This is an optimization exercise on Yosys and OpenROAD, whose aim is small area, a short achievable clock period and few clock cycles per item, not a production implementation. In this exercise RTL edits were held to simulation tests only and were not proved equivalent to the original. Not every run is shown, and edits may drop behaviour that the tests do not exercise.

[flow/config.mk]
export PLATFORM = sky130hd
export DESIGN_NAME = geofence
export DESIGN_NICKNAME = geofence
export VERILOG_FILES = /design/flow/design.v
export SDC_FILE = /design/flow/constraint.sdc
export NUM_CORES = 4
export LEC_CHECK = 0
export CAP_MARGIN = 20
export CORE_MARGIN = 2
export CORE_UTILIZATION = 40
export SLEW_MARGIN = 20
[flow/constraint.sdc]
create_clock -name core_clock -period 25.0 [get_ports {clk}]
set_input_delay 5.0000 -clock core_clock [delete_from_list [all_inputs] [get_ports {clk}]]
set_output_delay 5.0000 -clock core_clock [all_outputs]
set_load 0.01 [all_outputs]
[flow/design.v]
module geofence ( clk,reset,X,Y,R,valid,is_inside);
input clk;
input reset;
input [9:0] X;
input [9:0] Y;
input [10:0] R;
output reg valid;
output reg is_inside;
reg [5:0]  state,next_state;
reg [9:0]  X_buffer [5:0];
reg [9:0]  Y_buffer [5:0];
reg [10:0] R_buffer [5:0];
reg signed [20:0] mul_reg;
reg  [9:0] temp0,temp3;
reg  [10:0] temp1,temp2;
wire signed [10:0] mul_a,mul_b;
wire signed [20:0] mul;
wire [9:0] S;
reg [9:0] S_reg;
assign mul_a = temp0 - temp1;
assign mul_b = temp2 - temp3;
wire bigger_flag;
assign mul = mul_a * mul_b;
assign bigger_flag = (mul_reg < mul)?1'b1:0;
assign S = (temp0+temp1+temp2)>>1;
wire [19:0] sqrt_in;
wire [9:0] sqrt_out;
reg [21:0] area_reg,area_all_reg,next_area_all,next_area_reg;
assign sqrt_in = mul + mul_reg;
DW_sqrt_inst m_sqrt_inst_1(sqrt_in, sqrt_out);
always@(*) begin
	if(state == 8 || state == 10 || state == 12 || state == 14) begin
		if (bigger_flag) next_state = 6;
		else next_state = state + 1;
	end
	else begin
		next_state = state + 1;
	end
	if (&state) begin
		valid = 1;
	end
	else valid = 0;
	if(area_all_reg < area_reg) begin
		is_inside = 0;
	end
	else begin
		is_inside = 1;
	end
	next_area_all = (state > 56)? area_all_reg - mul : area_all_reg + mul;
	next_area_reg = area_reg + mul;
end
always@(posedge clk or posedge reset) begin
	if(reset) begin
		state <= 0;
	end
	else begin
		state <= next_state;
	end
end
always@(posedge clk or posedge reset) begin
	if(reset) begin
		area_reg <= 0;
		area_all_reg <= 0;
	end
	else begin
		case(state)
			0:begin
				X_buffer[0] <= X;
				Y_buffer[0] <= Y;
				R_buffer[0] <= R;
			end
			1:begin
				X_buffer[1] <= X;
				Y_buffer[1] <= Y;
				R_buffer[1] <= R;
			end
			2:begin
				X_buffer[2] <= X;
				Y_buffer[2] <= Y;
				R_buffer[2] <= R;
			end
			3:begin
				X_buffer[3] <= X;
				Y_buffer[3] <= Y;
				R_buffer[3] <= R;
			end
			4:begin
				X_buffer[4] <= X;
				Y_buffer[4] <= Y;
				R_buffer[4] <= R;
			end
			5:begin
				X_buffer[5] <= X;
				Y_buffer[5] <= Y;
				R_buffer[5] <= R;
			end
			6: begin
				temp0 <= X_buffer[1];
				temp1 <= X_buffer[0];
				temp2 <= Y_buffer[2];
				temp3 <= Y_buffer[0];
			end
			7:begin
				mul_reg <= mul;
				temp0 <= Y_buffer[1];
				temp1 <= Y_buffer[0];
				temp2 <= X_buffer[2];
				temp3 <= X_buffer[0];
			end
			8: begin
				if(bigger_flag) begin
					X_buffer[1] <= X_buffer[2];
					X_buffer[2] <= X_buffer[1];
					Y_buffer[1] <= Y_buffer[2];
					Y_buffer[2] <= Y_buffer[1];
					R_buffer[1] <= R_buffer[2];
					R_buffer[2] <= R_buffer[1];
				end
				temp0 <= X_buffer[2];
				temp1 <= X_buffer[0];
				temp2 <= Y_buffer[3];
				temp3 <= Y_buffer[0];
			end
			9: begin
				mul_reg <= mul;
				temp0 <= Y_buffer[2];
				temp1 <= Y_buffer[0];
				temp2 <= X_buffer[3];
				temp3 <= X_buffer[0];				
			end
			10: begin
				if(bigger_flag) begin
					X_buffer[2] <= X_buffer[3];
					X_buffer[3] <= X_buffer[2];
					Y_buffer[2] <= Y_buffer[3];
					Y_buffer[3] <= Y_buffer[2];
					R_buffer[2] <= R_buffer[3];
					R_buffer[3] <= R_buffer[2];
				end
				temp0 <= X_buffer[3];
				temp1 <= X_buffer[0];
				temp2 <= Y_buffer[4];
				temp3 <= Y_buffer[0];
			end
			11: begin
				mul_reg <= mul;
				temp0 <= Y_buffer[3];
				temp1 <= Y_buffer[0];
				temp2 <= X_buffer[4];
				temp3 <= X_buffer[0];					
			end
			12: begin
				if(bigger_flag) begin
					X_buffer[3] <= X_buffer[4];
					X_buffer[4] <= X_buffer[3];
					Y_buffer[3] <= Y_buffer[4];
					Y_buffer[4] <= Y_buffer[3];
					R_buffer[3] <= R_buffer[4];
					R_buffer[4] <= R_buffer[3];
				end
				temp0 <= X_buffer[4];
				temp1 <= X_buffer[0];
				temp2 <= Y_buffer[5];
				temp3 <= Y_buffer[0];							
			end
			13: begin
				mul_reg <= mul;
				temp0 <= Y_buffer[4];
				temp1 <= Y_buffer[0];
				temp2 <= X_buffer[5];
				temp3 <= X_buffer[0];			
			end
			14: begin
				if(bigger_flag) begin
					X_buffer[4] <= X_buffer[5];
					X_buffer[5] <= X_buffer[4];
					Y_buffer[4] <= Y_buffer[5];
					Y_buffer[5] <= Y_buffer[4];
					R_buffer[4] <= R_buffer[5];
					R_buffer[5] <= R_buffer[4];
				end
				temp0 <= X_buffer[0];
				temp1 <= X_buffer[1];
				temp2 <= X_buffer[0];
				temp3 <= X_buffer[1];
			end
			15: begin
				mul_reg <= mul;
				temp0 <= Y_buffer[0];
				temp1 <= Y_buffer[1];
				temp2 <= Y_buffer[0];
				temp3 <= Y_buffer[1];
			end
			16: begin
				temp0 <= sqrt_out;
				temp1 <= R_buffer[0];
				temp2 <= R_buffer[1];
				mul_reg <= 0;
			end
			17: begin
				S_reg <= S;
				temp0 <= S;
				temp1 <= 0;
				temp2 <= S;
				temp3 <= temp0; 
			end
			18: begin
				temp0 <= S_reg;
				temp1 <= R_buffer[0];
				temp2 <= S_reg;
				temp3 <= R_buffer[1];
				S_reg <= sqrt_out;
			end
			19: begin
				temp0 <= S_reg;
				temp1 <= 0;
				temp2 <= sqrt_out;
				temp3 <= 0;
			end
			20: begin
				area_reg <= next_area_reg;
				temp0 <= X_buffer[1];
				temp1 <= X_buffer[2];
				temp2 <= X_buffer[1];
				temp3 <= X_buffer[2];
			end
			21: begin
				mul_reg <= mul;
				temp0 <= Y_buffer[1];
				temp1 <= Y_buffer[2];
				temp2 <= Y_buffer[1];
				temp3 <= Y_buffer[2];
			end
			22: begin
				temp0 <= sqrt_out;
				temp1 <= R_buffer[1];
				temp2 <= R_buffer[2];
				mul_reg <= 0;
			end
			23: begin
				S_reg <= S;
				temp0 <= S;
				temp1 <= 0;
				temp2 <= S;
				temp3 <= temp0; 
			end
			24: begin
				temp0 <= S_reg;
				temp1 <= R_buffer[1];
				temp2 <= S_reg;
				temp3 <= R_buffer[2];
				S_reg <= sqrt_out;
			end
			25: begin
				temp0 <= S_reg;
				temp1 <= 0;
				temp2 <= sqrt_out;
				temp3 <= 0;
			end
			26: begin
				area_reg <= next_area_reg;
				temp0 <= X_buffer[2];
				temp1 <= X_buffer[3];
				temp2 <= X_buffer[2];
				temp3 <= X_buffer[3];	
			end
			27: begin
				mul_reg <= mul;
				temp0 <= Y_buffer[2];
				temp1 <= Y_buffer[3];
				temp2 <= Y_buffer[2];
				temp3 <= Y_buffer[3];
			end
			28: begin
				temp0 <= sqrt_out;
				temp1 <= R_buffer[2];
				temp2 <= R_buffer[3];
				mul_reg <= 0;
			end
			29: begin
				S_reg <= S;
				temp0 <= S;
				temp1 <= 0;
				temp2 <= S;
				temp3 <= temp0; 
			end
			30: begin
				temp0 <= S_reg;
				temp1 <= R_buffer[2];
				temp2 <= S_reg;
				temp3 <= R_buffer[3];
				S_reg <= sqrt_out;
			end
			31: begin
				temp0 <= S_reg;
				temp1 <= 0;
				temp2 <= sqrt_out;
				temp3 <= 0;
			end
			32: begin
				area_reg <= next_area_reg;
				temp0 <= X_buffer[3];
				temp1 <= X_buffer[4];
				temp2 <= X_buffer[3];
				temp3 <= X_buffer[4];	
			end
			33: begin
				mul_reg <= mul;
				temp0 <= Y_buffer[3];
				temp1 <= Y_buffer[4];
				temp2 <= Y_buffer[3];
				temp3 <= Y_buffer[4];
			end
			34: begin
				temp0 <= sqrt_out;
				temp1 <= R_buffer[3];
				temp2 <= R_buffer[4];
				mul_reg <= 0;
			end
			35: begin
				S_reg <= S;
				temp0 <= S;
				temp1 <= 0;
				temp2 <= S;
				temp3 <= temp0; 
			end
			36: begin
				temp0 <= S_reg;
				temp1 <= R_buffer[3];
				temp2 <= S_reg;
				temp3 <= R_buffer[4];
				S_reg <= sqrt_out;
			end
			37: begin
				temp0 <= S_reg;
				temp1 <= 0;
				temp2 <= sqrt_out;
				temp3 <= 0;
			end
			38: begin
				area_reg <= next_area_reg;
				temp0 <= X_buffer[4];
				temp1 <= X_buffer[5];
				temp2 <= X_buffer[4];
				temp3 <= X_buffer[5];	
			end
			39: begin
				mul_reg <= mul;
				temp0 <= Y_buffer[4];
				temp1 <= Y_buffer[5];
				temp2 <= Y_buffer[4];
				temp3 <= Y_buffer[5];
			end
			40: begin
				temp0 <= sqrt_out;
				temp1 <= R_buffer[4];
				temp2 <= R_buffer[5];
				mul_reg <= 0;
			end
			41: begin
				S_reg <= S;
				temp0 <= S;
				temp1 <= 0;
				temp2 <= S;
				temp3 <= temp0; 
			end
			42: begin
				temp0 <= S_reg;
				temp1 <= R_buffer[4];
				temp2 <= S_reg;
				temp3 <= R_buffer[5];
				S_reg <= sqrt_out;
			end
			43: begin
				temp0 <= S_reg;
				temp1 <= 0;
				temp2 <= sqrt_out;
				temp3 <= 0;
			end
			44: begin
				area_reg <= next_area_reg;
				temp0 <= X_buffer[5];
				temp1 <= X_buffer[0];
				temp2 <= X_buffer[5];
				temp3 <= X_buffer[0];	
			end
			45: begin
				mul_reg <= mul;
				temp0 <= Y_buffer[5];
				temp1 <= Y_buffer[0];
				temp2 <= Y_buffer[5];
				temp3 <= Y_buffer[0];
			end
			46: begin
				temp0 <= sqrt_out;
				temp1 <= R_buffer[5];
				temp2 <= R_buffer[0];
				mul_reg <= 0;
			end
			47: begin
				S_reg <= S;
				temp0 <= S;
				temp1 <= 0;
				temp2 <= S;
				temp3 <= temp0; 
			end
			48: begin
				temp0 <= S_reg;
				temp1 <= R_buffer[5];
				temp2 <= S_reg;
				temp3 <= R_buffer[0];
				S_reg <= sqrt_out;
			end
			49: begin
				temp0 <= S_reg;
				temp1 <= 0;
				temp2 <= sqrt_out;
				temp3 <= 0;
			end
			50: begin
				area_reg <= next_area_reg;
				temp0 <= X_buffer[0];
				temp2 <= Y_buffer[1];
			end
			51: begin
				temp0 <= X_buffer[1];
				temp2 <= Y_buffer[2];
				area_all_reg <= next_area_all;
			end
			52: begin
				temp0 <= X_buffer[2];
				temp2 <= Y_buffer[3];
				area_all_reg <= next_area_all;
			end
			53: begin
				temp0 <= X_buffer[3];
				temp2 <= Y_buffer[4];
				area_all_reg <= next_area_all;
			end
			54: begin
				temp0 <= X_buffer[4];
				temp2 <= Y_buffer[5];
				area_all_reg <= next_area_all;
			end
			55: begin
				temp0 <= X_buffer[5];
				temp2 <= Y_buffer[0];
				area_all_reg <= next_area_all;
			end
			56: begin
				temp0 <= X_buffer[1];
				temp2 <= Y_buffer[0];
				area_all_reg <= next_area_all;
			end
			57: begin
				temp0 <= X_buffer[2];
				temp2 <= Y_buffer[1];
				area_all_reg <= next_area_all;
			end
			58: begin
				temp0 <= X_buffer[3];
				temp2 <= Y_buffer[2];
				area_all_reg <= next_area_all;
			end
			59: begin
				temp0 <= X_buffer[4];
				temp2 <= Y_buffer[3];
				area_all_reg <= next_area_all;
			end
			60: begin
				temp0 <= X_buffer[5];
				temp2 <= Y_buffer[4];
				area_all_reg <= next_area_all;
			end
			61: begin
				temp0 <= X_buffer[0];
				temp2 <= Y_buffer[5];
				area_all_reg <= next_area_all;
			end
			62: begin
				area_all_reg <= next_area_all>>1;
			end
			63: begin
				area_all_reg <= 0;
				area_reg <= 0;
			end
		endcase
	end
end
endmodule
module DW_sqrt_inst (radicand, square_root);
    parameter radicand_width = 20;
    parameter tc_mode        = 0;
    input  [radicand_width-1 : 0]       radicand;
    output [(radicand_width+1)/2-1 : 0] square_root;
    localparam RW = (radicand_width+1)/2;
    reg [2*RW-1:0] rad;
    reg [RW+1:0]   rem;
    reg [RW+1:0]   trial;
    reg [RW-1:0]   root;
    integer i;
    always @(*) begin
        rad  = radicand;
        rem  = {(RW+2){1'b0}};
        root = {RW{1'b0}};
        for (i = RW-1; i >= 0; i = i - 1) begin
            rem   = {rem[RW-1:0], rad[2*i+1], rad[2*i]};
            trial = {root, 2'b01};
            if (rem >= trial) begin
                rem  = rem - trial;
                root = {root[RW-2:0], 1'b1};
            end else begin
                root = {root[RW-2:0], 1'b0};
            end
        end
    end
    assign square_root = root;
endmodule
[flow/run.sh]
#!/bin/bash
# synth_recipe.tcl (not shown) runs the flow's synth.tcl, then flattens the netlist and writes it again
# the make line also repeats each setting of config.mk as NAME=value (left out here)
make -C /OpenROAD-flow-scripts/flow DESIGN_CONFIG=/design/flow/config.mk WORK_HOME=/design/flow/orfs CLKGATE_MAP_FILE= SYNTH_SCRIPT=/design/flow/synth_recipe.tcl finish
==> run_1/port_trees.png <==
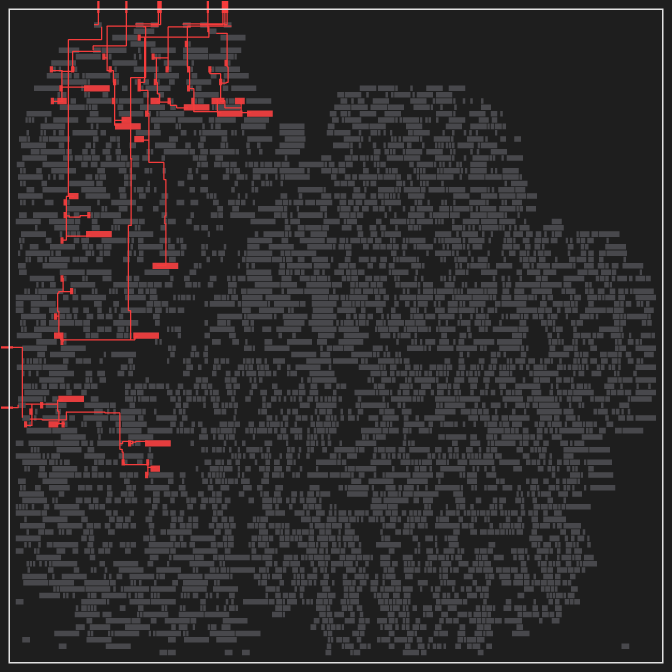
[red] X | direction: input | end cells: 60 | wire: 1160 um
Buffers on Ports: 34
I/O Pins: 35

==> run_1/ff_map.png <==
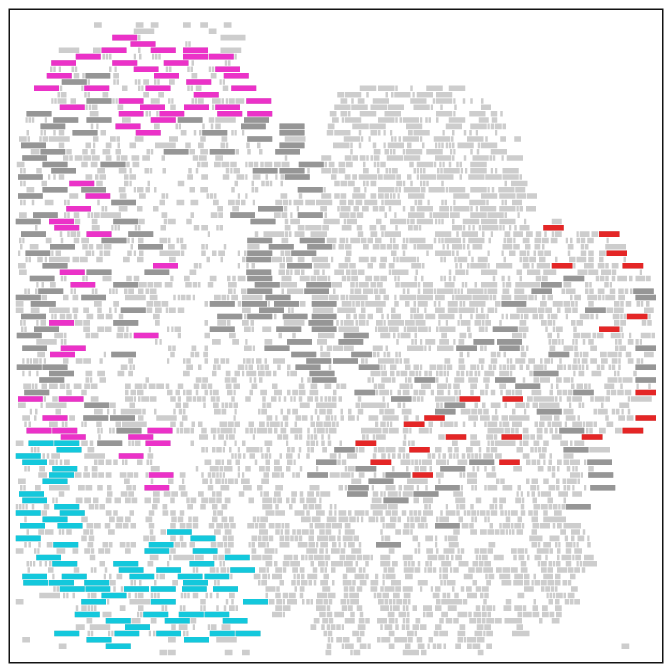
[cyan] R_buffer | sequential cells: 66 | where: lower left
[red] area_reg | sequential cells: 22
[magenta] X_buffer | sequential cells: 60
not coloured: 161
fraction of area in registers: 26.5%
post-layout util: 45.1%
FF+latch area: 0.00903 mm2

==> run_1/placed.png <==
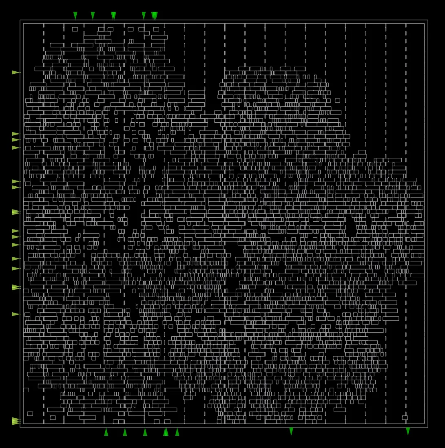
sequential cell count: 309
Final Non-Filler Cells: 4521
Tap Count: 978
filler instances: 7448

==> run_1/m1.png <==
Bar = 100 um. Supply wires on this layer in grey.
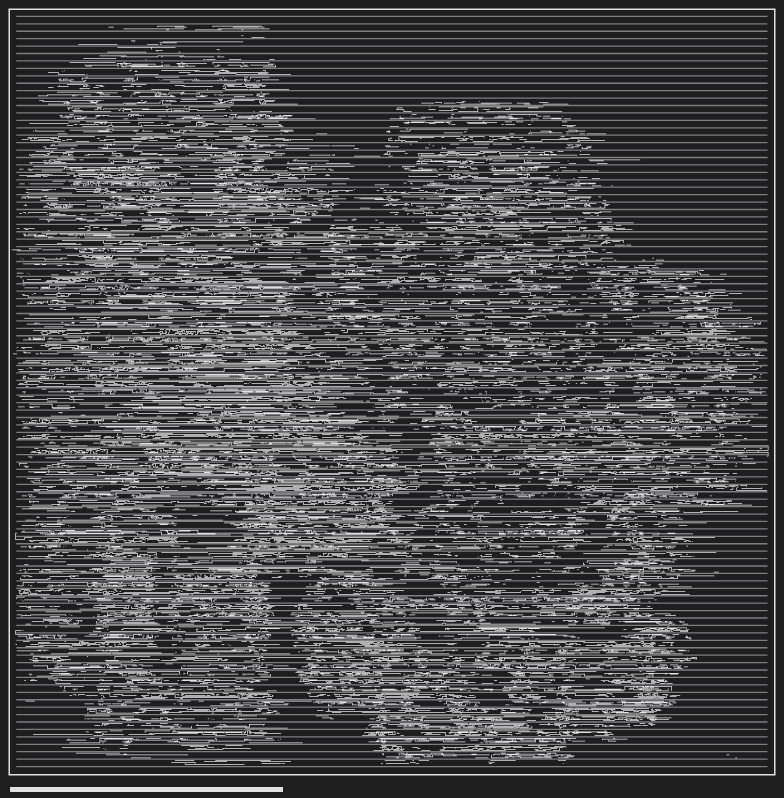
share of all routed wire: 40%
wire length on this layer: 44.9 mm
nets with wire on the layer: 3718
main direction: horizontal
DRT Wirelength: 113000 um
vias: 27800

==> results.cfg, run 1 <==
[sta]
hold_viol = 0
worst_pin_slew_ps = 1210
fmax_mhz = 42.6
setup_violations = 0
min_period_ps = 23500
setup_tns_ps = 0
worst_slack_ps = 1500

[final_layout]
reg.largest.list = R_buffer x66, X_buffer x60, Y_buffer x60
final_area_mm2 = 0.0341
largest_reg_flops = 66

[synth]
yosys_warnings = 5
synth_top_family_by_area = compound AO/OA/AOI/OAI gates
syn_nets = 3859
synth.top_cell.area_share_pct = 25.6
synth_seq_area_share_pct = 29.7
async_flop_share_pct = 16.2

[clock_network]
clock_sinks = 309
cts_tree = done
clk_path_buf_depth = 3
clockRootBuffer = clkbuf_16
cts_buffers = 39

[critical_path]
cp_data_arrival_time_ps = 23790
setup.worst_path.start = temp1[1]$_DFFE_PP_
rrSetupSlack_ps = 1500
start_kind = flip-flop
critical_path.max_fanout = 17
slowest_delay_ps = 540

[die]
die_height_um = 280

[grt]
grt-ovfl-total = 0

[hold_path]
holdPathStages = 1

[run_status]
outcome = finished clean
Testbench counts for the RTL of run 1, summed over its fixed seeds: cycles 147,583, items 1,600.
run 1: routing by layer:
layer / wire [um] / track usage (%) / part of all wire (%)
met5: 42 / 0 / 0.037
met4: 8470 / 17.7 / 7.5
met3: 9590 / 5.34 / 8.5
met2: 50300 / 45.4 / 44
met1: 44900 / 36.0 / 40
run 1: placed cells by master (no fill, tap or decap), types with 121 or more instances in the layout:
| cell | synthesis | routed |
|---|---|---|
| fa_1 | 128 | 125 |
| inv_1 | 314 | 311 |
| ha_1 | 243 | 237 |
| a21oi_1 | 175 | 157 |
| buf_4 | 1 | 143 |
| a22oi_1 | 234 | 234 |
| nand2_1 | 497 | 496 |
| o21ai_0 | 124 | 121 |
| edfxtp_1 | 259 | 259 |
| nor2_1 | 269 | 256 |
run 1: through the flow:
step,hold slack [ps],util (%)
floorplan,467,-
global placement,505,42.9
detailed placement,510,42.9
CTS,526,44.5
global route,546,45.1
finish,522,45.1
run 1: cell type report:
| cell class | instances | area [um2] |
|---|---|---|
| Clock buffer | 48 | 1010 |
| Clock inverter | 21 | 228 |
| Fill cell | 7448 | 41500 |
| Inverter | 321 | 1210 |
| Multi-Input combinational cell | 2663 | 19900 |
| Sequential cell | 309 | 9030 |
| Tap cell | 978 | 1220 |
| Timing Repair Buffer | 181 | 1450 |
run 1: what timing repair did:
item                                    4_1_cts  5_1_grt
resized for setup                             4       55
endpoints found under the hold margin         0        0
endpoints found under the setup margin        3        6
hold buffers                                  0        0
pin swaps                                     0       11
gates cloned                                  0        2
buffers inserted                              0       19
run 1: critical path, delay by kind of cell (launching register included):
family / cells / cell delay (ps)
compound gates: 50 / 8900
fa+ha+maj: 17 / 6210
simple gates: 32 / 4210
mux: 5 / 1600
buf+inv: 14 / 1430
flops: 1 / 460
xor+xnor: 2 / 340
run 1: cells by family after synthesis:
group	count (synthesis)
muxes	70
xor gates and xnor gates	165
adders and majority gates	371
and+or+nand+nor	1075
buffers and inverters	485
DFF	309
AOI/OAI and AO/OA	980
run 1: how the worst min path moves through the flow:
stage / to / slack [ps] / start
3_5_place_dp: area_reg[1]$_DFFE_PP0P_ / 510 / area_reg[1]$_DFFE_PP0P_
6_report: area_reg[6]$_DFFE_PP0P_ / 520 / area_reg[6]$_DFFE_PP0P_
5_1_grt: area_reg[6]$_DFFE_PP0P_ / 550 / area_reg[6]$_DFFE_PP0P_
2_1_floorplan: area_all_reg[0]$_DFFE_PP0P_ / 470 / area_all_reg[0]$_DFFE_PP0P_
4_1_cts: area_reg[1]$_DFFE_PP0P_ / 530 / area_reg[1]$_DFFE_PP0P_
3_3_place_gp: area_reg[0]$_DFFE_PP0P_ / 510 / area_reg[0]$_DFFE_PP0P_
==> run_1/m2.png <==
Cells faint in the background.
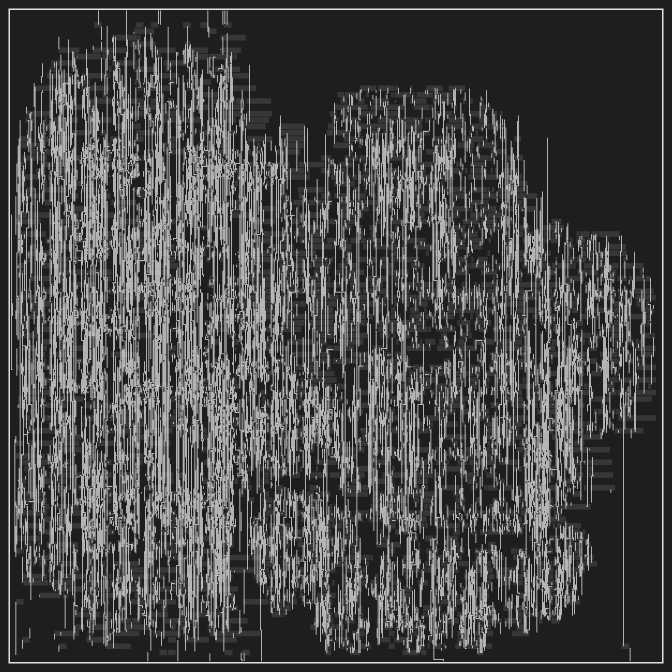

==> run 2: a larger rewrite; changed files in full <==
==> flow/design.v <==
module geofence (clk, reset, X, Y, R, valid, is_inside);
input clk;
input reset;
input [9:0] X;
input [9:0] Y;
input [10:0] R;
output reg valid;
output reg is_inside;
reg [9:0]  X0, Y0;
reg [10:0] R0;
reg [10:0] px [1:5];    
reg [10:0] py [1:5];
reg [10:0] pr [1:5];
reg        inph;        
reg [2:0]  t;           
reg        cph;        
reg [4:0]  c;           
reg [2:0]  ins;         
reg [2:0]  lo, hi;
reg [2:0]  L [0:4];     
reg  [2:0]  pidx;
reg  [10:0] rx, ry, rr;
always @(*) begin
    case (pidx)
        3'd1: begin rx = px[1]; ry = py[1]; rr = pr[1]; end
        3'd2: begin rx = px[2]; ry = py[2]; rr = pr[2]; end
        3'd3: begin rx = px[3]; ry = py[3]; rr = pr[3]; end
        3'd4: begin rx = px[4]; ry = py[4]; rr = pr[4]; end
        3'd5: begin rx = px[5]; ry = py[5]; rr = pr[5]; end
        default: begin rx = 11'd0; ry = 11'd0; rr = R0; end
    endcase
end
reg [10:0] nx, ny;
always @(*) begin
    case (ins)
        3'd2: begin nx = px[2]; ny = py[2]; end
        3'd3: begin nx = px[3]; ny = py[3]; end
        3'd4: begin nx = px[4]; ny = py[4]; end
        default: begin nx = px[5]; ny = py[5]; end
    endcase
end
wire [2:0] mid = (lo + hi) >> 1;
wire sorting = (ins != 3'd6) && (!inph || (t > ins));
reg [10:0] ax, ay;             
reg [32:0] pb, cb;             
reg [19:0] m1r;
reg [21:0] m2r;
reg [9:0]  aq0, aq1, aq2;      
reg [9:0]  S;
reg [10:0] e1, e2, e3;
reg [9:0]  ureg;
reg [9:0]  qout;
reg [21:0] A, T;
wire aph   = cph && (c <= 5'd5);                  
wire uprod = cph && (c >= 5'd6) && (c <= 5'd16) && !c[0];
wire vprod = cph && (c >= 5'd7) && (c <= 5'd17) &&  c[0];
wire uvmul = cph && (c >= 5'd11) && (c <= 5'd21) && c[0];
always @(*) begin
    if (!cph) pidx = L[mid];
    else case (c)
        5'd0: pidx = L[0];
        5'd1: pidx = L[1];
        5'd2: pidx = L[2];
        5'd3: pidx = L[3];
        5'd4: pidx = L[4];
        5'd6: pidx = L[1];
        5'd8: pidx = L[2];
        5'd10: pidx = L[3];
        5'd12: pidx = L[4];
        default: pidx = 3'd0;
    endcase
end
reg signed [10:0] m1a, m1b;
reg signed [11:0] m2a;
reg signed [10:0] m2b;
wire signed [10:0] dx = ax - rx;
wire signed [10:0] dy = ay - ry;
wire [10:0] shx_l = pb[32:22];
wire [10:0] shx_r = cb[32:22];
wire [11:0] shx = {shx_l[10], shx_l} + {shx_r[10], shx_r};
wire [10:0] shy = cb[21:11] - pb[21:11];
always @(*) begin
    if (!cph) begin m1a = nx; m1b = ry; m2a = {ny[10], ny}; m2b = rx; end
    else if (aph) begin m1a = dx; m1b = dx; m2a = {dy[10], dy}; m2b = dy; end
    else begin
        if (uprod) begin m1a = {1'b0, S}; m1b = e1; end
        else       begin m1a = {1'b0, ureg}; m1b = {1'b0, qout}; end
        if (vprod) begin m2a = {e2[10], e2}; m2b = e3; end
        else       begin m2a = shx; m2b = shy; end
    end
end
wire signed [21:0] m1 = m1a * m1b;
wire signed [22:0] m2 = m2a * m2b;
wire bef = m1 > m2;    
wire [19:0] rad = (c <= 5'd6) ? (m1r + m2r[19:0]) : (c[0] ? m1r : m2r[19:0]);
function [21:0] sqstep;    
    input [11:0] rem;
    input [9:0]  root;
    input [1:0]  b;
    reg [13:0] re, tr;
    begin
        re = {rem, b};
        tr = {2'b00, root, 2'b01};
        if (re >= tr) sqstep = {re[11:0] - tr[11:0], root[8:0], 1'b1};
        else          sqstep = {re[11:0], root[8:0], 1'b0};
    end
endfunction
reg [4:0]  q1rem; reg [3:0] q1root; reg [11:0] q1rad;
reg [7:0]  q2rem; reg [6:0] q2root; reg [5:0]  q2rad;
reg [21:0] s1, s2;
always @(*) begin
    s1 = {12'd0, 10'd0};
    s1 = sqstep(s1[21:10], s1[9:0], rad[19:18]);
    s1 = sqstep(s1[21:10], s1[9:0], rad[17:16]);
    s1 = sqstep(s1[21:10], s1[9:0], rad[15:14]);
    s1 = sqstep(s1[21:10], s1[9:0], rad[13:12]);
    s2 = {7'd0, q1rem, 6'd0, q1root};
    s2 = sqstep(s2[21:10], s2[9:0], q1rad[11:10]);
    s2 = sqstep(s2[21:10], s2[9:0], q1rad[9:8]);
    s2 = sqstep(s2[21:10], s2[9:0], q1rad[7:6]);
end
reg [21:0] s3;
always @(*) begin
    s3 = {4'd0, q2rem, 3'd0, q2root};
    s3 = sqstep(s3[21:10], s3[9:0], q2rad[5:4]);
    s3 = sqstep(s3[21:10], s3[9:0], q2rad[3:2]);
    s3 = sqstep(s3[21:10], s3[9:0], q2rad[1:0]);
end
always @(posedge clk) begin
    q1rem <= s1[14:10]; q1root <= s1[3:0]; q1rad <= rad[11:0];
    q2rem <= s2[17:10]; q2root <= s2[6:0]; q2rad <= q1rad[5:0];
    qout <= s3[9:0];
end
wire [9:0]  acur = (c == 5'd5) ? aq0 : (c == 5'd7 || c == 5'd13) ? aq1 : (c == 5'd15) ? aq0 : aq2;
wire [10:0] ri = pb[10:0];
wire [10:0] rj = cb[10:0];
wire [10:0] ssum = acur + ri + rj;
wire [9:0]  Sn = ssum[10:1];
wire sph = cph && (c >= 5'd5) && (c <= 5'd15) && c[0];
integer k;
always @(posedge clk or posedge reset) begin
    if (reset) begin
        inph <= 1'b1; t <= 3'd0; cph <= 1'b0; c <= 5'd0;
        valid <= 1'b0;
        ins <= 3'd2; lo <= 3'd0; hi <= 3'd1;
    end else begin
        valid <= cph && (c == 5'd22);
        if (inph) begin
            t <= t + 3'd1;
            if (t == 3'd5) inph <= 1'b0;
        end
        if (sorting) begin
            if (bef) begin
                if (lo == mid) begin
                    ins <= ins + 3'd1; lo <= 3'd0; hi <= ins;
                end else hi <= mid;
            end else begin
                if (mid + 3'd1 == hi) begin
                    ins <= ins + 3'd1; lo <= 3'd0; hi <= ins;
                end else lo <= mid + 3'd1;
            end
        end
        if (!inph && !cph && ins == 3'd6) begin
            cph <= 1'b1; c <= 5'd0;
        end
        if (cph) begin
            c <= c + 5'd1;
            if (c == 5'd23) begin
                cph <= 1'b0; inph <= 1'b1; t <= 3'd0;
                ins <= 3'd2; lo <= 3'd0; hi <= 3'd1;
            end
        end
    end
end
wire [2:0] pos = bef ? mid : mid + 3'd1;
wire done_ins = bef ? (lo == mid) : (mid + 3'd1 == hi);
always @(posedge clk) begin
    if (inph && t == 3'd1) L[0] <= 3'd1;
    if (sorting && done_ins) begin
        for (k = 0; k < 5; k = k + 1)
            if (k > pos) L[k] <= L[k-1];
            else if (k == pos) L[k] <= ins;
    end
end
always @(posedge clk) begin
    if (inph) begin
        case (t)
            3'd0: begin X0 <= X; Y0 <= Y; R0 <= R; end
            3'd1: begin px[1] <= {1'b0, X} - {1'b0, X0}; py[1] <= {1'b0, Y} - {1'b0, Y0}; pr[1] <= R; end
            3'd2: begin px[2] <= {1'b0, X} - {1'b0, X0}; py[2] <= {1'b0, Y} - {1'b0, Y0}; pr[2] <= R; end
            3'd3: begin px[3] <= {1'b0, X} - {1'b0, X0}; py[3] <= {1'b0, Y} - {1'b0, Y0}; pr[3] <= R; end
            3'd4: begin px[4] <= {1'b0, X} - {1'b0, X0}; py[4] <= {1'b0, Y} - {1'b0, Y0}; pr[4] <= R; end
            default: begin px[5] <= {1'b0, X} - {1'b0, X0}; py[5] <= {1'b0, Y} - {1'b0, Y0}; pr[5] <= R; end
        endcase
    end
    if (!cph) begin ax <= 11'd0; ay <= 11'd0; end
    else if (aph) begin ax <= rx; ay <= ry; end
    if (!cph) begin pb <= {22'd0, R0}; end
    if (cph && c == 5'd0) cb <= {rx, ry, rr};
    if (cph && (c == 5'd6 || c == 5'd8 || c == 5'd10 || c == 5'd12 || c == 5'd14)) begin
        pb <= cb; cb <= {rx, ry, rr};
    end
    m1r <= m1[19:0];
    m2r <= m2[21:0];
    if (cph && c >= 5'd4 && c <= 5'd9) begin aq0 <= qout; aq1 <= aq0; aq2 <= aq1; end
    if (sph) begin
        S  <= Sn;
        e1 <= {1'b0, Sn} - {1'b0, acur};
        e2 <= {1'b0, Sn} - ri;
        e3 <= {1'b0, Sn} - {1'b0, rj[9:0]};
    end
    if (cph && c >= 5'd10 && c <= 5'd20 && !c[0]) ureg <= qout;
    if (!cph) begin A <= 22'd0; T <= 22'd0; end
    else begin
        if (c >= 5'd7 && c <= 5'd17 && c[0]) A <= A + m2r;
        if (c >= 5'd12 && c <= 5'd22 && !c[0]) T <= T + {2'd0, m1r};
    end
    if (cph && c == 5'd22) is_inside <= (A[21:1] >= (T + {2'd0, m1r}));
end
endmodule
==> run_2/m2.png <==
Cells faint in the background.
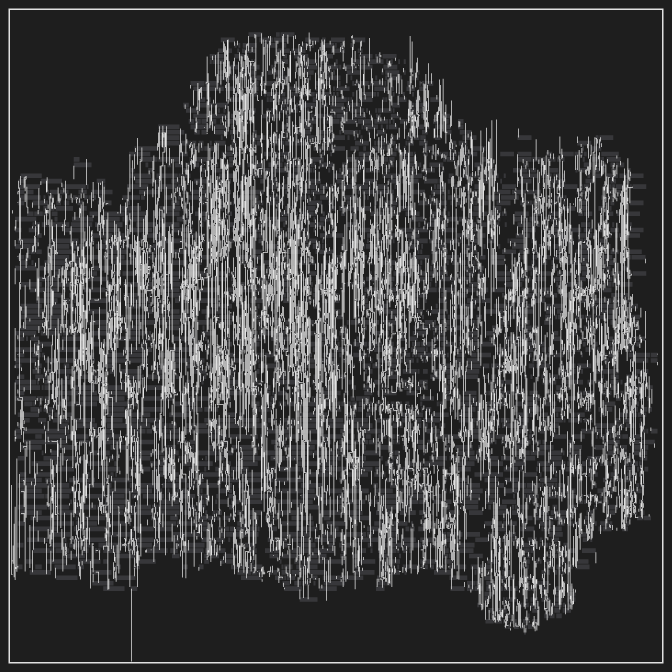
share of all routed wire: 46%
main direction: vertical
longest straight run: 151 um
wire length on this layer: 50.4 mm

==> run_2/sizing.png <==
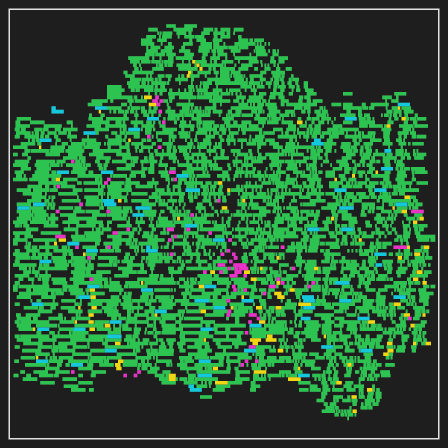
[magenta] x3 and x4 | cells: 81 | share: 1.9%
[cyan] x6 and larger | cells: 72 | share: 1.7%
[yellow] x2 | cells: 109 | share: 2.6%
[green] x1 and smaller | cells: 4010 | share: 94%
Layout area overhead: 9.59%
Signal buffers: 99

==> results.cfg, run 2 <==
[sta]
worst_pin_slew_ps = 1080
fmax_mhz = 60.5
hold_slack_ps = 325
setup_tns_ps = 0
setup_violations = 0
hold_viol = 0
min_period_ps = 16540

[synth]
synth_top_cells_by_count = 578 x inv_1, 381 x ha_1, 365 x nor2_1, 358 x edfxtp_1, 289 x nand2_1
yosys_warnings = 5
synth_area_per_cell_um2 = 9.88
async_flop_share_pct = 3.70
syn_nets = 4888

[final_layout]
multi_input_area_mm2 = 0.0244
final-instance-count-excl-fill = 5652
final_area_mm2 = 0.0456
seqCellArea_mm2 = 0.0145
final_common_cell = inv_1
final_cell_mix = 576 x inv_1, 381 x ha_1, 364 x nor2_1, 358 x edfxtp_1, 289 x nand2_1
post-route-util_pct = 44.1
reg.largest.list = pr x55, px x55, py x55
n_fill_cell = 9919

[grt]
use_met2_pct = 33.7
use_met1_pct = 28.7
grt-ovfl-total = 0
grt_busiest_layer = met2
use_met3_pct = 2.28

[run_status]
outcome = finished clean

[critical_path]
critical_path.max_fanout = 41
start_kind = flip-flop
slowest_delay_ps = 940
cp_data_arrival_time_ps = 16860

[clock_network]
cts_hold_buf = 0
cts_buffers = 58
ctsResizeCount = 0
clk_path_buf_depth = 3

[placed_design]
port_buffers = 34

[die]
ios = 35
die_height_um = 326

[drt]
routed_wl_um = 109000
routed-via-count = 29900

[hold_path]
holdPathStages = 0
Testbench counts for the RTL of run 2, summed over its fixed seeds: cycles 56,078, items 1,600.
## run 2: cell count changes after synthesis, sizes merged, moves of 50 or more
cell,before,now
o21ai,138,194
ha,243,381
nor2,272,368
a21o,55,105
edfxtp,259,358
inv,316,579
dfxtp,0,163
mux2i,22,93
clkbuf,144,92
a21oi,177,277
fa,128,267
a22oi,235,5
nand2,501,289
## run 2: logic make-up (layout without fill, tap and decap cells)
kind of cell	after synthesis	after routing	synth area share, %
AO/OA/AOI/OAI	940	940	15.0
flip-flops	541	541	34.9
AND/OR/NAND/NOR	996	996	11.0
XOR/XNOR	231	231	4.90
adder cells (fa/ha/maj)	648	648	24.3
multiplexers	129	129	3.22
buffers and inverters	722	787	6.69
## run 2: critical path: cells and delay by family, from the launching register on
kind                     cells  cell delay [ps]
AO/OA/AOI/OAI               21             4580
buffers and inverters        8             1620
multiplexers                 2             1590
flip-flops                   1              550
adder cells (fa/ha/maj)     11             4520
XOR/XNOR                     4             1050
AND/OR/NAND/NOR             12             2180
## run 2: final cells by class
class / count / share of cell area [%]
timing repair buffer: 99 / 1.82
clock buffer: 67 / 3.33
tap: 1380 / 3.79
multi-input combinational: 2944 / 53.5
sequential: 541 / 31.9
inverter: 580 / 4.78
clock inverter: 41 / 0.901
## run 2: metal layers
metal	wire length, um	vias up
li1	-	14500
met1	50900	14600
met2	50400	744
met3	5260	131
met4	2770	0
met5	0	-
## run 2: worst paths after layout
check                            startpoint                 to  slack [ps]
max                         hi[0]$_DFF_PP1_  L[4][0]$_DFFE_PP_        8460
min                        q1rad[1]$_DFF_P_   q2rad[1]$_DFF_P_         330
max reg2reg                 hi[0]$_DFF_PP1_  L[4][0]$_DFFE_PP_        8460
min reg2reg                q1rad[1]$_DFF_P_   q2rad[1]$_DFF_P_         330
max in group asynchronous             reset      cph$_DFF_PP0_       19700
min in group asynchronous             reset     t[2]$_DFF_PP0_        4790
==> run_2/port_trees.png <==
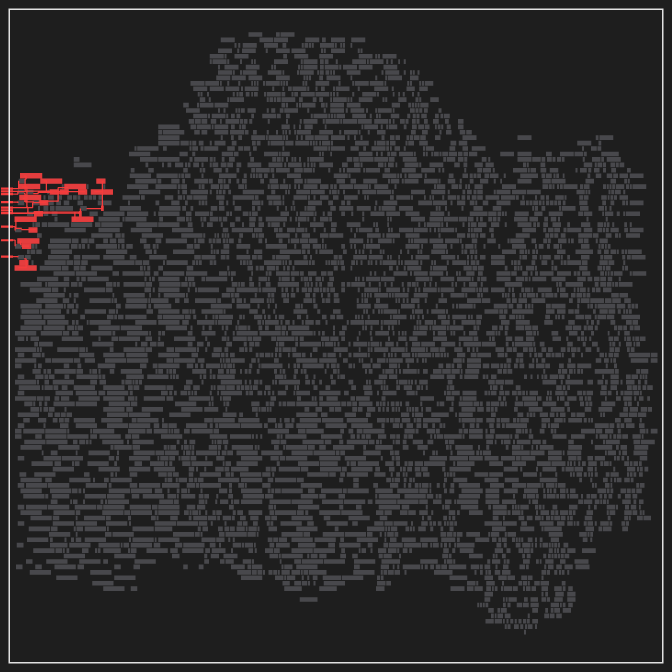

==> run 3: a larger rewrite; changed files in full <==
==> flow/design.v <==
module geofence (clk, reset, X, Y, R, valid, is_inside);
input clk;
input reset;
input [9:0] X;
input [9:0] Y;
input [10:0] R;
output reg valid;
output reg is_inside;
reg [5:0] n;                        
wire [5:0] n_n = (n == 6'd38) ? 6'd0 : n + 6'd1;
reg [2:0] g;                        
wire [2:0] g_n = (n == 6'd38 || g == 3'd5) ? 3'd0 : g + 3'd1;
reg inph;
reg [30:0] ring [0:5];              
reg [9:0] X0, Y0;
integer k;
always @(posedge clk) begin
    for (k = 0; k < 5; k = k + 1) ring[k] <= ring[k+1];
    ring[5] <= inph ? {X, Y, R} : ring[0];
    if (n == 6'd0) begin X0 <= X; Y0 <= Y; end
end
function [2:0] posof;               
    input [2:0] j;
    input [2:0] gg;
    reg [3:0] d;
    begin
        d = {1'b0, j} + 4'd6 - {1'b0, gg};
        posof = (d >= 4'd6) ? d[2:0] - 3'd6 : d[2:0];
    end
endfunction
reg [2:0] rk1, rk2, rk3, rk4, rk5;
function [2:0] lsel;                
    input [2:0] r;
    begin
        lsel = (rk1 == r) ? 3'd1 : (rk2 == r) ? 3'd2 : (rk3 == r) ? 3'd3 :
               (rk4 == r) ? 3'd4 : 3'd5;
    end
endfunction
reg [2:0] posA, posB;
reg       first;                    
wire [2:0] posB_e = first ? posof(lsel(3'd0), g) : posB;
wire [30:0] pA = ring[posA];
wire [30:0] pB = ring[posB_e];
wire [9:0]  ax = pA[30:21], ay = pA[20:11];
wire [10:0] ar = pA[10:0];
wire [9:0]  bx = pB[30:21], by = pB[20:11];
wire [10:0] br = pB[10:0];
reg sload, smul, aph, sph, eph, uvl, aqsh, aacc, tacc, fin, radsum, radodd;
reg [2:0] ci, cj;                   
reg [2:0] li, lj;                   
reg [2:0] asel;                     
function [5:0] pairof;
    input [5:0] nn;
    case (nn)
        6'd3:  pairof = {3'd1, 3'd2};
        6'd4:  pairof = {3'd1, 3'd3};
        6'd5:  pairof = {3'd2, 3'd3};
        6'd6:  pairof = {3'd1, 3'd4};
        6'd7:  pairof = {3'd2, 3'd4};
        6'd8:  pairof = {3'd3, 3'd4};
        6'd9:  pairof = {3'd1, 3'd5};
        6'd10: pairof = {3'd2, 3'd5};
        6'd11: pairof = {3'd3, 3'd5};
        default: pairof = {3'd4, 3'd5};
    endcase
endfunction
function [2:0] qsel;
    input [2:0] m;
    case (m)
        3'd1: qsel = lsel(3'd0);
        3'd2: qsel = lsel(3'd1);
        3'd3: qsel = lsel(3'd2);
        3'd4: qsel = lsel(3'd3);
        3'd5: qsel = lsel(3'd4);
        default: qsel = 3'd0;
    endcase
endfunction
wire [5:0] cn = n_n - 6'd14;        
reg  [2:0] kA_n;                    
reg  [2:0] jA_n, jB_n;
always @(*) begin
    kA_n = (cn <= 6'd5) ? cn[2:0] : cn[3:1] - 3'd3;
    if (n_n >= 6'd3 && n_n <= 6'd12) begin
        {jA_n, jB_n} = pairof(n_n);
    end else begin
        jA_n = qsel(kA_n);
        jB_n = qsel(kA_n + 3'd1);
    end
end
wire cph_n = (n_n >= 6'd14);
always @(posedge clk or posedge reset) begin
    if (reset) begin
        n <= 6'd0; g <= 3'd0; inph <= 1'b1; valid <= 1'b0;
    end else begin
        n <= n_n; g <= g_n;
        inph <= (n_n <= 6'd5);
        valid <= fin;
    end
end
always @(posedge clk) begin
    posA   <= posof(jA_n, g_n);
    posB   <= posof(jB_n, g_n);
    first  <= (n_n == 6'd14);
    sload  <= (n_n >= 6'd3) && (n_n <= 6'd12);
    smul   <= (n_n >= 6'd4) && (n_n <= 6'd13);
    {li, lj} <= pairof(n_n);
    {ci, cj} <= {li, lj};
    aph    <= cph_n && (cn <= 6'd5);
    sph    <= cph_n && (cn >= 6'd6) && (cn <= 6'd16) && !cn[0];
    eph    <= cph_n && (cn >= 6'd7) && (cn <= 6'd17) && cn[0];
    uvl    <= cph_n && (cn >= 6'd11) && (cn <= 6'd21) && cn[0];
    aqsh   <= cph_n && (cn >= 6'd5) && (cn <= 6'd10);
    aacc   <= cph_n && (cn >= 6'd8) && (cn <= 6'd18) && !cn[0];
    tacc   <= cph_n && (cn >= 6'd13) && (cn <= 6'd23) && cn[0];
    fin    <= cph_n && (cn == 6'd23);
    radsum <= (cn <= 6'd7);
    radodd <= cn[0];
    asel   <= (cn == 6'd6 || cn == 6'd16) ? 3'b001 : (cn == 6'd8 || cn == 6'd14) ? 3'b010 : 3'b100;
end
reg  [10:0] oa1, ob1, ob2;
reg  [11:0] oa2;
reg  [19:0] m1r;
reg  [21:0] m2r;
wire signed [10:0] soa1 = oa1, sob1 = ob1, sob2 = ob2;
wire signed [11:0] soa2 = oa2;
wire signed [21:0] m1 = soa1 * sob1;
wire signed [22:0] m2 = soa2 * sob2;
wire bef = m1 > m2;                 
always @(posedge clk) begin
    if (n <= 6'd3) begin
        rk1 <= 3'd0; rk2 <= 3'd0; rk3 <= 3'd0; rk4 <= 3'd0; rk5 <= 3'd0;
    end else if (smul) begin
        case (bef ? cj : ci)
            3'd1: rk1 <= rk1 + 3'd1;
            3'd2: rk2 <= rk2 + 3'd1;
            3'd3: rk3 <= rk3 + 3'd1;
            3'd4: rk4 <= rk4 + 3'd1;
            default: rk5 <= rk5 + 3'd1;
        endcase
    end
end
wire [19:0] rad = radsum ? (m1r + m2r[19:0]) : (radodd ? m2r[19:0] : m1r);
function [21:0] sqstep;    
    input [11:0] rem;
    input [9:0]  root;
    input [1:0]  b;
    reg [13:0] re, tr;
    begin
        re = {rem, b};
        tr = {2'b00, root, 2'b01};
        if (re >= tr) sqstep = {re[11:0] - tr[11:0], root[8:0], 1'b1};
        else          sqstep = {re[11:0], root[8:0], 1'b0};
    end
endfunction
reg [4:0]  q1rem; reg [3:0] q1root; reg [11:0] q1rad;
reg [7:0]  q2rem; reg [6:0] q2root; reg [5:0]  q2rad;
reg [9:0]  qout;
reg [21:0] s1, s2, s3;
always @(*) begin
    s1 = 22'd0;
    s1 = sqstep(s1[21:10], s1[9:0], rad[19:18]);
    s1 = sqstep(s1[21:10], s1[9:0], rad[17:16]);
    s1 = sqstep(s1[21:10], s1[9:0], rad[15:14]);
    s1 = sqstep(s1[21:10], s1[9:0], rad[13:12]);
    s2 = {7'd0, q1rem, 6'd0, q1root};
    s2 = sqstep(s2[21:10], s2[9:0], q1rad[11:10]);
    s2 = sqstep(s2[21:10], s2[9:0], q1rad[9:8]);
    s2 = sqstep(s2[21:10], s2[9:0], q1rad[7:6]);
    s3 = {4'd0, q2rem, 3'd0, q2root};
    s3 = sqstep(s3[21:10], s3[9:0], q2rad[5:4]);
    s3 = sqstep(s3[21:10], s3[9:0], q2rad[3:2]);
    s3 = sqstep(s3[21:10], s3[9:0], q2rad[1:0]);
end
always @(posedge clk) begin
    q1rem <= s1[14:10]; q1root <= s1[3:0]; q1rad <= rad[11:0];
    q2rem <= s2[17:10]; q2root <= s2[6:0]; q2rad <= q1rad[5:0];
    qout <= s3[9:0];
end
reg [9:0]  aq0, aq1, aq2;           
reg [10:0] e2r, e3r;
reg [21:0] A, T;
wire [9:0]  acur = asel[0] ? aq0 : asel[1] ? aq1 : aq2;
wire [10:0] ssum = acur + ar + br;
wire [9:0]  Sn = ssum[10:1];
wire [10:0] dx = {1'b0, ax} - {1'b0, bx};
wire [10:0] dy = {1'b0, ay} - {1'b0, by};
always @(posedge clk) begin
    if (sload) begin
        oa1 <= {1'b0, ax} - {1'b0, X0};
        ob1 <= {1'b0, by} - {1'b0, Y0};
        oa2 <= {1'b0, ay} - {1'b0, Y0};
        ob2 <= {1'b0, bx} - {1'b0, X0};
    end
    if (aph) begin
        oa1 <= dx; ob1 <= dx; oa2 <= {dy[10], dy}; ob2 <= dy;
    end
    if (sph) begin
        oa1 <= {1'b0, Sn}; ob1 <= {1'b0, Sn} - {1'b0, acur};
        oa2 <= {2'b00, ax} + {2'b00, bx}; ob2 <= {1'b0, by} - {1'b0, ay};
        e2r <= {1'b0, Sn} - ar;
        e3r <= {1'b0, Sn} - {1'b0, br[9:0]};
    end
    if (eph) begin
        oa2 <= {e2r[10], e2r}; ob2 <= e3r;
    end
    if (uvl) begin
        oa1 <= {1'b0, qout}; ob1 <= {1'b0, s3[9:0]};
    end
    m1r <= m1[19:0];
    m2r <= m2[21:0];
    if (aqsh) begin aq0 <= qout; aq1 <= aq0; aq2 <= aq1; end
    if (n <= 6'd13) begin A <= 22'd0; T <= 22'd0; end
    else begin
        if (aacc) A <= A + m2r;
        if (tacc) T <= T + {2'd0, m1r};
    end
    if (fin) is_inside <= (A[21:1] >= (T + {2'd0, m1r}));
end
endmodule
==> run_3/port_trees.png <==
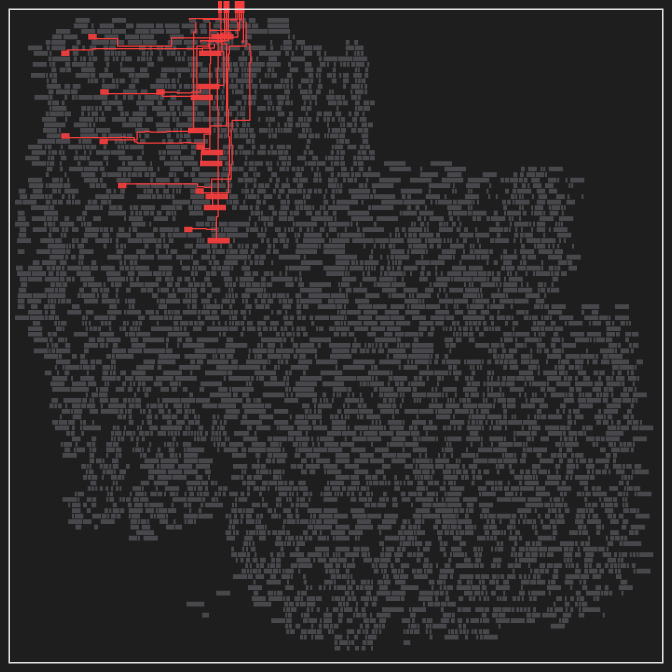
[red] X | direction: input | end cells: 20 | wire: 1190 um

==> run_3/ff_map.png <==
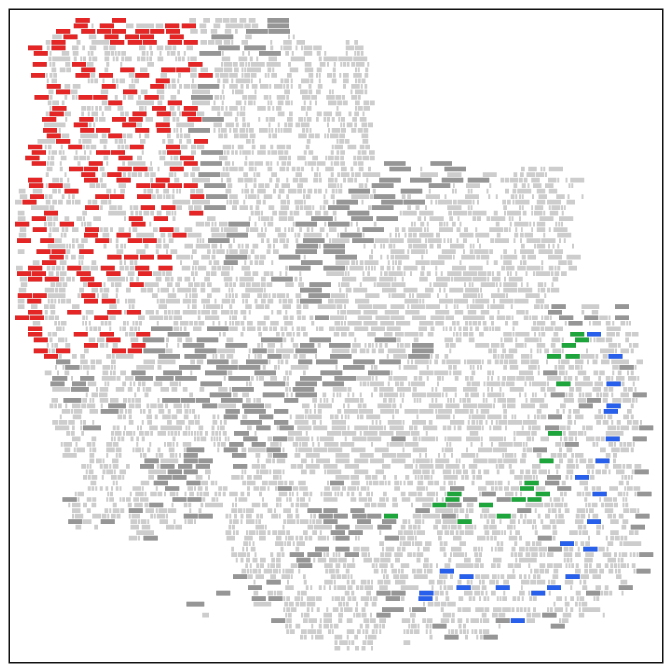
[blue] T | sequential cells: 22 | where: lower right
[red] ring | sequential cells: 186
[green] m1r | sequential cells: 20 | where: lower right
not coloured: 270
FF+latch area: 0.0112 mm2
post-layout util: 43.9%
fraction of area in registers: 25.4%

==> results.cfg, run 3 <==
[run_status]
outcome = finished clean

[sta]
hold_viol = 0
min_period_ps = 8520
setup_violations = 0
hold_slack_ps = 331
worst_slack_ps = 16480
fin_skew_ps = 85.5
setup_tns_ps = 0
worst_pin_slew_ps = 1060
fmax_mhz = 117

[drt]
firstDrtPassIters = 6
via_per_inst = 5.45
routed_wl_um = 108000
routed-via-count = 31300

[critical_path]
cp_num_buf_inv = 4
slowest_delay_ps = 590
start_kind = flip-flop
critPathTopFamily = compound AO/OA/AOI/OAI gates
critical_path.max_fanout = 12
cp_data_arrival_time_ps = 9090

[synth]
synth_area_per_cell_um2 = 9.08
yosysMostFrequentCell = inv_1
syn_nets = 5180
yosys_warnings = 2
synth.top_cell.area_share_pct = 18.4
synth_top_cells_by_count = 526 x inv_1, 425 x ha_1, 371 x dfxtp_1, 341 x nand2_1
async_flop_share_pct = 2.21

[clock_network]
clk_path_buf_depth = 3
clock_sinks = 498
ctsResizeCount = 0
cts_buffers = 57
cts_setup_buffers = 0
cts_hold_buf = 0
clockRootBuffer = clkbuf_16
cts_tree = done
clkLatencyLatePin_ps = 670

[die]
ios = 35
dieWidth_um = 322
die_height_um = 322

[grt]
grt-ovfl-total = 0
grt_busiest_layer = met2
use_met1_pct = 29.6
use_met3_pct = 2.31
grt_use_total_pct = 20.9
use_met2_pct = 33.6

[final_layout]
final_common_cell = inv_1
final_area_mm2 = 0.0440
final_nets = 5132
area_growth_pct = 8.77
final_layout_size_suffix_gt1_share_pct = 5.03
n_fill_cell = 9789
multi_input_area_mm2 = 0.0266

[placed_design]
port_buffers = 34

[job]
drv_cap = 0
Testbench counts for the RTL of run 3, summed over its fixed seeds: cycles 62,400, items 1,600.
==> run 3: worst register-to-register path: cells and delay by family (launching register included) <==
kind | cells | cell delay (ps)
compound gates | 18 | 3320
xor+xnor | 1 | 260
fa+ha+maj | 7 | 2920
buf+inv | 4 | 220
flops | 1 | 590
simple gates | 5 | 1180
==> run 3: path summary, 6_finish.rpt <==
| path | startpoint | end | slack (ps) | cells past startpoint |
|---|---|---|---|---|
| max | ob2[4]$_DFFE_PP_ | rk2[2]$_SDFFE_PP0P_ | 16480 | 35 |
| min | li[0]$_SDFF_PP0_ | ci[0]$_DFF_P_ | 330 | 0 |
| max reg2reg | ob2[4]$_DFFE_PP_ | rk2[2]$_SDFFE_PP0P_ | 16480 | 35 |
| min reg2reg | li[0]$_SDFF_PP0_ | ci[0]$_DFF_P_ | 330 | 0 |
| max in group asynchronous | reset | inph$_DFF_PP1_ | 19920 | 2 |
| min in group asynchronous | reset | valid$_DFF_PP0_ | 4690 | 2 |
==> run 3: cell type report <==
type | count | area share, %
Clock buffer | 80 | 3.84
Clock inverter | 27 | 0.634
Inverter | 534 | 4.56
Multi-Input combinational cell | 3246 | 60.5
Sequential cell | 498 | 25.4
Tap cell | 1298 | 3.69
Timing Repair Buffer | 67 | 1.33
==> run 3: kinds of logic after synthesis <==
logic type	synth area share, %
compound gates	18.3
mux	3.35
flops	27.7
xor+xnor	4.83
simple gates	12.7
buf+inv	6.59
fa+ha+maj	26.5
==> run 3: metal layers <==
metal,wire (um),up-vias
li1,-,15200
met1,50800,15200
met2,49600,805
met3,5400,139
met4,2600,0
met5,0,-
==> run 3: per-stage QoR <==
| step | instances |
|---|---|
| floorplan | 4452 |
| global placement | 5642 |
| detailed placement | 5642 |
| CTS | 5749 |
| global route | 5750 |
| finish | 5750 |
==> run_3/placed.png <==
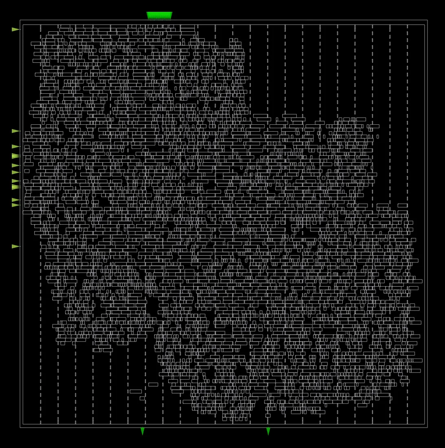

--- run 4 (diff from run 3) ---
--- a/flow/config.mk
+++ b/flow/config.mk
@@ -5,6 +5,7 @@
 export SDC_FILE = /design/flow/constraint.sdc
 export NUM_CORES = 4
 export LEC_CHECK = 0
+export ABC_AREA = 1
 export CAP_MARGIN = 20
 export CORE_MARGIN = 2
 export CORE_UTILIZATION = 40
==> run_4/placed.png <==
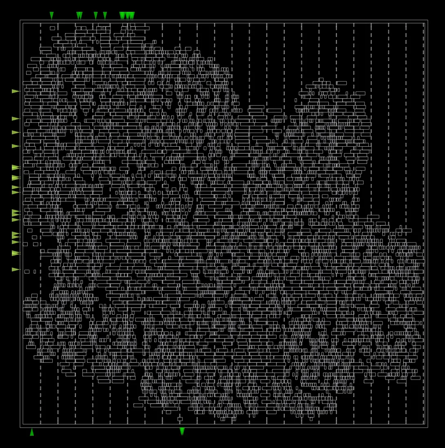
Rows: 117
core area: 0.101 mm2
Tap Count: 1368

==> run_4/port_trees.png <==
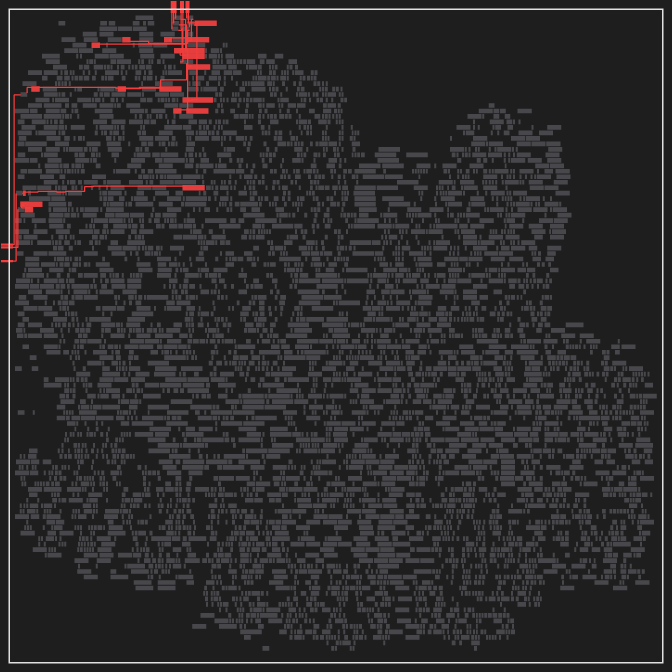
[red] X | direction: input | end cells: 20 | wire: 660 um

==> results.cfg, run 4 <==
[clock_network]
ctsResizeCount = 0
cts_setup_buffers = 0
clockRootBuffer = clkbuf_16
cts_buffers = 57

[critical_path]
critical_path.max_fanout = 60
rrSetupSlack_ps = 16820
rr_worst_depth = 44
setup.worst_path.start = rk3[0]$_SDFFE_PP0P_
start_kind = flip-flop
cp_num_buf_inv = 10

[synth]
async_flop_share_pct = 2.21
synth_top_cells_by_count = 1066 x nand2_1, 983 x inv_1, 425 x ha_1, 388 x nor2_1, 371 x dfxtp_1
synth_area_per_cell_um2 = 7.78
synth.top_cell.area_share_pct = 18.2
yosysMostFrequentCell = nand2_1

[final_layout]
final_common_cell = nand2_1
n_fill_cell = 10200
final_cell_mix = 1066 x nand2_1, 983 x inv_1, 425 x ha_1, 386 x nor2_1, 370 x dfxtp_1
final_nets = 5961
seqCellArea_mm2 = 0.0112

[grt]
grt_use_total_pct = 22.5

[drt]
firstDrtPassIters = 6

[die]
die_height_um = 323
ios = 35

[run_status]
outcome = finished clean
## run 4: changes by cell type after synthesis, moves of 60 or more
cell	before	now
mux2i_1	77	1
o21a_1	85	3
nor2_1	270	388
inv_1	526	983
and2_1	134	4
a21o_1	103	15
xnor2_1	168	62
nor2b_1	71	0
nand2_1	341	1066
nand3_1	38	167
o21ai_0	229	305
nand2b_1	61	1
## run 4: worst paths after layout
path / to
max reg2reg: ob1[9]$_DFFE_PP_
min in group asynchronous: g[0]$_DFF_PP0_
min: ci[2]$_DFF_P_
min reg2reg: ci[2]$_DFF_P_
max: ob1[9]$_DFFE_PP_
max in group asynchronous: valid$_DFF_PP0_
## run 4: worst register-to-register path, delay by kind of cell, from the launching register on
family          cells  cell delay (ps)
compound gates     14             2570
xor+xnor            3              490
fa+ha+maj           8             2230
buf+inv            10             1200
flops               1              350
simple gates        9             1030
## run 4: logic make-up after synthesis
group	synth area share (%)
simple gates	18.3
buf+inv	10.4
compound gates	13.3
fa+ha+maj	26.3
flops	27.4
xor+xnor	3.59
mux	0.714
## run 4: final cells by class
type                            count  share of cell area, %
Clock buffer                       72                   3.60
Clock inverter                     36                  0.856
Inverter                          998                   8.40
Multi-Input combinational cell   3614                   57.0
Sequential cell                   498                   25.1
Tap cell                         1368                   3.84
Timing Repair Buffer               64                   1.27
## run 4: per-layer routing
metal | global-route usage, % | vias to the layer above | share of wire [%]
met5 | 0 | - | 0
met4 | 7.83 | 0 | 3.5
met3 | 2.20 | 180 | 4.5
met2 | 37.1 | 869 | 46
met1 | 30.7 | 16100 | 46
li1 | - | 16900 | -
## run 4: stage by stage
stage	utilization, %	setup WS (ps)
after CTS	44.0	16910
final	44.0	16820
after floorplan	-	17840
after detailed placement	42.0	16930
after global placement	42.0	17000
after global routing	44.0	15860
==> run_4/m2.png <==
Cells faint in the background.
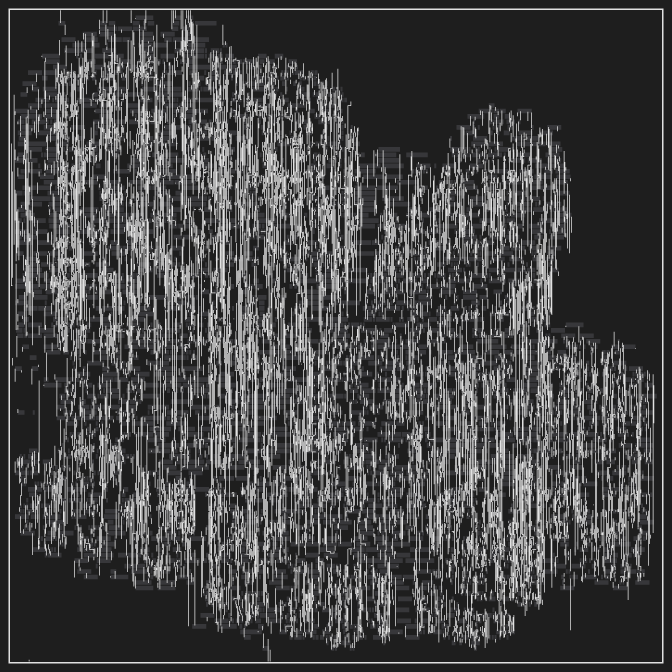

--- run 5 (changed files replaced; the others as in run 4) ---
==> flow/design.v <==
module geofence (clk, reset, X, Y, R, valid, is_inside);
input clk;
input reset;
input [9:0] X;
input [9:0] Y;
input [10:0] R;
output reg valid;
output reg is_inside;
reg [5:0] n;                        
wire [5:0] n_n = (n == 6'd39) ? 6'd0 : n + 6'd1;
reg [2:0] g;                        
wire [2:0] g_n = (n == 6'd39 || g == 3'd5) ? 3'd0 : g + 3'd1;
reg inph;
reg [30:0] ring [0:5];              
reg [9:0] X0, Y0;
integer k;
always @(posedge clk) begin
    for (k = 0; k < 5; k = k + 1) ring[k] <= ring[k+1];
    ring[5] <= inph ? {X, Y, R} : ring[0];
    if (n == 6'd0) begin X0 <= X; Y0 <= Y; end
end
function [2:0] posof;               
    input [2:0] j;
    input [2:0] gg;
    reg [3:0] d;
    begin
        d = {1'b0, j} + 4'd6 - {1'b0, gg};
        posof = (d >= 4'd6) ? d[2:0] - 3'd6 : d[2:0];
    end
endfunction
reg [2:0] rk1, rk2, rk3, rk4, rk5;
wire [2:0] rf1, rf2, rf3, rf4, rf5;    
function [2:0] lsel;                
    input [2:0] r;
    begin
        lsel = (rf1 == r) ? 3'd1 : (rf2 == r) ? 3'd2 : (rf3 == r) ? 3'd3 :
               (rf4 == r) ? 3'd4 : 3'd5;
    end
endfunction
reg [2:0] posA, posB;
wire [30:0] pA = ring[posA];
wire [30:0] pB = ring[posB];
wire [9:0]  ax = pA[30:21], ay = pA[20:11];
wire [10:0] ar = pA[10:0];
wire [9:0]  bx = pB[30:21], by = pB[20:11];
wire [10:0] br = pB[10:0];
reg sload, smul, scmp, aph, sph, eph, uvl, aqsh, aacc, tacc, fin, radsum, radodd;
reg [2:0] ci, cj;                   
reg [2:0] di, dj;                   
reg [2:0] li, lj;                   
reg [2:0] asel;                     
function [5:0] pairof;
    input [5:0] nn;
    case (nn)
        6'd3:  pairof = {3'd1, 3'd2};
        6'd4:  pairof = {3'd1, 3'd3};
        6'd5:  pairof = {3'd2, 3'd3};
        6'd6:  pairof = {3'd1, 3'd4};
        6'd7:  pairof = {3'd2, 3'd4};
        6'd8:  pairof = {3'd3, 3'd4};
        6'd9:  pairof = {3'd1, 3'd5};
        6'd10: pairof = {3'd2, 3'd5};
        6'd11: pairof = {3'd3, 3'd5};
        default: pairof = {3'd4, 3'd5};
    endcase
endfunction
function [2:0] qsel;
    input [2:0] m;
    case (m)
        3'd1: qsel = lsel(3'd0);
        3'd2: qsel = lsel(3'd1);
        3'd3: qsel = lsel(3'd2);
        3'd4: qsel = lsel(3'd3);
        3'd5: qsel = lsel(3'd4);
        default: qsel = 3'd0;
    endcase
endfunction
wire [5:0] cn = n_n - 6'd15;        
reg  [2:0] kA_n;                    
reg  [2:0] jA_n, jB_n;
always @(*) begin
    kA_n = (cn <= 6'd5) ? cn[2:0] : cn[3:1] - 3'd3;
    if (n_n >= 6'd3 && n_n <= 6'd12) begin
        {jA_n, jB_n} = pairof(n_n);
    end else begin
        jA_n = qsel(kA_n);
        jB_n = qsel(kA_n + 3'd1);
    end
end
wire cph_n = (n_n >= 6'd15);
always @(posedge clk or posedge reset) begin
    if (reset) begin
        n <= 6'd0; g <= 3'd0; inph <= 1'b1; valid <= 1'b0;
    end else begin
        n <= n_n; g <= g_n;
        inph <= (n_n <= 6'd5);
        valid <= fin;
    end
end
always @(posedge clk) begin
    posA   <= posof(jA_n, g_n);
    posB   <= posof(jB_n, g_n);
    sload  <= (n_n >= 6'd3) && (n_n <= 6'd12);
    smul   <= (n_n >= 6'd4) && (n_n <= 6'd13);
    {li, lj} <= pairof(n_n);
    {ci, cj} <= {li, lj};
    {di, dj} <= {ci, cj};
    scmp   <= smul;
    aph    <= cph_n && (cn <= 6'd5);
    sph    <= cph_n && (cn >= 6'd6) && (cn <= 6'd16) && !cn[0];
    eph    <= cph_n && (cn >= 6'd7) && (cn <= 6'd17) && cn[0];
    uvl    <= cph_n && (cn >= 6'd11) && (cn <= 6'd21) && cn[0];
    aqsh   <= cph_n && (cn >= 6'd5) && (cn <= 6'd10);
    aacc   <= cph_n && (cn >= 6'd8) && (cn <= 6'd18) && !cn[0];
    tacc   <= cph_n && (cn >= 6'd13) && (cn <= 6'd23) && cn[0];
    fin    <= cph_n && (cn == 6'd23);
    radsum <= (cn <= 6'd7);
    radodd <= cn[0];
    asel   <= (cn == 6'd6 || cn == 6'd16) ? 3'b001 : (cn == 6'd8 || cn == 6'd14) ? 3'b010 : 3'b100;
end
reg  [10:0] oa1, ob1, ob2;
reg  [11:0] oa2;
reg  [21:0] m1r;
reg  [21:0] m2r;
wire signed [10:0] soa1 = oa1, sob1 = ob1, sob2 = ob2;
wire signed [11:0] soa2 = oa2;
wire signed [21:0] m1 = soa1 * sob1;
wire signed [22:0] m2 = soa2 * sob2;
wire signed [21:0] sm1r = m1r, sm2r = m2r;
wire bef = sm1r > sm2r;             
always @(posedge clk) begin
    if (n <= 6'd3) begin
        rk1 <= 3'd0; rk2 <= 3'd0; rk3 <= 3'd0; rk4 <= 3'd0; rk5 <= 3'd0;
    end else begin
        rk1 <= rf1; rk2 <= rf2; rk3 <= rf3; rk4 <= rf4; rk5 <= rf5;
    end
end
wire [2:0] win = bef ? dj : di;     
assign rf1 = rk1 + {2'd0, scmp && win == 3'd1};
assign rf2 = rk2 + {2'd0, scmp && win == 3'd2};
assign rf3 = rk3 + {2'd0, scmp && win == 3'd3};
assign rf4 = rk4 + {2'd0, scmp && win == 3'd4};
assign rf5 = rk5 + {2'd0, scmp && win == 3'd5};
wire [19:0] rad = radsum ? (m1r[19:0] + m2r[19:0]) : (radodd ? m2r[19:0] : m1r[19:0]);
function [21:0] sqstep;    
    input [11:0] rem;
    input [9:0]  root;
    input [1:0]  b;
    reg [13:0] re, tr;
    begin
        re = {rem, b};
        tr = {2'b00, root, 2'b01};
        if (re >= tr) sqstep = {re[11:0] - tr[11:0], root[8:0], 1'b1};
        else          sqstep = {re[11:0], root[8:0], 1'b0};
    end
endfunction
reg [4:0]  q1rem; reg [3:0] q1root; reg [11:0] q1rad;
reg [7:0]  q2rem; reg [6:0] q2root; reg [5:0]  q2rad;
reg [9:0]  qout;
reg [21:0] s1, s2, s3;
always @(*) begin
    s1 = 22'd0;
    s1 = sqstep(s1[21:10], s1[9:0], rad[19:18]);
    s1 = sqstep(s1[21:10], s1[9:0], rad[17:16]);
    s1 = sqstep(s1[21:10], s1[9:0], rad[15:14]);
    s1 = sqstep(s1[21:10], s1[9:0], rad[13:12]);
    s2 = {7'd0, q1rem, 6'd0, q1root};
    s2 = sqstep(s2[21:10], s2[9:0], q1rad[11:10]);
    s2 = sqstep(s2[21:10], s2[9:0], q1rad[9:8]);
    s2 = sqstep(s2[21:10], s2[9:0], q1rad[7:6]);
    s3 = {4'd0, q2rem, 3'd0, q2root};
    s3 = sqstep(s3[21:10], s3[9:0], q2rad[5:4]);
    s3 = sqstep(s3[21:10], s3[9:0], q2rad[3:2]);
    s3 = sqstep(s3[21:10], s3[9:0], q2rad[1:0]);
end
always @(posedge clk) begin
    q1rem <= s1[14:10]; q1root <= s1[3:0]; q1rad <= rad[11:0];
    q2rem <= s2[17:10]; q2root <= s2[6:0]; q2rad <= q1rad[5:0];
    qout <= s3[9:0];
end
reg [9:0]  aq0, aq1, aq2;           
reg [10:0] e2r, e3r;
reg [21:0] A, T;
wire [9:0]  acur = asel[0] ? aq0 : asel[1] ? aq1 : aq2;
wire [12:0] ssum = {3'd0, acur} + {2'd0, ar} + {2'd0, br};
wire [9:0]  Sn = ssum[10:1];
wire [12:0] d1 = {2'd0, ar} + {2'd0, br} - {3'd0, acur};
wire [12:0] d2 = {3'd0, acur} + {2'd0, br} - {2'd0, ar};
wire [12:0] d3 = {3'd0, acur} + {2'd0, ar} + {2'd0, br[10], 10'd0} - {3'd0, br[9:0]};
wire [10:0] e1n = {d1[11] ^ ssum[11], d1[10:1]};
wire [10:0] e2n = {d2[11] ^ ssum[11], d2[10:1]};
wire [10:0] e3n = {d3[11] ^ ssum[11], d3[10:1]};
wire [10:0] dx = {1'b0, ax} - {1'b0, bx};
wire [10:0] dy = {1'b0, ay} - {1'b0, by};
always @(posedge clk) begin
    if (sload) begin
        oa1 <= {1'b0, ax} - {1'b0, X0};
        ob1 <= {1'b0, by} - {1'b0, Y0};
        oa2 <= {1'b0, ay} - {1'b0, Y0};
        ob2 <= {1'b0, bx} - {1'b0, X0};
    end
    if (aph) begin
        oa1 <= dx; ob1 <= dx; oa2 <= {dy[10], dy}; ob2 <= dy;
    end
    if (sph) begin
        oa1 <= {1'b0, Sn}; ob1 <= e1n;
        oa2 <= {2'b00, ax} + {2'b00, bx}; ob2 <= {1'b0, by} - {1'b0, ay};
        e2r <= e2n;
        e3r <= e3n;
    end
    if (eph) begin
        oa2 <= {e2r[10], e2r}; ob2 <= e3r;
    end
    if (uvl) begin
        oa1 <= {1'b0, qout}; ob1 <= {1'b0, s3[9:0]};
    end
    m1r <= m1[21:0];
    m2r <= m2[21:0];
    if (aqsh) begin aq0 <= qout; aq1 <= aq0; aq2 <= aq1; end
    if (n <= 6'd14) begin A <= 22'd0; T <= 22'd0; end
    else begin
        if (aacc) A <= A + m2r;
        if (tacc) T <= T + {2'd0, m1r[19:0]};
    end
    if (fin) is_inside <= (A[21:1] >= (T + {2'd0, m1r[19:0]}));
end
endmodule
==> flow/config.mk <==
export PLATFORM = sky130hd
export DESIGN_NAME = geofence
export DESIGN_NICKNAME = geofence
export VERILOG_FILES = /design/flow/design.v
export SDC_FILE = /design/flow/constraint.sdc
export NUM_CORES = 4
export LEC_CHECK = 0
export CAP_MARGIN = 20
export CORE_MARGIN = 2
export CORE_UTILIZATION = 40
export SLEW_MARGIN = 20
==> run_5/m2.png <==
Cells faint in the background.
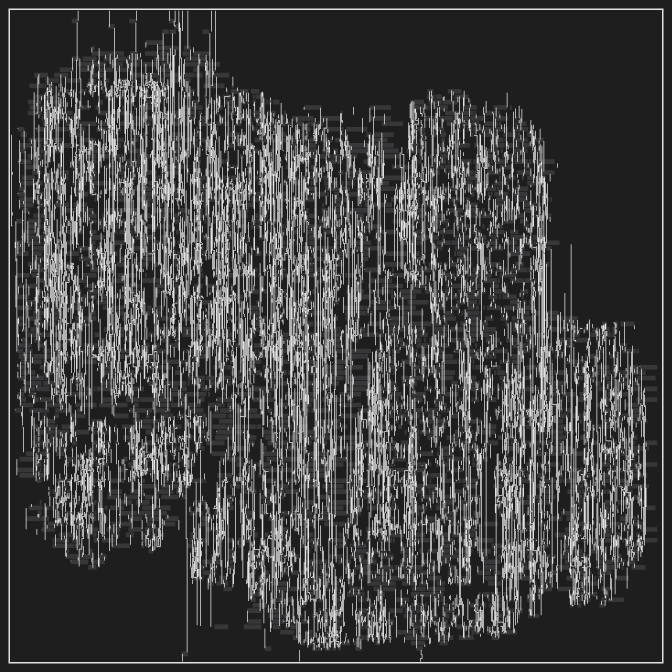
main direction: vertical
share of all routed wire: 45%
longest straight run: 156 um
nets with wire on the layer: 4375
wire length on this layer: 51.6 mm

==> run_5/m1.png <==
Bar = 100 um. Supply wires on this layer in grey.
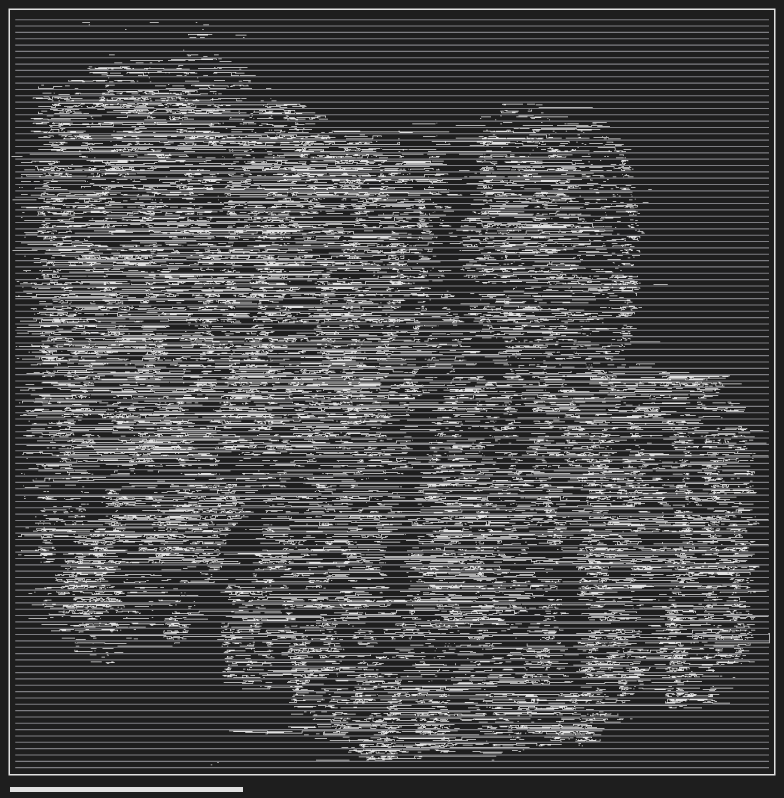
share of all routed wire: 47%
nets with wire on the layer: 5038
wire length on this layer: 54.0 mm

==> results.cfg, run 5 <==
[run_status]
outcome = finished clean

[clock_network]
cts_buffers = 58
clockRootBuffer = clkbuf_16
cts_setup_buffers = 0
ctsResizeCount = 0
clock_sinks = 506

[synth]
synth.top_cell.area_share_pct = 18.1
synth_seq_area_share_pct = 27.0
synthMuxAreaShare_pct = 3.82
synth_compound_area_share_pct = 17.3
yosys_warnings = 2
async_flop_share_pct = 2.17
synthAdderAreaFrac_pct = 26.3
syn_nets = 5399

[critical_path]
start_kind = flip-flop
rr_worst_depth = 24

[grt]
use_met2_pct = 34.0
use_met1_pct = 29.4
grt_use_total_pct = 21.1
grt-ovfl-total = 0

[sta]
worst_pin_slew_ps = 1080
fmax_mhz = 141
hold_viol = 0

[final_layout]
final_nets = 5353
area_growth_pct = 8.60
final_common_cell = inv_1

[job]
drv_cap = 0

[die]
dieWidth_um = 328

[drt]
via_per_inst = 5.39
firstDrtPassIters = 6
Testbench counts for the RTL of run 5, summed over its fixed seeds: cycles 64,000, items 1,600.
-- run 5: cells by family (layout without fill, tap and decap cells) --
logic type               count (synthesis)  count (layout)
AND/OR/NAND/NOR                       1167            1167
AO/OA/AOI/OAI                         1119            1119
buffers and inverters                  751             752
adder cells (fa/ha/maj)                716             716
flip-flops                             506             506
XOR/XNOR                               239             239
multiplexers                           152             152
-- run 5: path summary, 6_finish.rpt --
path                                   start          endpoint
setup / recovery           q2root[3]$_DFF_P_  ob1[0]$_DFFE_PP_
hold / removal                 cj[1]$_DFF_P_     dj[1]$_DFF_P_
setup reg to reg           q2root[3]$_DFF_P_  ob1[0]$_DFFE_PP_
hold reg to reg                cj[1]$_DFF_P_     dj[1]$_DFF_P_
max in group asynchronous              reset    n[4]$_DFF_PP0_
min in group asynchronous              reset    g[0]$_DFF_PP0_
-- run 5: per-stage QoR --
step	setup slack, ps	cell area, um2	util [%]	hold slack [ps]	cells
6_report	17920	45600	43.9	324	6031
5_1_grt	17220	45600	43.9	330	6031
4_1_cts	17900	45600	43.9	326	6031
3_5_place_dp	17920	43600	42.0	312	5924
3_3_place_gp	18060	43600	42.0	311	5924
2_1_floorplan	19020	42000	-	310	4650
-- run 5: layout make-up --
type,instances,area [um2]
Sequential cell,506,11400
Multi-Input combinational cell,3393,27800
Inverter,575,2160
Timing Repair Buffer,70,611
Clock inverter,34,344
Clock buffer,73,1590
Fill cell,10100,58200
Tap cell,1380,1730
-- run 5: worst max-delay path: cells and delay by family, from the launching register on --
kind                       cells  cell delay [ps]
AOI/OAI and AO/OA             10             2520
adders and majority gates      3             1050
buffers and inverters          3              940
DFF                            1              370
and+or+nand+nor                8             1940
-- run 5: layer usage --
metal	wire (um)	part of all wire, %
met2	51600	45
met3	5610	4.9
met5	13	0.011
met4	3770	3.3
met1	54000	47
==> run_5/port_trees.png <==
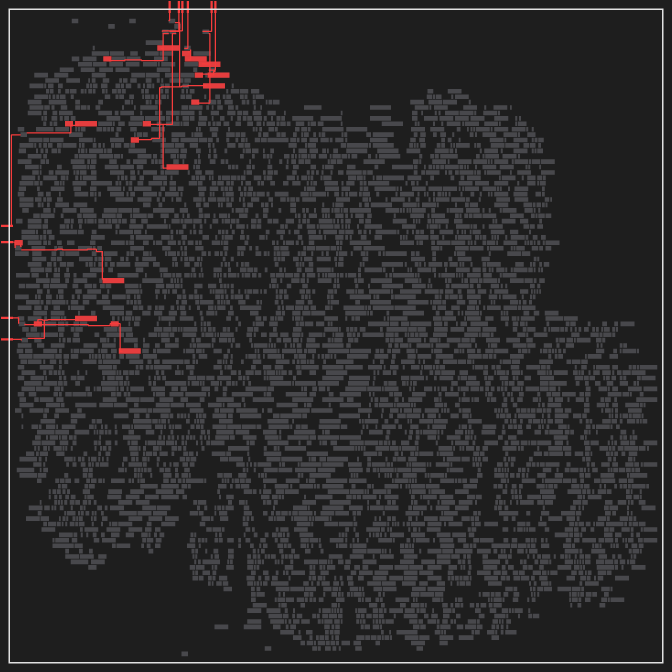

--- run 6 (diff from run 5) ---
--- a/flow/config.mk
+++ b/flow/config.mk
@@ -5,6 +5,7 @@
 export SDC_FILE = /design/flow/constraint.sdc
 export NUM_CORES = 4
 export LEC_CHECK = 0
+export ABC_AREA = 1
 export CAP_MARGIN = 20
 export CORE_MARGIN = 2
 export CORE_UTILIZATION = 40
==> run_6/port_trees.png <==
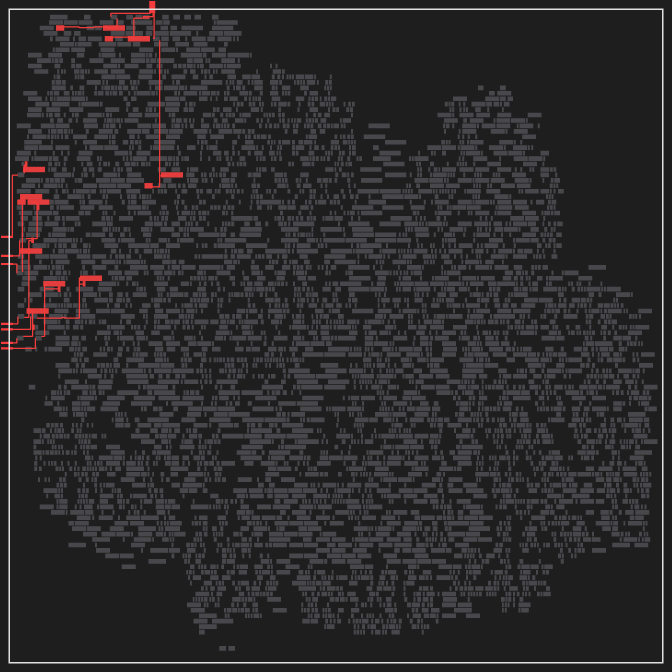
[red] X | direction: input | end cells: 20 | wire: 506 um

==> run_6/ff_map.png <==
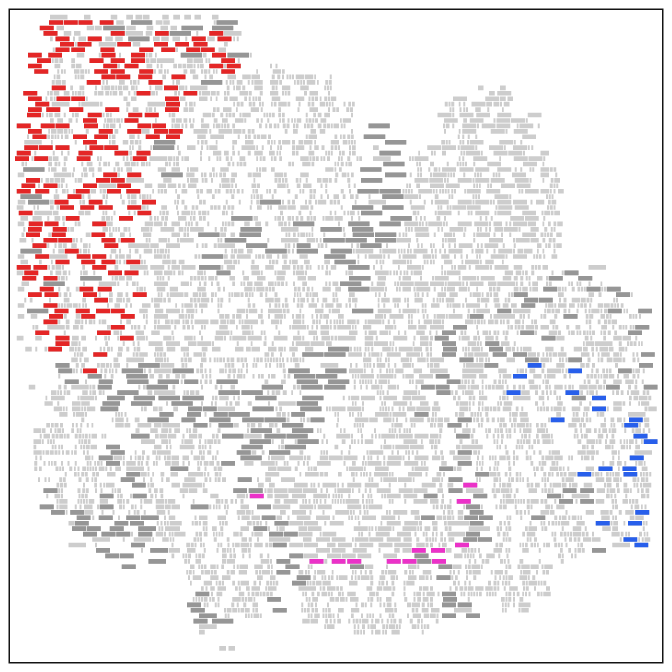
[magenta] q1rad | sequential cells: 12
[blue] T | sequential cells: 22
[red] ring | sequential cells: 186 | where: upper left
not coloured: 286

==> results.cfg, run 6 <==
[grt]
grt-ovfl-total = 0

[synth]
synth_area_per_cell_um2 = 7.95
synth_seq_area_share_pct = 27.4
syn_nets = 5962
synth.top_cell.area_share_pct = 18.3

[final_layout]
area_growth_pct = 8.96
largest_reg_flops = 186

[die]
ios = 35
die_height_um = 326
core_area_mm2 = 0.103
dieWidth_um = 326

[clock_network]
cts_buffers = 56
cts_hold_buf = 0
clk_path_buf_depth = 3
clkLatencyLatePin_ps = 690
cts_setup_buffers = 0

[drt]
routed-via-count = 33900
firstDrtPassIters = 6

[sta]
min_period_ps = 6500
setup_tns_ps = 0
fmax_mhz = 154
worst_pin_slew_ps = 1080
fin_skew_ps = 59.9

[job]
drv_cap = 0

[run_status]
outcome = finished clean

[critical_path]
critPathTopFamily = buffers and inverters
critical_path.max_fanout = 1
rrSetupSlack_ps = 18750
-- run 6: layout make-up --
cell class,count,area [um2]
fill,10300,58100
multi-input combinational,3564,25800
sequential,506,11300
inverter,1004,3770
tap,1380,1730
clock buffer,76,1560
timing repair buffer,59,528
clock inverter,30,387
antenna,2,5.00
-- run 6: worst paths after layout --
| path | startpoint | to | cells after the start |
|---|---|---|---|
| max in group asynchronous | reset | valid$_DFF_PP0_ | 2 |
| min in group asynchronous | reset | g[2]$_DFF_PP0_ | 2 |
| min | ci[1]$_DFF_P_ | di[1]$_DFF_P_ | 0 |
| max reg2reg | posA[0]$_DFF_P_ | e2r[10]$_DFFE_PP_ | 28 |
| max | is_inside$_DFFE_PP_ | is_inside | 1 |
| min reg2reg | ci[1]$_DFF_P_ | di[1]$_DFF_P_ | 0 |
-- run 6: kinds of logic after synthesis --
logic type	share of synthesized area, %
and+or+nand+nor	17.2
muxes	0.571
DFF	27.4
adders and majority gates	26.6
xor gates and xnor gates	3.78
AOI/OAI and AO/OA	14.1
buffers and inverters	10.4
-- run 6: routing by layer --
layer	wire [um]	part of all wire [%]	vias to the layer above	track usage, %
li1	-	-	16800	-
met1	54700	47	16000	30.5
met5	0	0	-	0
met3	5720	4.9	150	2.28
met4	3100	2.6	0	6.15
met2	53800	46	863	35.8
-- run 6: metrics by stage --
stage | hold slack, ps | utilization, % | instance area, um2 | setup slack, ps | cells
6_report | 315 | 43.7 | 45100 | 18500 | 6621
5_1_grt | 325 | 43.7 | 45100 | 18020 | 6619
4_1_cts | 318 | 43.7 | 45100 | 18430 | 6619
3_5_place_dp | 312 | 41.9 | 43200 | 18760 | 6513
3_3_place_gp | 311 | 41.9 | 43200 | 18760 | 6513
2_1_floorplan | 310 | - | 41400 | 19590 | 5213
==> run_6/m1.png <==
Bar = 100 um. Supply wires on this layer in grey.
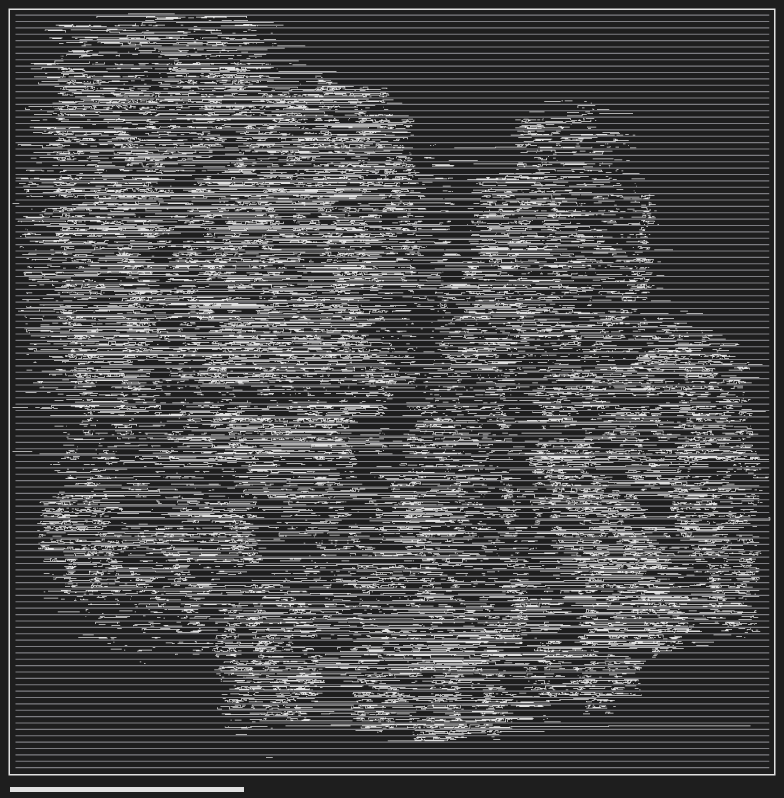

## Run 7: large edit since run 6, in outline
flow/design.v: 227 -> 647 lines; modules unchanged: 0
  geofence: edited, 227 -> 226 lines
  mul_s11x11: new, 200 lines
  mul_s12x11: new, 221 lines
==> module geofence as of run 7 <==
module geofence (clk, reset, X, Y, R, valid, is_inside);
input clk;
input reset;
input [9:0] X;
input [9:0] Y;
input [10:0] R;
output reg valid;
output reg is_inside;
reg [5:0] n;                        
wire [5:0] n_n = (n == 6'd39) ? 6'd0 : n + 6'd1;
reg [2:0] g;                        
wire [2:0] g_n = (n == 6'd39 || g == 3'd5) ? 3'd0 : g + 3'd1;
reg inph;
reg [30:0] ring [0:5];              
reg [9:0] X0, Y0;
integer k;
always @(posedge clk) begin
    for (k = 0; k < 5; k = k + 1) ring[k] <= ring[k+1];
    ring[5] <= inph ? {X, Y, R} : ring[0];
    if (n == 6'd0) begin X0 <= X; Y0 <= Y; end
end
function [2:0] posof;               
    input [2:0] j;
    input [2:0] gg;
    reg [3:0] d;
    begin
        d = {1'b0, j} + 4'd6 - {1'b0, gg};
        posof = (d >= 4'd6) ? d[2:0] - 3'd6 : d[2:0];
    end
endfunction
reg [2:0] rk1, rk2, rk3, rk4, rk5;
wire [2:0] rf1, rf2, rf3, rf4, rf5;    
function [2:0] lsel;                
    input [2:0] r;
    begin
        lsel = (rf1 == r) ? 3'd1 : (rf2 == r) ? 3'd2 : (rf3 == r) ? 3'd3 :
               (rf4 == r) ? 3'd4 : 3'd5;
    end
endfunction
reg [2:0] posA, posB;
wire [30:0] pA = ring[posA];
wire [30:0] pB = ring[posB];
wire [9:0]  ax = pA[30:21], ay = pA[20:11];
wire [10:0] ar = pA[10:0];
wire [9:0]  bx = pB[30:21], by = pB[20:11];
wire [10:0] br = pB[10:0];
reg sload, smul, scmp, aph, sph, eph, uvl, aqsh, aacc, tacc, fin, radsum, radodd;
reg [2:0] ci, cj;                   
reg [2:0] di, dj;                   
reg [2:0] li, lj;                   
reg [2:0] asel;                     
function [5:0] pairof;
    input [5:0] nn;
    case (nn)
        6'd3:  pairof = {3'd1, 3'd2};
        6'd4:  pairof = {3'd1, 3'd3};
        6'd5:  pairof = {3'd2, 3'd3};
        6'd6:  pairof = {3'd1, 3'd4};
        6'd7:  pairof = {3'd2, 3'd4};
        6'd8:  pairof = {3'd3, 3'd4};
        6'd9:  pairof = {3'd1, 3'd5};
        6'd10: pairof = {3'd2, 3'd5};
        6'd11: pairof = {3'd3, 3'd5};
        default: pairof = {3'd4, 3'd5};
    endcase
endfunction
function [2:0] qsel;
    input [2:0] m;
    case (m)
        3'd1: qsel = lsel(3'd0);
        3'd2: qsel = lsel(3'd1);
        3'd3: qsel = lsel(3'd2);
        3'd4: qsel = lsel(3'd3);
        3'd5: qsel = lsel(3'd4);
        default: qsel = 3'd0;
    endcase
endfunction
wire [5:0] cn = n_n - 6'd15;        
reg  [2:0] kA_n;                    
reg  [2:0] jA_n, jB_n;
always @(*) begin
    kA_n = (cn <= 6'd5) ? cn[2:0] : cn[3:1] - 3'd3;
    if (n_n >= 6'd3 && n_n <= 6'd12) begin
        {jA_n, jB_n} = pairof(n_n);
    end else begin
        jA_n = qsel(kA_n);
        jB_n = qsel(kA_n + 3'd1);
    end
end
wire cph_n = (n_n >= 6'd15);
always @(posedge clk or posedge reset) begin
    if (reset) begin
        n <= 6'd0; g <= 3'd0; inph <= 1'b1; valid <= 1'b0;
    end else begin
        n <= n_n; g <= g_n;
        inph <= (n_n <= 6'd5);
        valid <= fin;
    end
end
always @(posedge clk) begin
    posA   <= posof(jA_n, g_n);
    posB   <= posof(jB_n, g_n);
    sload  <= (n_n >= 6'd3) && (n_n <= 6'd12);
    smul   <= (n_n >= 6'd4) && (n_n <= 6'd13);
    {li, lj} <= pairof(n_n);
    {ci, cj} <= {li, lj};
    {di, dj} <= {ci, cj};
    scmp   <= smul;
    aph    <= cph_n && (cn <= 6'd5);
    sph    <= cph_n && (cn >= 6'd6) && (cn <= 6'd16) && !cn[0];
    eph    <= cph_n && (cn >= 6'd7) && (cn <= 6'd17) && cn[0];
    uvl    <= cph_n && (cn >= 6'd11) && (cn <= 6'd21) && cn[0];
    aqsh   <= cph_n && (cn >= 6'd5) && (cn <= 6'd10);
    aacc   <= cph_n && (cn >= 6'd8) && (cn <= 6'd18) && !cn[0];
    tacc   <= cph_n && (cn >= 6'd13) && (cn <= 6'd23) && cn[0];
    fin    <= cph_n && (cn == 6'd23);
    radsum <= (cn <= 6'd7);
    radodd <= cn[0];
    asel   <= (cn == 6'd6 || cn == 6'd16) ? 3'b001 : (cn == 6'd8 || cn == 6'd14) ? 3'b010 : 3'b100;
end
reg  [10:0] oa1, ob1, ob2;
reg  [11:0] oa2;
reg  [21:0] m1r;
reg  [21:0] m2r;
wire [21:0] m1, m2;
mul_s11x11 u_m1 (.a(oa1), .b(ob1), .p(m1));
mul_s12x11 u_m2 (.a(oa2), .b(ob2), .p(m2));
wire signed [21:0] sm1r = m1r, sm2r = m2r;
wire bef = sm1r > sm2r;             
always @(posedge clk) begin
    if (n <= 6'd3) begin
        rk1 <= 3'd0; rk2 <= 3'd0; rk3 <= 3'd0; rk4 <= 3'd0; rk5 <= 3'd0;
    end else begin
        rk1 <= rf1; rk2 <= rf2; rk3 <= rf3; rk4 <= rf4; rk5 <= rf5;
    end
end
wire [2:0] win = bef ? dj : di;     
assign rf1 = rk1 + {2'd0, scmp && win == 3'd1};
assign rf2 = rk2 + {2'd0, scmp && win == 3'd2};
assign rf3 = rk3 + {2'd0, scmp && win == 3'd3};
assign rf4 = rk4 + {2'd0, scmp && win == 3'd4};
assign rf5 = rk5 + {2'd0, scmp && win == 3'd5};
wire [19:0] rad = radsum ? (m1r[19:0] + m2r[19:0]) : (radodd ? m2r[19:0] : m1r[19:0]);
function [21:0] sqstep;    
    input [11:0] rem;
    input [9:0]  root;
    input [1:0]  b;
    reg [13:0] re, tr;
    begin
        re = {rem, b};
        tr = {2'b00, root, 2'b01};
        if (re >= tr) sqstep = {re[11:0] - tr[11:0], root[8:0], 1'b1};
        else          sqstep = {re[11:0], root[8:0], 1'b0};
    end
endfunction
reg [4:0]  q1rem; reg [3:0] q1root; reg [11:0] q1rad;
reg [7:0]  q2rem; reg [6:0] q2root; reg [5:0]  q2rad;
reg [9:0]  qout;
reg [21:0] s1, s2, s3;
always @(*) begin
    s1 = 22'd0;
    s1 = sqstep(s1[21:10], s1[9:0], rad[19:18]);
    s1 = sqstep(s1[21:10], s1[9:0], rad[17:16]);
    s1 = sqstep(s1[21:10], s1[9:0], rad[15:14]);
    s1 = sqstep(s1[21:10], s1[9:0], rad[13:12]);
    s2 = {7'd0, q1rem, 6'd0, q1root};
    s2 = sqstep(s2[21:10], s2[9:0], q1rad[11:10]);
    s2 = sqstep(s2[21:10], s2[9:0], q1rad[9:8]);
    s2 = sqstep(s2[21:10], s2[9:0], q1rad[7:6]);
    s3 = {4'd0, q2rem, 3'd0, q2root};
    s3 = sqstep(s3[21:10], s3[9:0], q2rad[5:4]);
    s3 = sqstep(s3[21:10], s3[9:0], q2rad[3:2]);
    s3 = sqstep(s3[21:10], s3[9:0], q2rad[1:0]);
end
always @(posedge clk) begin
    q1rem <= s1[14:10]; q1root <= s1[3:0]; q1rad <= rad[11:0];
    q2rem <= s2[17:10]; q2root <= s2[6:0]; q2rad <= q1rad[5:0];
    qout <= s3[9:0];
end
reg [9:0]  aq0, aq1, aq2;           
reg [10:0] e2r, e3r;
reg [21:0] A, T;
wire [9:0]  acur = asel[0] ? aq0 : asel[1] ? aq1 : aq2;
wire [12:0] ssum = {3'd0, acur} + {2'd0, ar} + {2'd0, br};
wire [9:0]  Sn = ssum[10:1];
wire [12:0] d1 = {2'd0, ar} + {2'd0, br} - {3'd0, acur};
wire [12:0] d2 = {3'd0, acur} + {2'd0, br} - {2'd0, ar};
wire [12:0] d3 = {3'd0, acur} + {2'd0, ar} + {2'd0, br[10], 10'd0} - {3'd0, br[9:0]};
wire [10:0] e1n = {d1[11] ^ ssum[11], d1[10:1]};
wire [10:0] e2n = {d2[11] ^ ssum[11], d2[10:1]};
wire [10:0] e3n = {d3[11] ^ ssum[11], d3[10:1]};
wire [10:0] dx = {1'b0, ax} - {1'b0, bx};
wire [10:0] dy = {1'b0, ay} - {1'b0, by};
always @(posedge clk) begin
    if (sload) begin
        oa1 <= {1'b0, ax} - {1'b0, X0};
        ob1 <= {1'b0, by} - {1'b0, Y0};
        oa2 <= {1'b0, ay} - {1'b0, Y0};
        ob2 <= {1'b0, bx} - {1'b0, X0};
    end
    if (aph) begin
        oa1 <= dx; ob1 <= dx; oa2 <= {dy[10], dy}; ob2 <= dy;
    end
    if (sph) begin
        oa1 <= {1'b0, Sn}; ob1 <= e1n;
        oa2 <= {2'b00, ax} + {2'b00, bx}; ob2 <= {1'b0, by} - {1'b0, ay};
        e2r <= e2n;
        e3r <= e3n;
    end
    if (eph) begin
        oa2 <= {e2r[10], e2r}; ob2 <= e3r;
    end
    if (uvl) begin
        oa1 <= {1'b0, qout}; ob1 <= {1'b0, s3[9:0]};
    end
    m1r <= m1[21:0];
    m2r <= m2[21:0];
    if (aqsh) begin aq0 <= qout; aq1 <= aq0; aq2 <= aq1; end
    if (n <= 6'd14) begin A <= 22'd0; T <= 22'd0; end
    else begin
        if (aacc) A <= A + m2r;
        if (tacc) T <= T + {2'd0, m1r[19:0]};
    end
    if (fin) is_inside <= (A[21:1] >= (T + {2'd0, m1r[19:0]}));
end
endmodule
--- a/flow/config.mk
+++ b/flow/config.mk
@@ -6,5 +6,4 @@
 export NUM_CORES = 4
 export LEC_CHECK = 0
-export ABC_AREA = 1
 export CAP_MARGIN = 20
 export CORE_MARGIN = 2
==> run_7/m1.png <==
Bar = 100 um. Supply wires on this layer in grey.
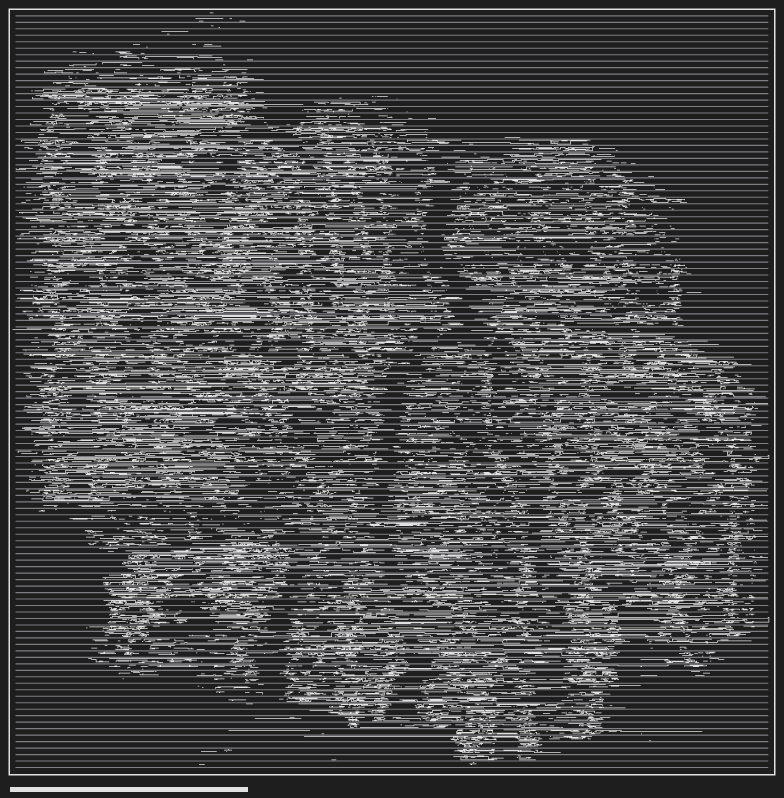
longest straight run: 99.4 um
main direction: horizontal
DRT Wirelength: 111000 um
vias: 31800
routing usage on met1: 28.8%

==> results.cfg, run 7 <==
[sta]
worst_pin_slew_ps = 1100
fin_skew_ps = 53.7
worst_slack_ps = 17390
setup_violations = 0
min_period_ps = 7610
setup_tns_ps = 0

[grt]
grt-ovfl-total = 0
grt_use_total_pct = 21.5

[critical_path]
cp_num_buf_inv = 3
cp_data_arrival_time_ps = 8120
rr_worst_depth = 27
start_kind = flip-flop
critPathTopFamily = compound AO/OA/AOI/OAI gates

[clock_network]
clk_path_buf_depth = 3
cts_setup_buffers = 0
ctsResizeCount = 0
clock_sinks = 506
cts_hold_buf = 0
cts_tree = done
clockRootBuffer = clkbuf_16
cts_buffers = 57

[run_status]
outcome = finished clean

[final_layout]
final_common_cell = inv_1
final_layout_size_suffix_gt1_share_pct = 5.21
final-instance-count-excl-fill = 5870
largest_reg_flops = 186
final_cell_mix = 536 x inv_1, 399 x ha_1, 373 x dfxtp_1, 366 x nand2_1, 311 x a21oi_1
n_antenna_cell = 0

[synth]
syn_nets = 5221
synth_area_per_cell_um2 = 8.76
synth_seq_area_share_pct = 28.3
yosys_warnings = 2
yosysMostFrequentCell = inv_1
synth.top_cell.area_share_pct = 18.9
async_flop_share_pct = 2.17
synth_top_cells_by_count = 536 x inv_1, 399 x ha_1, 379 x dfxtp_1, 366 x nand2_1, 313 x a21oi_1

[placed_design]
place_worst_setup_slack_ps = 17480
port_buffers = 34

[die]
die_height_um = 321
dieWidth_um = 321
placementRows = 116
core_area_mm2 = 0.0997

[drt]
via_per_inst = 5.42
firstDrtPassIters = 6

[hold_path]
holdPathStages = 0

[job]
drv_cap = 0
Testbench counts for the RTL of run 7, summed over its fixed seeds: cycles 64,000, items 1,600.
==> run_7/m2.png <==
Cells faint in the background.
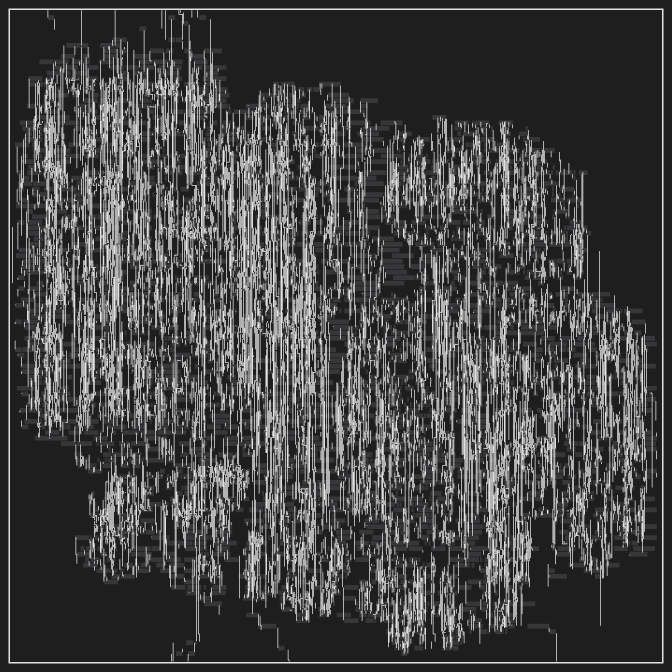
share of all routed wire: 46%
nets with wire on the layer: 4188
longest straight run: 141 um
main direction: vertical
routing usage on met2: 35.6%

run 7: cell types whose count changed in the layout (fill, tap and decap cells not counted), sizes merged, moves of 73 or more:
cell	change
inv	-458
o21a	+73
xnor2	+103
nand2	-605
and2	+154
mux2i	+102
nand3	-126
nor2b	+81
run 7: cell type report:
cell class | instances | area [um2]
well taps | 1298 | 1620
fillers | 9758 | 56100
clock buffers | 82 | 1670
clock inverters | 26 | 310
repair buffers | 70 | 618
inverters | 544 | 2040
flip-flops and latches | 506 | 11400
multi-input cells | 3344 | 26000
run 7: worst paths after layout:
| check | start | end | slack [ps] |
|---|---|---|---|
| worst min-delay path | cj[2]$_DFF_P_ | dj[2]$_DFF_P_ | 320 |
| worst max register to register | m1r[1]$_DFF_P_ | q1rem[4]$_DFF_P_ | 17390 |
| worst min register to register | cj[2]$_DFF_P_ | dj[2]$_DFF_P_ | 320 |
| min in group asynchronous | reset | valid$_DFF_PP0_ | 4690 |
| worst max-delay path | m1r[1]$_DFF_P_ | q1rem[4]$_DFF_P_ | 17390 |
| max in group asynchronous | reset | inph$_DFF_PP1_ | 19940 |
run 7: logic make-up after synthesis:
| logic type | share of synthesized area [%] |
|---|---|
| simple gates | 14.9 |
| compound gates | 18.0 |
| buf+inv | 6.98 |
| fa+ha+maj | 22.8 |
| flops | 28.3 |
| xor+xnor | 5.00 |
| mux | 4.07 |
run 7: metal layers:
metal / up-vias / global-route usage (%) / wire length [um]
met2: 759 / 35.6 / 51100
met1: 15300 / 28.8 / 50900
met3: 176 / 2.60 / 5500
li1: 15600 / - / -
met4: 0 / 7.47 / 3940
met5: - / 0 / 0
run 7: per-stage QoR:
step / hold WS (ps) / area, um2 / util [%]
after floorplan: 310 / 40100 / -
after global placement: 311 / 41600 / 41.7
after detailed placement: 312 / 41600 / 41.7
after CTS: 325 / 43600 / 43.7
after global routing: 330 / 43600 / 43.7
final: 325 / 43600 / 43.7
==> run_7/port_trees.png <==
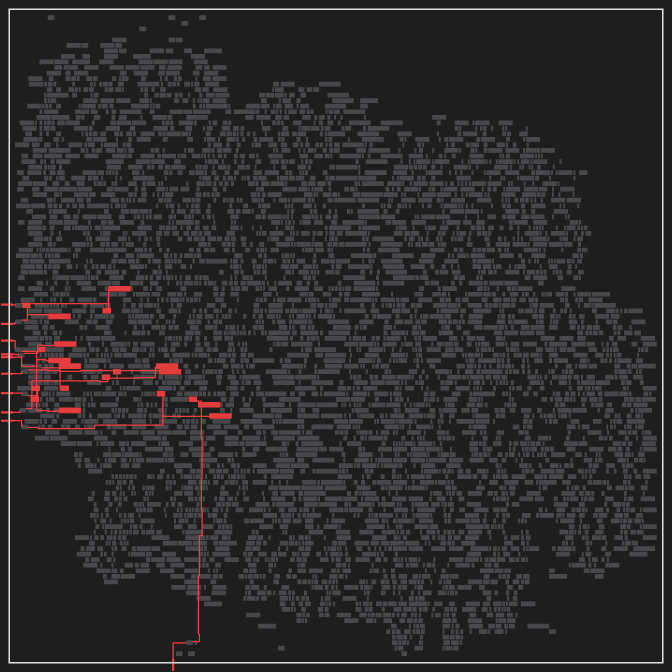

--- run 8 (diff from run 7) ---
--- a/flow/design.v
+++ b/flow/design.v
@@ -141,40 +141,42 @@
 assign rf4 = rk4 + {2'd0, scmp && win == 3'd4};
 assign rf5 = rk5 + {2'd0, scmp && win == 3'd5};
 wire [19:0] rad = radsum ? (m1r[19:0] + m2r[19:0]) : (radodd ? m2r[19:0] : m1r[19:0]);
-function [21:0] sqstep;    
-    input [11:0] rem;
-    input [9:0]  root;
+function [22:0] nrstep;    
+    input [12:0] r;
+    input [9:0]  q;
     input [1:0]  b;
-    reg [13:0] re, tr;
+    input [3:0]  j;
+    reg [12:0] rn, m;
     begin
-        re = {rem, b};
-        tr = {2'b00, root, 2'b01};
-        if (re >= tr) sqstep = {re[11:0] - tr[11:0], root[8:0], 1'b1};
-        else          sqstep = {re[11:0], root[8:0], 1'b0};
+        if (!r[12]) rn = {r[10:0], b} - {1'b0, q, 2'b01};
+        else        rn = {r[10:0], b} + {1'b0, q, 2'b11};
+        m = 13'h1fff << (j + 1);
+        rn = rn[j+1] ? (rn | m) : (rn & ~m);
+        nrstep = {rn, q[8:0], !rn[12]};
     end
 endfunction
-reg [4:0]  q1rem; reg [3:0] q1root; reg [11:0] q1rad;
-reg [7:0]  q2rem; reg [6:0] q2root; reg [5:0]  q2rad;
+reg [5:0]  q1r; reg [3:0] q1q; reg [11:0] q1rad;
+reg [8:0]  q2r; reg [6:0] q2q; reg [5:0]  q2rad;
 reg [9:0]  qout;
-reg [21:0] s1, s2, s3;
+reg [22:0] s1, s2, s3;
 always @(*) begin
-    s1 = 22'd0;
-    s1 = sqstep(s1[21:10], s1[9:0], rad[19:18]);
-    s1 = sqstep(s1[21:10], s1[9:0], rad[17:16]);
-    s1 = sqstep(s1[21:10], s1[9:0], rad[15:14]);
-    s1 = sqstep(s1[21:10], s1[9:0], rad[13:12]);
-    s2 = {7'd0, q1rem, 6'd0, q1root};
-    s2 = sqstep(s2[21:10], s2[9:0], q1rad[11:10]);
-    s2 = sqstep(s2[21:10], s2[9:0], q1rad[9:8]);
-    s2 = sqstep(s2[21:10], s2[9:0], q1rad[7:6]);
-    s3 = {4'd0, q2rem, 3'd0, q2root};
-    s3 = sqstep(s3[21:10], s3[9:0], q2rad[5:4]);
-    s3 = sqstep(s3[21:10], s3[9:0], q2rad[3:2]);
-    s3 = sqstep(s3[21:10], s3[9:0], q2rad[1:0]);
+    s1 = 23'd0;
+    s1 = nrstep(s1[22:10], s1[9:0], rad[19:18], 4'd1);
+    s1 = nrstep(s1[22:10], s1[9:0], rad[17:16], 4'd2);
+    s1 = nrstep(s1[22:10], s1[9:0], rad[15:14], 4'd3);
+    s1 = nrstep(s1[22:10], s1[9:0], rad[13:12], 4'd4);
+    s2 = {{7{q1r[5]}}, q1r, 6'd0, q1q};
+    s2 = nrstep(s2[22:10], s2[9:0], q1rad[11:10], 4'd5);
+    s2 = nrstep(s2[22:10], s2[9:0], q1rad[9:8], 4'd6);
+    s2 = nrstep(s2[22:10], s2[9:0], q1rad[7:6], 4'd7);
+    s3 = {{4{q2r[8]}}, q2r, 3'd0, q2q};
+    s3 = nrstep(s3[22:10], s3[9:0], q2rad[5:4], 4'd8);
+    s3 = nrstep(s3[22:10], s3[9:0], q2rad[3:2], 4'd9);
+    s3 = nrstep(s3[22:10], s3[9:0], q2rad[1:0], 4'd10);
 end
 always @(posedge clk) begin
-    q1rem <= s1[14:10]; q1root <= s1[3:0]; q1rad <= rad[11:0];
-    q2rem <= s2[17:10]; q2root <= s2[6:0]; q2rad <= q1rad[5:0];
+    q1r <= s1[15:10]; q1q <= s1[3:0]; q1rad <= rad[11:0];
+    q2r <= s2[18:10]; q2q <= s2[6:0]; q2rad <= q1rad[5:0];
     qout <= s3[9:0];
 end
 reg [9:0]  aq0, aq1, aq2;           
--- a/flow/config.mk
+++ b/flow/config.mk
@@ -5,6 +5,7 @@
 export SDC_FILE = /design/flow/constraint.sdc
 export NUM_CORES = 4
 export LEC_CHECK = 0
+export ABC_AREA = 1
 export CAP_MARGIN = 20
 export CORE_MARGIN = 2
 export CORE_UTILIZATION = 40
==> run_8/port_trees.png <==
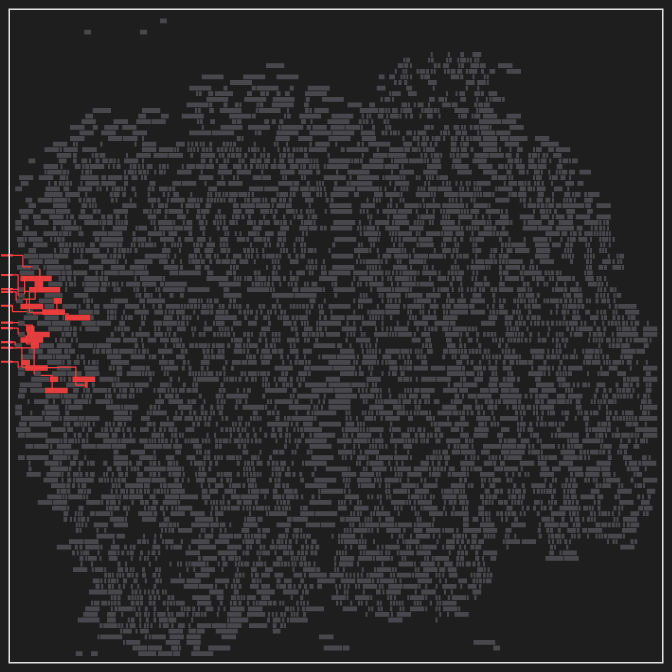
[red] X | direction: input | end cells: 20 | wire: 286 um

==> results.cfg, run 8 <==
[run_status]
outcome = finished clean

[drt]
routed_wl_um = 112000
via_per_inst = 5.13
routed-via-count = 32600
firstDrtPassIters = 6

[final_layout]
final_cell_mix = 997 x inv_1, 955 x nand2_1, 384 x ha_1, 380 x dfxtp_1, 345 x a21oi_1
largest_reg_flops = 186
multi_input_area_mm2 = 0.0234
area_growth_pct = 9.22
n_fill_cell = 9748
final_layout_size_suffix_gt1_share_pct = 4.25
seqCellArea_mm2 = 0.0114

[placed_design]
port_buffers = 34

[die]
ios = 35
die_height_um = 317
core_area_mm2 = 0.0969
dieWidth_um = 317

[sta]
min_period_ps = 6490
fin_skew_ps = 37.3
fmax_mhz = 154
worst_pin_slew_ps = 1100
setup_violations = 0
setup_tns_ps = 0

[synth]
syn_nets = 5674
yosys_warnings = 2
async_flop_share_pct = 2.17
synth_seq_area_share_pct = 29.1
synth.top_cell.area_share_pct = 19.5

[critical_path]
start_kind = flip-flop
cp_data_arrival_time_ps = 1490
slowest_delay_ps = 520
critical_path.max_fanout = 1

[clock_network]
clockRootBuffer = clkbuf_16
cts_buffers = 58
cts_tree = done
cts_setup_buffers = 0
clkLatencyLatePin_ps = 660
clk_path_buf_depth = 3
ctsResizeCount = 0
cts_hold_buf = 0

[grt]
grt_use_total_pct = 22.4
grt-ovfl-total = 0

[job]
drv_cap = 0
Testbench counts for the RTL of run 8, summed over its fixed seeds: cycles 64,000, items 1,600.
==> run_8/m2.png <==
Cells faint in the background.
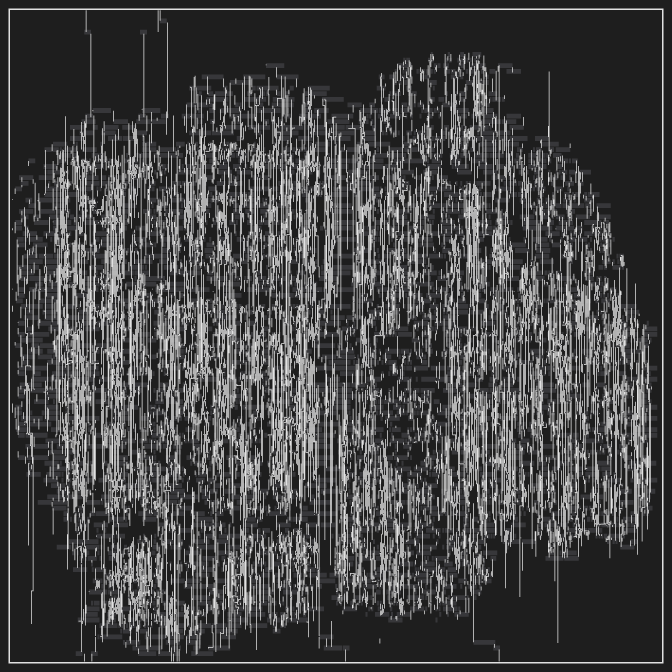
share of all routed wire: 46%
longest straight run: 90.8 um
main direction: vertical

## run 8: final cells by class
type                    instances  share of cell area (%)
flip-flops and latches        508                    26.7
multi-input cells            3393                    54.8
inverters                    1012                    8.90
well taps                    1276                    3.74
clock inverters                37                    1.00
diodes                          2                  0.0117
repair buffers                 61                    1.27
clock buffers                  71                    3.63
## run 8: stage by stage
step | cells | worst slack, ps | area [um2] | hold WS (ps)
4_1_cts | 6358 | 18460 | 42700 | 326
3_5_place_dp | 6250 | 18850 | 40700 | 312
5_1_grt | 6358 | 18020 | 42700 | 331
6_report | 6360 | 18510 | 42700 | 325
2_1_floorplan | 5050 | 19610 | 39100 | 310
3_3_place_gp | 6250 | 18920 | 40700 | 311
## run 8: logic make-up (layout without fill, tap and decap cells)
kind of cell	Yosys count	in the layout	share of synthesized area, %
other cells	0	2	0
buf+inv	1149	1181	11.1
compound gates	970	970	14.5
fa+ha+maj	591	591	22.9
xor+xnor	208	208	4.69
simple gates	1599	1599	17.0
mux	25	25	0.716
flops	508	508	29.1
## run 8: worst paths after layout
check / startpoint / to / slack, ps / depth (start not counted)
hold reg to reg: lj[2]$_SDFF_PP1_ / cj[2]$_DFF_P_ / 330 / 0
max in group asynchronous: reset / inph$_DFF_PP1_ / 19940 / 2
setup reg to reg: posA[1]$_DFF_P_ / e2r[10]$_DFFE_PP_ / 18720 / 27
setup / recovery: valid$_DFF_PP0_ / valid / 18510 / 1
hold / removal: lj[2]$_SDFF_PP1_ / cj[2]$_DFF_P_ / 330 / 0
min in group asynchronous: reset / g[2]$_DFF_PP0_ / 4690 / 2
## run 8: per-layer routing
metal / wire (um) / vias to the layer above / GRT usage [%] / share of wire (%)
li1: - / 16200 / - / -
met1: 51200 / 15300 / 30.6 / 46
met2: 51300 / 945 / 36.9 / 46
met3: 5730 / 176 / 2.57 / 5.1
met4: 3730 / 2 / 7.57 / 3.3
met5: 12 / - / 0 / 0.011
==> run_8/placed.png <==
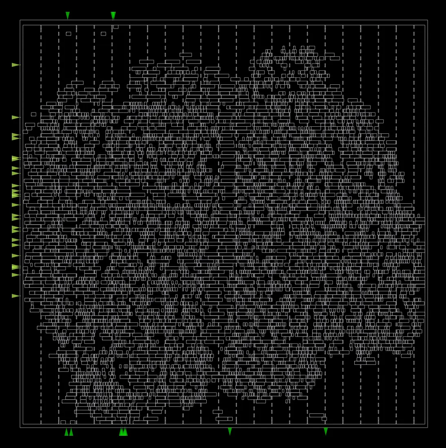

--- run 9 (diff from run 8) ---
--- a/flow/design.v
+++ b/flow/design.v
@@ -7,16 +7,18 @@
 output reg valid;
 output reg is_inside;
 reg [5:0] n;                        
-wire [5:0] n_n = (n == 6'd39) ? 6'd0 : n + 6'd1;
+wire [5:0] n_n = (n == 6'd38) ? 6'd0 : n + 6'd1;
 reg [2:0] g;                        
-wire [2:0] g_n = (n == 6'd39 || g == 3'd5) ? 3'd0 : g + 3'd1;
+wire [2:0] g_n = (n == 6'd38 || g == 3'd5) ? 3'd0 : g + 3'd1;
 reg inph;
-reg [30:0] ring [0:5];              
+reg [32:0] ring [0:5];              
 reg [9:0] X0, Y0;
+wire [10:0] inx = {1'b0, X} - {1'b0, X0};
+wire [10:0] iny = {1'b0, Y} - {1'b0, Y0};
 integer k;
 always @(posedge clk) begin
     for (k = 0; k < 5; k = k + 1) ring[k] <= ring[k+1];
-    ring[5] <= inph ? {X, Y, R} : ring[0];
+    ring[5] <= inph ? ((n == 6'd0) ? {22'd0, R} : {inx, iny, R}) : ring[0];
     if (n == 6'd0) begin X0 <= X; Y0 <= Y; end
 end
 function [2:0] posof;               
@@ -38,13 +40,13 @@
     end
 endfunction
 reg [2:0] posA, posB;
-wire [30:0] pA = ring[posA];
-wire [30:0] pB = ring[posB];
-wire [9:0]  ax = pA[30:21], ay = pA[20:11];
+wire [32:0] pA = ring[posA];
+wire [32:0] pB = ring[posB];
+wire [10:0] ax = pA[32:22], ay = pA[21:11];
 wire [10:0] ar = pA[10:0];
-wire [9:0]  bx = pB[30:21], by = pB[20:11];
+wire [10:0] bx = pB[32:22], by = pB[21:11];
 wire [10:0] br = pB[10:0];
-reg sload, smul, scmp, aph, sph, eph, uvl, aqsh, aacc, tacc, fin, radsum, radodd;
+reg sload, byp, smul, scmp, aph, sph, eph, uvl, aqsh, aacc, tacc, fin, radsum, radodd;
 reg [2:0] ci, cj;                   
 reg [2:0] di, dj;                   
 reg [2:0] li, lj;                   
@@ -52,15 +54,15 @@
 function [5:0] pairof;
     input [5:0] nn;
     case (nn)
-        6'd3:  pairof = {3'd1, 3'd2};
-        6'd4:  pairof = {3'd1, 3'd3};
-        6'd5:  pairof = {3'd2, 3'd3};
-        6'd6:  pairof = {3'd1, 3'd4};
-        6'd7:  pairof = {3'd2, 3'd4};
-        6'd8:  pairof = {3'd3, 3'd4};
-        6'd9:  pairof = {3'd1, 3'd5};
-        6'd10: pairof = {3'd2, 3'd5};
-        6'd11: pairof = {3'd3, 3'd5};
+        6'd2:  pairof = {3'd1, 3'd2};
+        6'd3:  pairof = {3'd1, 3'd3};
+        6'd4:  pairof = {3'd2, 3'd3};
+        6'd5:  pairof = {3'd1, 3'd4};
+        6'd6:  pairof = {3'd2, 3'd4};
+        6'd7:  pairof = {3'd3, 3'd4};
+        6'd8:  pairof = {3'd1, 3'd5};
+        6'd9:  pairof = {3'd2, 3'd5};
+        6'd10: pairof = {3'd3, 3'd5};
         default: pairof = {3'd4, 3'd5};
     endcase
 endfunction
@@ -75,19 +77,19 @@
         default: qsel = 3'd0;
     endcase
 endfunction
-wire [5:0] cn = n_n - 6'd15;        
+wire [5:0] cn = n_n - 6'd14;        
 reg  [2:0] kA_n;                    
 reg  [2:0] jA_n, jB_n;
 always @(*) begin
     kA_n = (cn <= 6'd5) ? cn[2:0] : cn[3:1] - 3'd3;
-    if (n_n >= 6'd3 && n_n <= 6'd12) begin
+    if (n_n >= 6'd2 && n_n <= 6'd11) begin
         {jA_n, jB_n} = pairof(n_n);
     end else begin
         jA_n = qsel(kA_n);
         jB_n = qsel(kA_n + 3'd1);
     end
 end
-wire cph_n = (n_n >= 6'd15);
+wire cph_n = (n_n >= 6'd14);
 always @(posedge clk or posedge reset) begin
     if (reset) begin
         n <= 6'd0; g <= 3'd0; inph <= 1'b1; valid <= 1'b0;
@@ -100,8 +102,9 @@
 always @(posedge clk) begin
     posA   <= posof(jA_n, g_n);
     posB   <= posof(jB_n, g_n);
-    sload  <= (n_n >= 6'd3) && (n_n <= 6'd12);
-    smul   <= (n_n >= 6'd4) && (n_n <= 6'd13);
+    sload  <= (n_n >= 6'd2) && (n_n <= 6'd11);
+    byp    <= (n_n == 6'd2) || (n_n == 6'd3);
+    smul   <= (n_n >= 6'd3) && (n_n <= 6'd12);
     {li, lj} <= pairof(n_n);
     {ci, cj} <= {li, lj};
     {di, dj} <= {ci, cj};
@@ -128,7 +131,7 @@
 wire signed [21:0] sm1r = m1r, sm2r = m2r;
 wire bef = sm1r > sm2r;             
 always @(posedge clk) begin
-    if (n <= 6'd3) begin
+    if (n <= 6'd2) begin
         rk1 <= 3'd0; rk2 <= 3'd0; rk3 <= 3'd0; rk4 <= 3'd0; rk5 <= 3'd0;
     end else begin
         rk1 <= rf1; rk2 <= rf2; rk3 <= rf3; rk4 <= rf4; rk5 <= rf5;
@@ -191,21 +194,21 @@
 wire [10:0] e1n = {d1[11] ^ ssum[11], d1[10:1]};
 wire [10:0] e2n = {d2[11] ^ ssum[11], d2[10:1]};
 wire [10:0] e3n = {d3[11] ^ ssum[11], d3[10:1]};
-wire [10:0] dx = {1'b0, ax} - {1'b0, bx};
-wire [10:0] dy = {1'b0, ay} - {1'b0, by};
+wire [10:0] dx = ax - bx;
+wire [10:0] dy = ay - by;
 always @(posedge clk) begin
     if (sload) begin
-        oa1 <= {1'b0, ax} - {1'b0, X0};
-        ob1 <= {1'b0, by} - {1'b0, Y0};
-        oa2 <= {1'b0, ay} - {1'b0, Y0};
-        ob2 <= {1'b0, bx} - {1'b0, X0};
+        oa1 <= ax;
+        ob1 <= byp ? iny : by;
+        oa2 <= {ay[10], ay};
+        ob2 <= byp ? inx : bx;
     end
     if (aph) begin
         oa1 <= dx; ob1 <= dx; oa2 <= {dy[10], dy}; ob2 <= dy;
     end
     if (sph) begin
         oa1 <= {1'b0, Sn}; ob1 <= e1n;
-        oa2 <= {2'b00, ax} + {2'b00, bx}; ob2 <= {1'b0, by} - {1'b0, ay};
+        oa2 <= {ax[10], ax} + {bx[10], bx}; ob2 <= by - ay;
         e2r <= e2n;
         e3r <= e3n;
     end
@@ -218,7 +221,7 @@
     m1r <= m1[21:0];
     m2r <= m2[21:0];
     if (aqsh) begin aq0 <= qout; aq1 <= aq0; aq2 <= aq1; end
-    if (n <= 6'd14) begin A <= 22'd0; T <= 22'd0; end
+    if (n <= 6'd13) begin A <= 22'd0; T <= 22'd0; end
     else begin
         if (aacc) A <= A + m2r;
         if (tacc) T <= T + {2'd0, m1r[19:0]};
==> run_9/placed.png <==
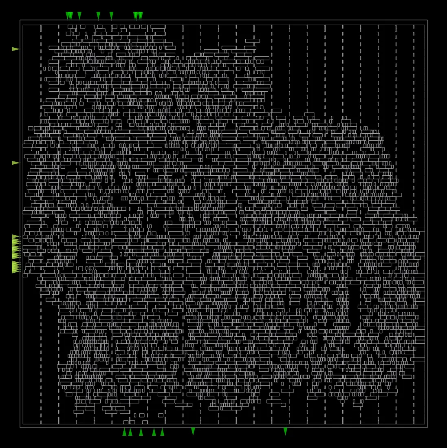
sequential cell count: 521
Tap Count: 1276
Rows: 114
core area: 0.0969 mm2
filler instances: 9733

==> run_9/m2.png <==
Cells faint in the background.
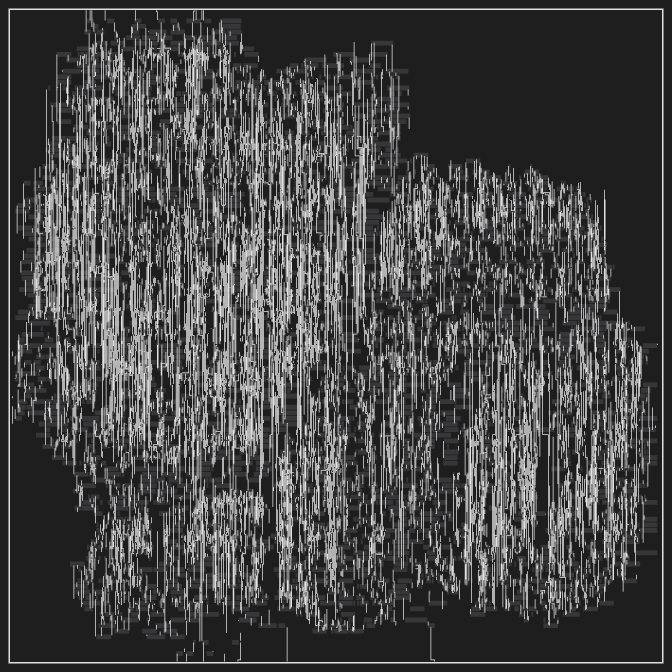
main direction: vertical
share of all routed wire: 45%
DRT Wirelength: 114000 um
routing usage on met2: 37.1%
vias: 32400

==> results.cfg, run 9 <==
[clock_network]
clock_sinks = 521
clockRootBuffer = clkbuf_16
cts_tree = done
clkLatencyLatePin_ps = 720

[placed_design]
dp_cells = 6152
placed_area_mm2 = 0.0408

[critical_path]
start_kind = input pin
rrSetupSlack_ps = 18720
rr_worst_depth = 33
r2r-end = ob1[0]$_DFFE_PP_
slowest_delay_ps = 550

[grt]
grt_use_total_pct = 22.7
grt-ovfl-total = 0

[synth]
synthXorXnorAreaFrac_pct = 5.16
synthAdderAreaFrac_pct = 22.4
synth.top_cell.area_share_pct = 20.2
yosysMostFrequentCell = inv_1
syn_nets = 5557
synth_seq_area_share_pct = 29.8
yosys.area_share.simple_pct = 16.0
synth_top_cells_by_count = 1017 x inv_1, 872 x nand2_1, 394 x dfxtp_1, 373 x ha_1, 314 x a21oi_1
yosys_warnings = 2
synth_top_family_by_area = adder cells

[final_layout]
largest_reg_flops = 198
seqCellArea_mm2 = 0.0116
final_nets = 5549
final-instance-count-excl-fill = 6265
final_common_cell = inv_1
area_growth_pct = 9.60
final_layout_size_suffix_gt1_share_pct = 5.15

[sta]
hold_viol = 0
hold_slack_ps = 325
worst_pin_slew_ps = 1100
fin_skew_ps = 89.0
setup_violations = 0

[drt]
firstDrtPassIters = 5
wl_met3_um = 6150
wl_met2_um = 51700
wl_met1_um = 51600

[hold_path]
min_from = lj[2]$_SDFF_PP1_
holdPathStages = 0

[run_status]
outcome = finished clean
Testbench counts for the RTL of run 9, summed over its fixed seeds: cycles 62,400, items 1,600.
[run 9: worst max path at each step]
stage | to | slack [ps] | depth (start not counted)
after detailed placement | ob2[8]$_DFFE_PP_ | 16990 | 15
after floorplan | ob2[8]$_DFFE_PP_ | 17900 | 14
after global placement | ob2[8]$_DFFE_PP_ | 17040 | 15
final | ob2[8]$_DFFE_PP_ | 17660 | 15
after CTS | ob2[8]$_DFFE_PP_ | 17740 | 15
after global routing | ob2[8]$_DFFE_PP_ | 17470 | 15
[run 9: worst register-to-register path: cells and delay by family (launching register included)]
| kind | cells | cell delay [ps] |
|---|---|---|
| fa+ha+maj | 3 | 990 |
| xor+xnor | 5 | 1100 |
| buf+inv | 3 | 200 |
| simple gates | 15 | 1980 |
| compound gates | 7 | 1170 |
| flops | 1 | 580 |
[run 9: per-stage QoR]
| stage | util [%] |
|---|---|
| finish | 44.3 |
| CTS | 44.3 |
| floorplan | - |
| global placement | 42.1 |
| global route | 44.3 |
| detailed placement | 42.1 |
[run 9: logic make-up after synthesis]
| logic type | after synthesis |
|---|---|
| AND/OR/NAND/NOR | 1462 |
| adder cells (fa/ha/maj) | 578 |
| buffers and inverters | 1185 |
| XOR/XNOR | 225 |
| flip-flops | 521 |
| multiplexers | 10 |
| AO/OA/AOI/OAI | 965 |
[run 9: per-layer routing]
layer  vias up  global-route usage, %
met2       892                   37.1
met3       206                   2.67
li1      15900                      -
met5         -                      0
met1     15400                   30.8
met4         0                   8.38
[run 9: area by class of cell]
| class | count | share of cell area, % |
|---|---|---|
| multi-input combinational | 3240 | 53.7 |
| sequential | 521 | 27.2 |
| inverter | 1042 | 9.14 |
| clock buffer | 76 | 3.86 |
| tap | 1276 | 3.72 |
| timing repair buffer | 73 | 1.48 |
| clock inverter | 37 | 0.972 |

[separate check: timing with driven ports]
No port has a modelled driver above. Below, the same layouts with a new extraction and two added sets of constraints.
Step 1 sets driving cells, clkbuf_16 on the clock port and buf_2 on the other inputs (assumed; they add their load-dependent delay and slew).
Step 2, shift: input delay + t, output delay - t, t = (earliest + latest rising clock arrival at the registers) / 2. This alone moves slack from input paths to output paths.
Slacks: ideal ports / drivers / drivers and shift; pairs: ideal ports / drivers.
run	shift t [ns]	slack for setup (ns)	worst setup path after step 2	worst data-port slew with drivers (ns)
run 1	0.625	1.504 / 1.504 / 1.504	register to register	0.06
run 2	0.701	8.464 / 8.464 / 8.464	register to register	0.05
run 3	0.706	16.482 / 16.482 / 16.482	register to register	0.05
run 4	0.724	16.824 / 16.824 / 16.824	register to register	0.06
run 5	0.721	17.919 / 17.919 / 17.919	register to register	0.05
run 6	0.730	18.495 / 18.430 / 18.753	register to register	0.06
run 7	0.698	17.395 / 17.395 / 17.395	register to register	0.05
run 8	0.707	18.508 / 18.441 / 18.719	register to register	0.04
run 9	0.752	17.656 / 17.709 / 16.956	input to register	0.04
After both steps every run listed still meets setup and hold. For run 9, which loses most, drivers alone change the setup slack by +0.053 ns; drivers and shift together by -0.700 ns.
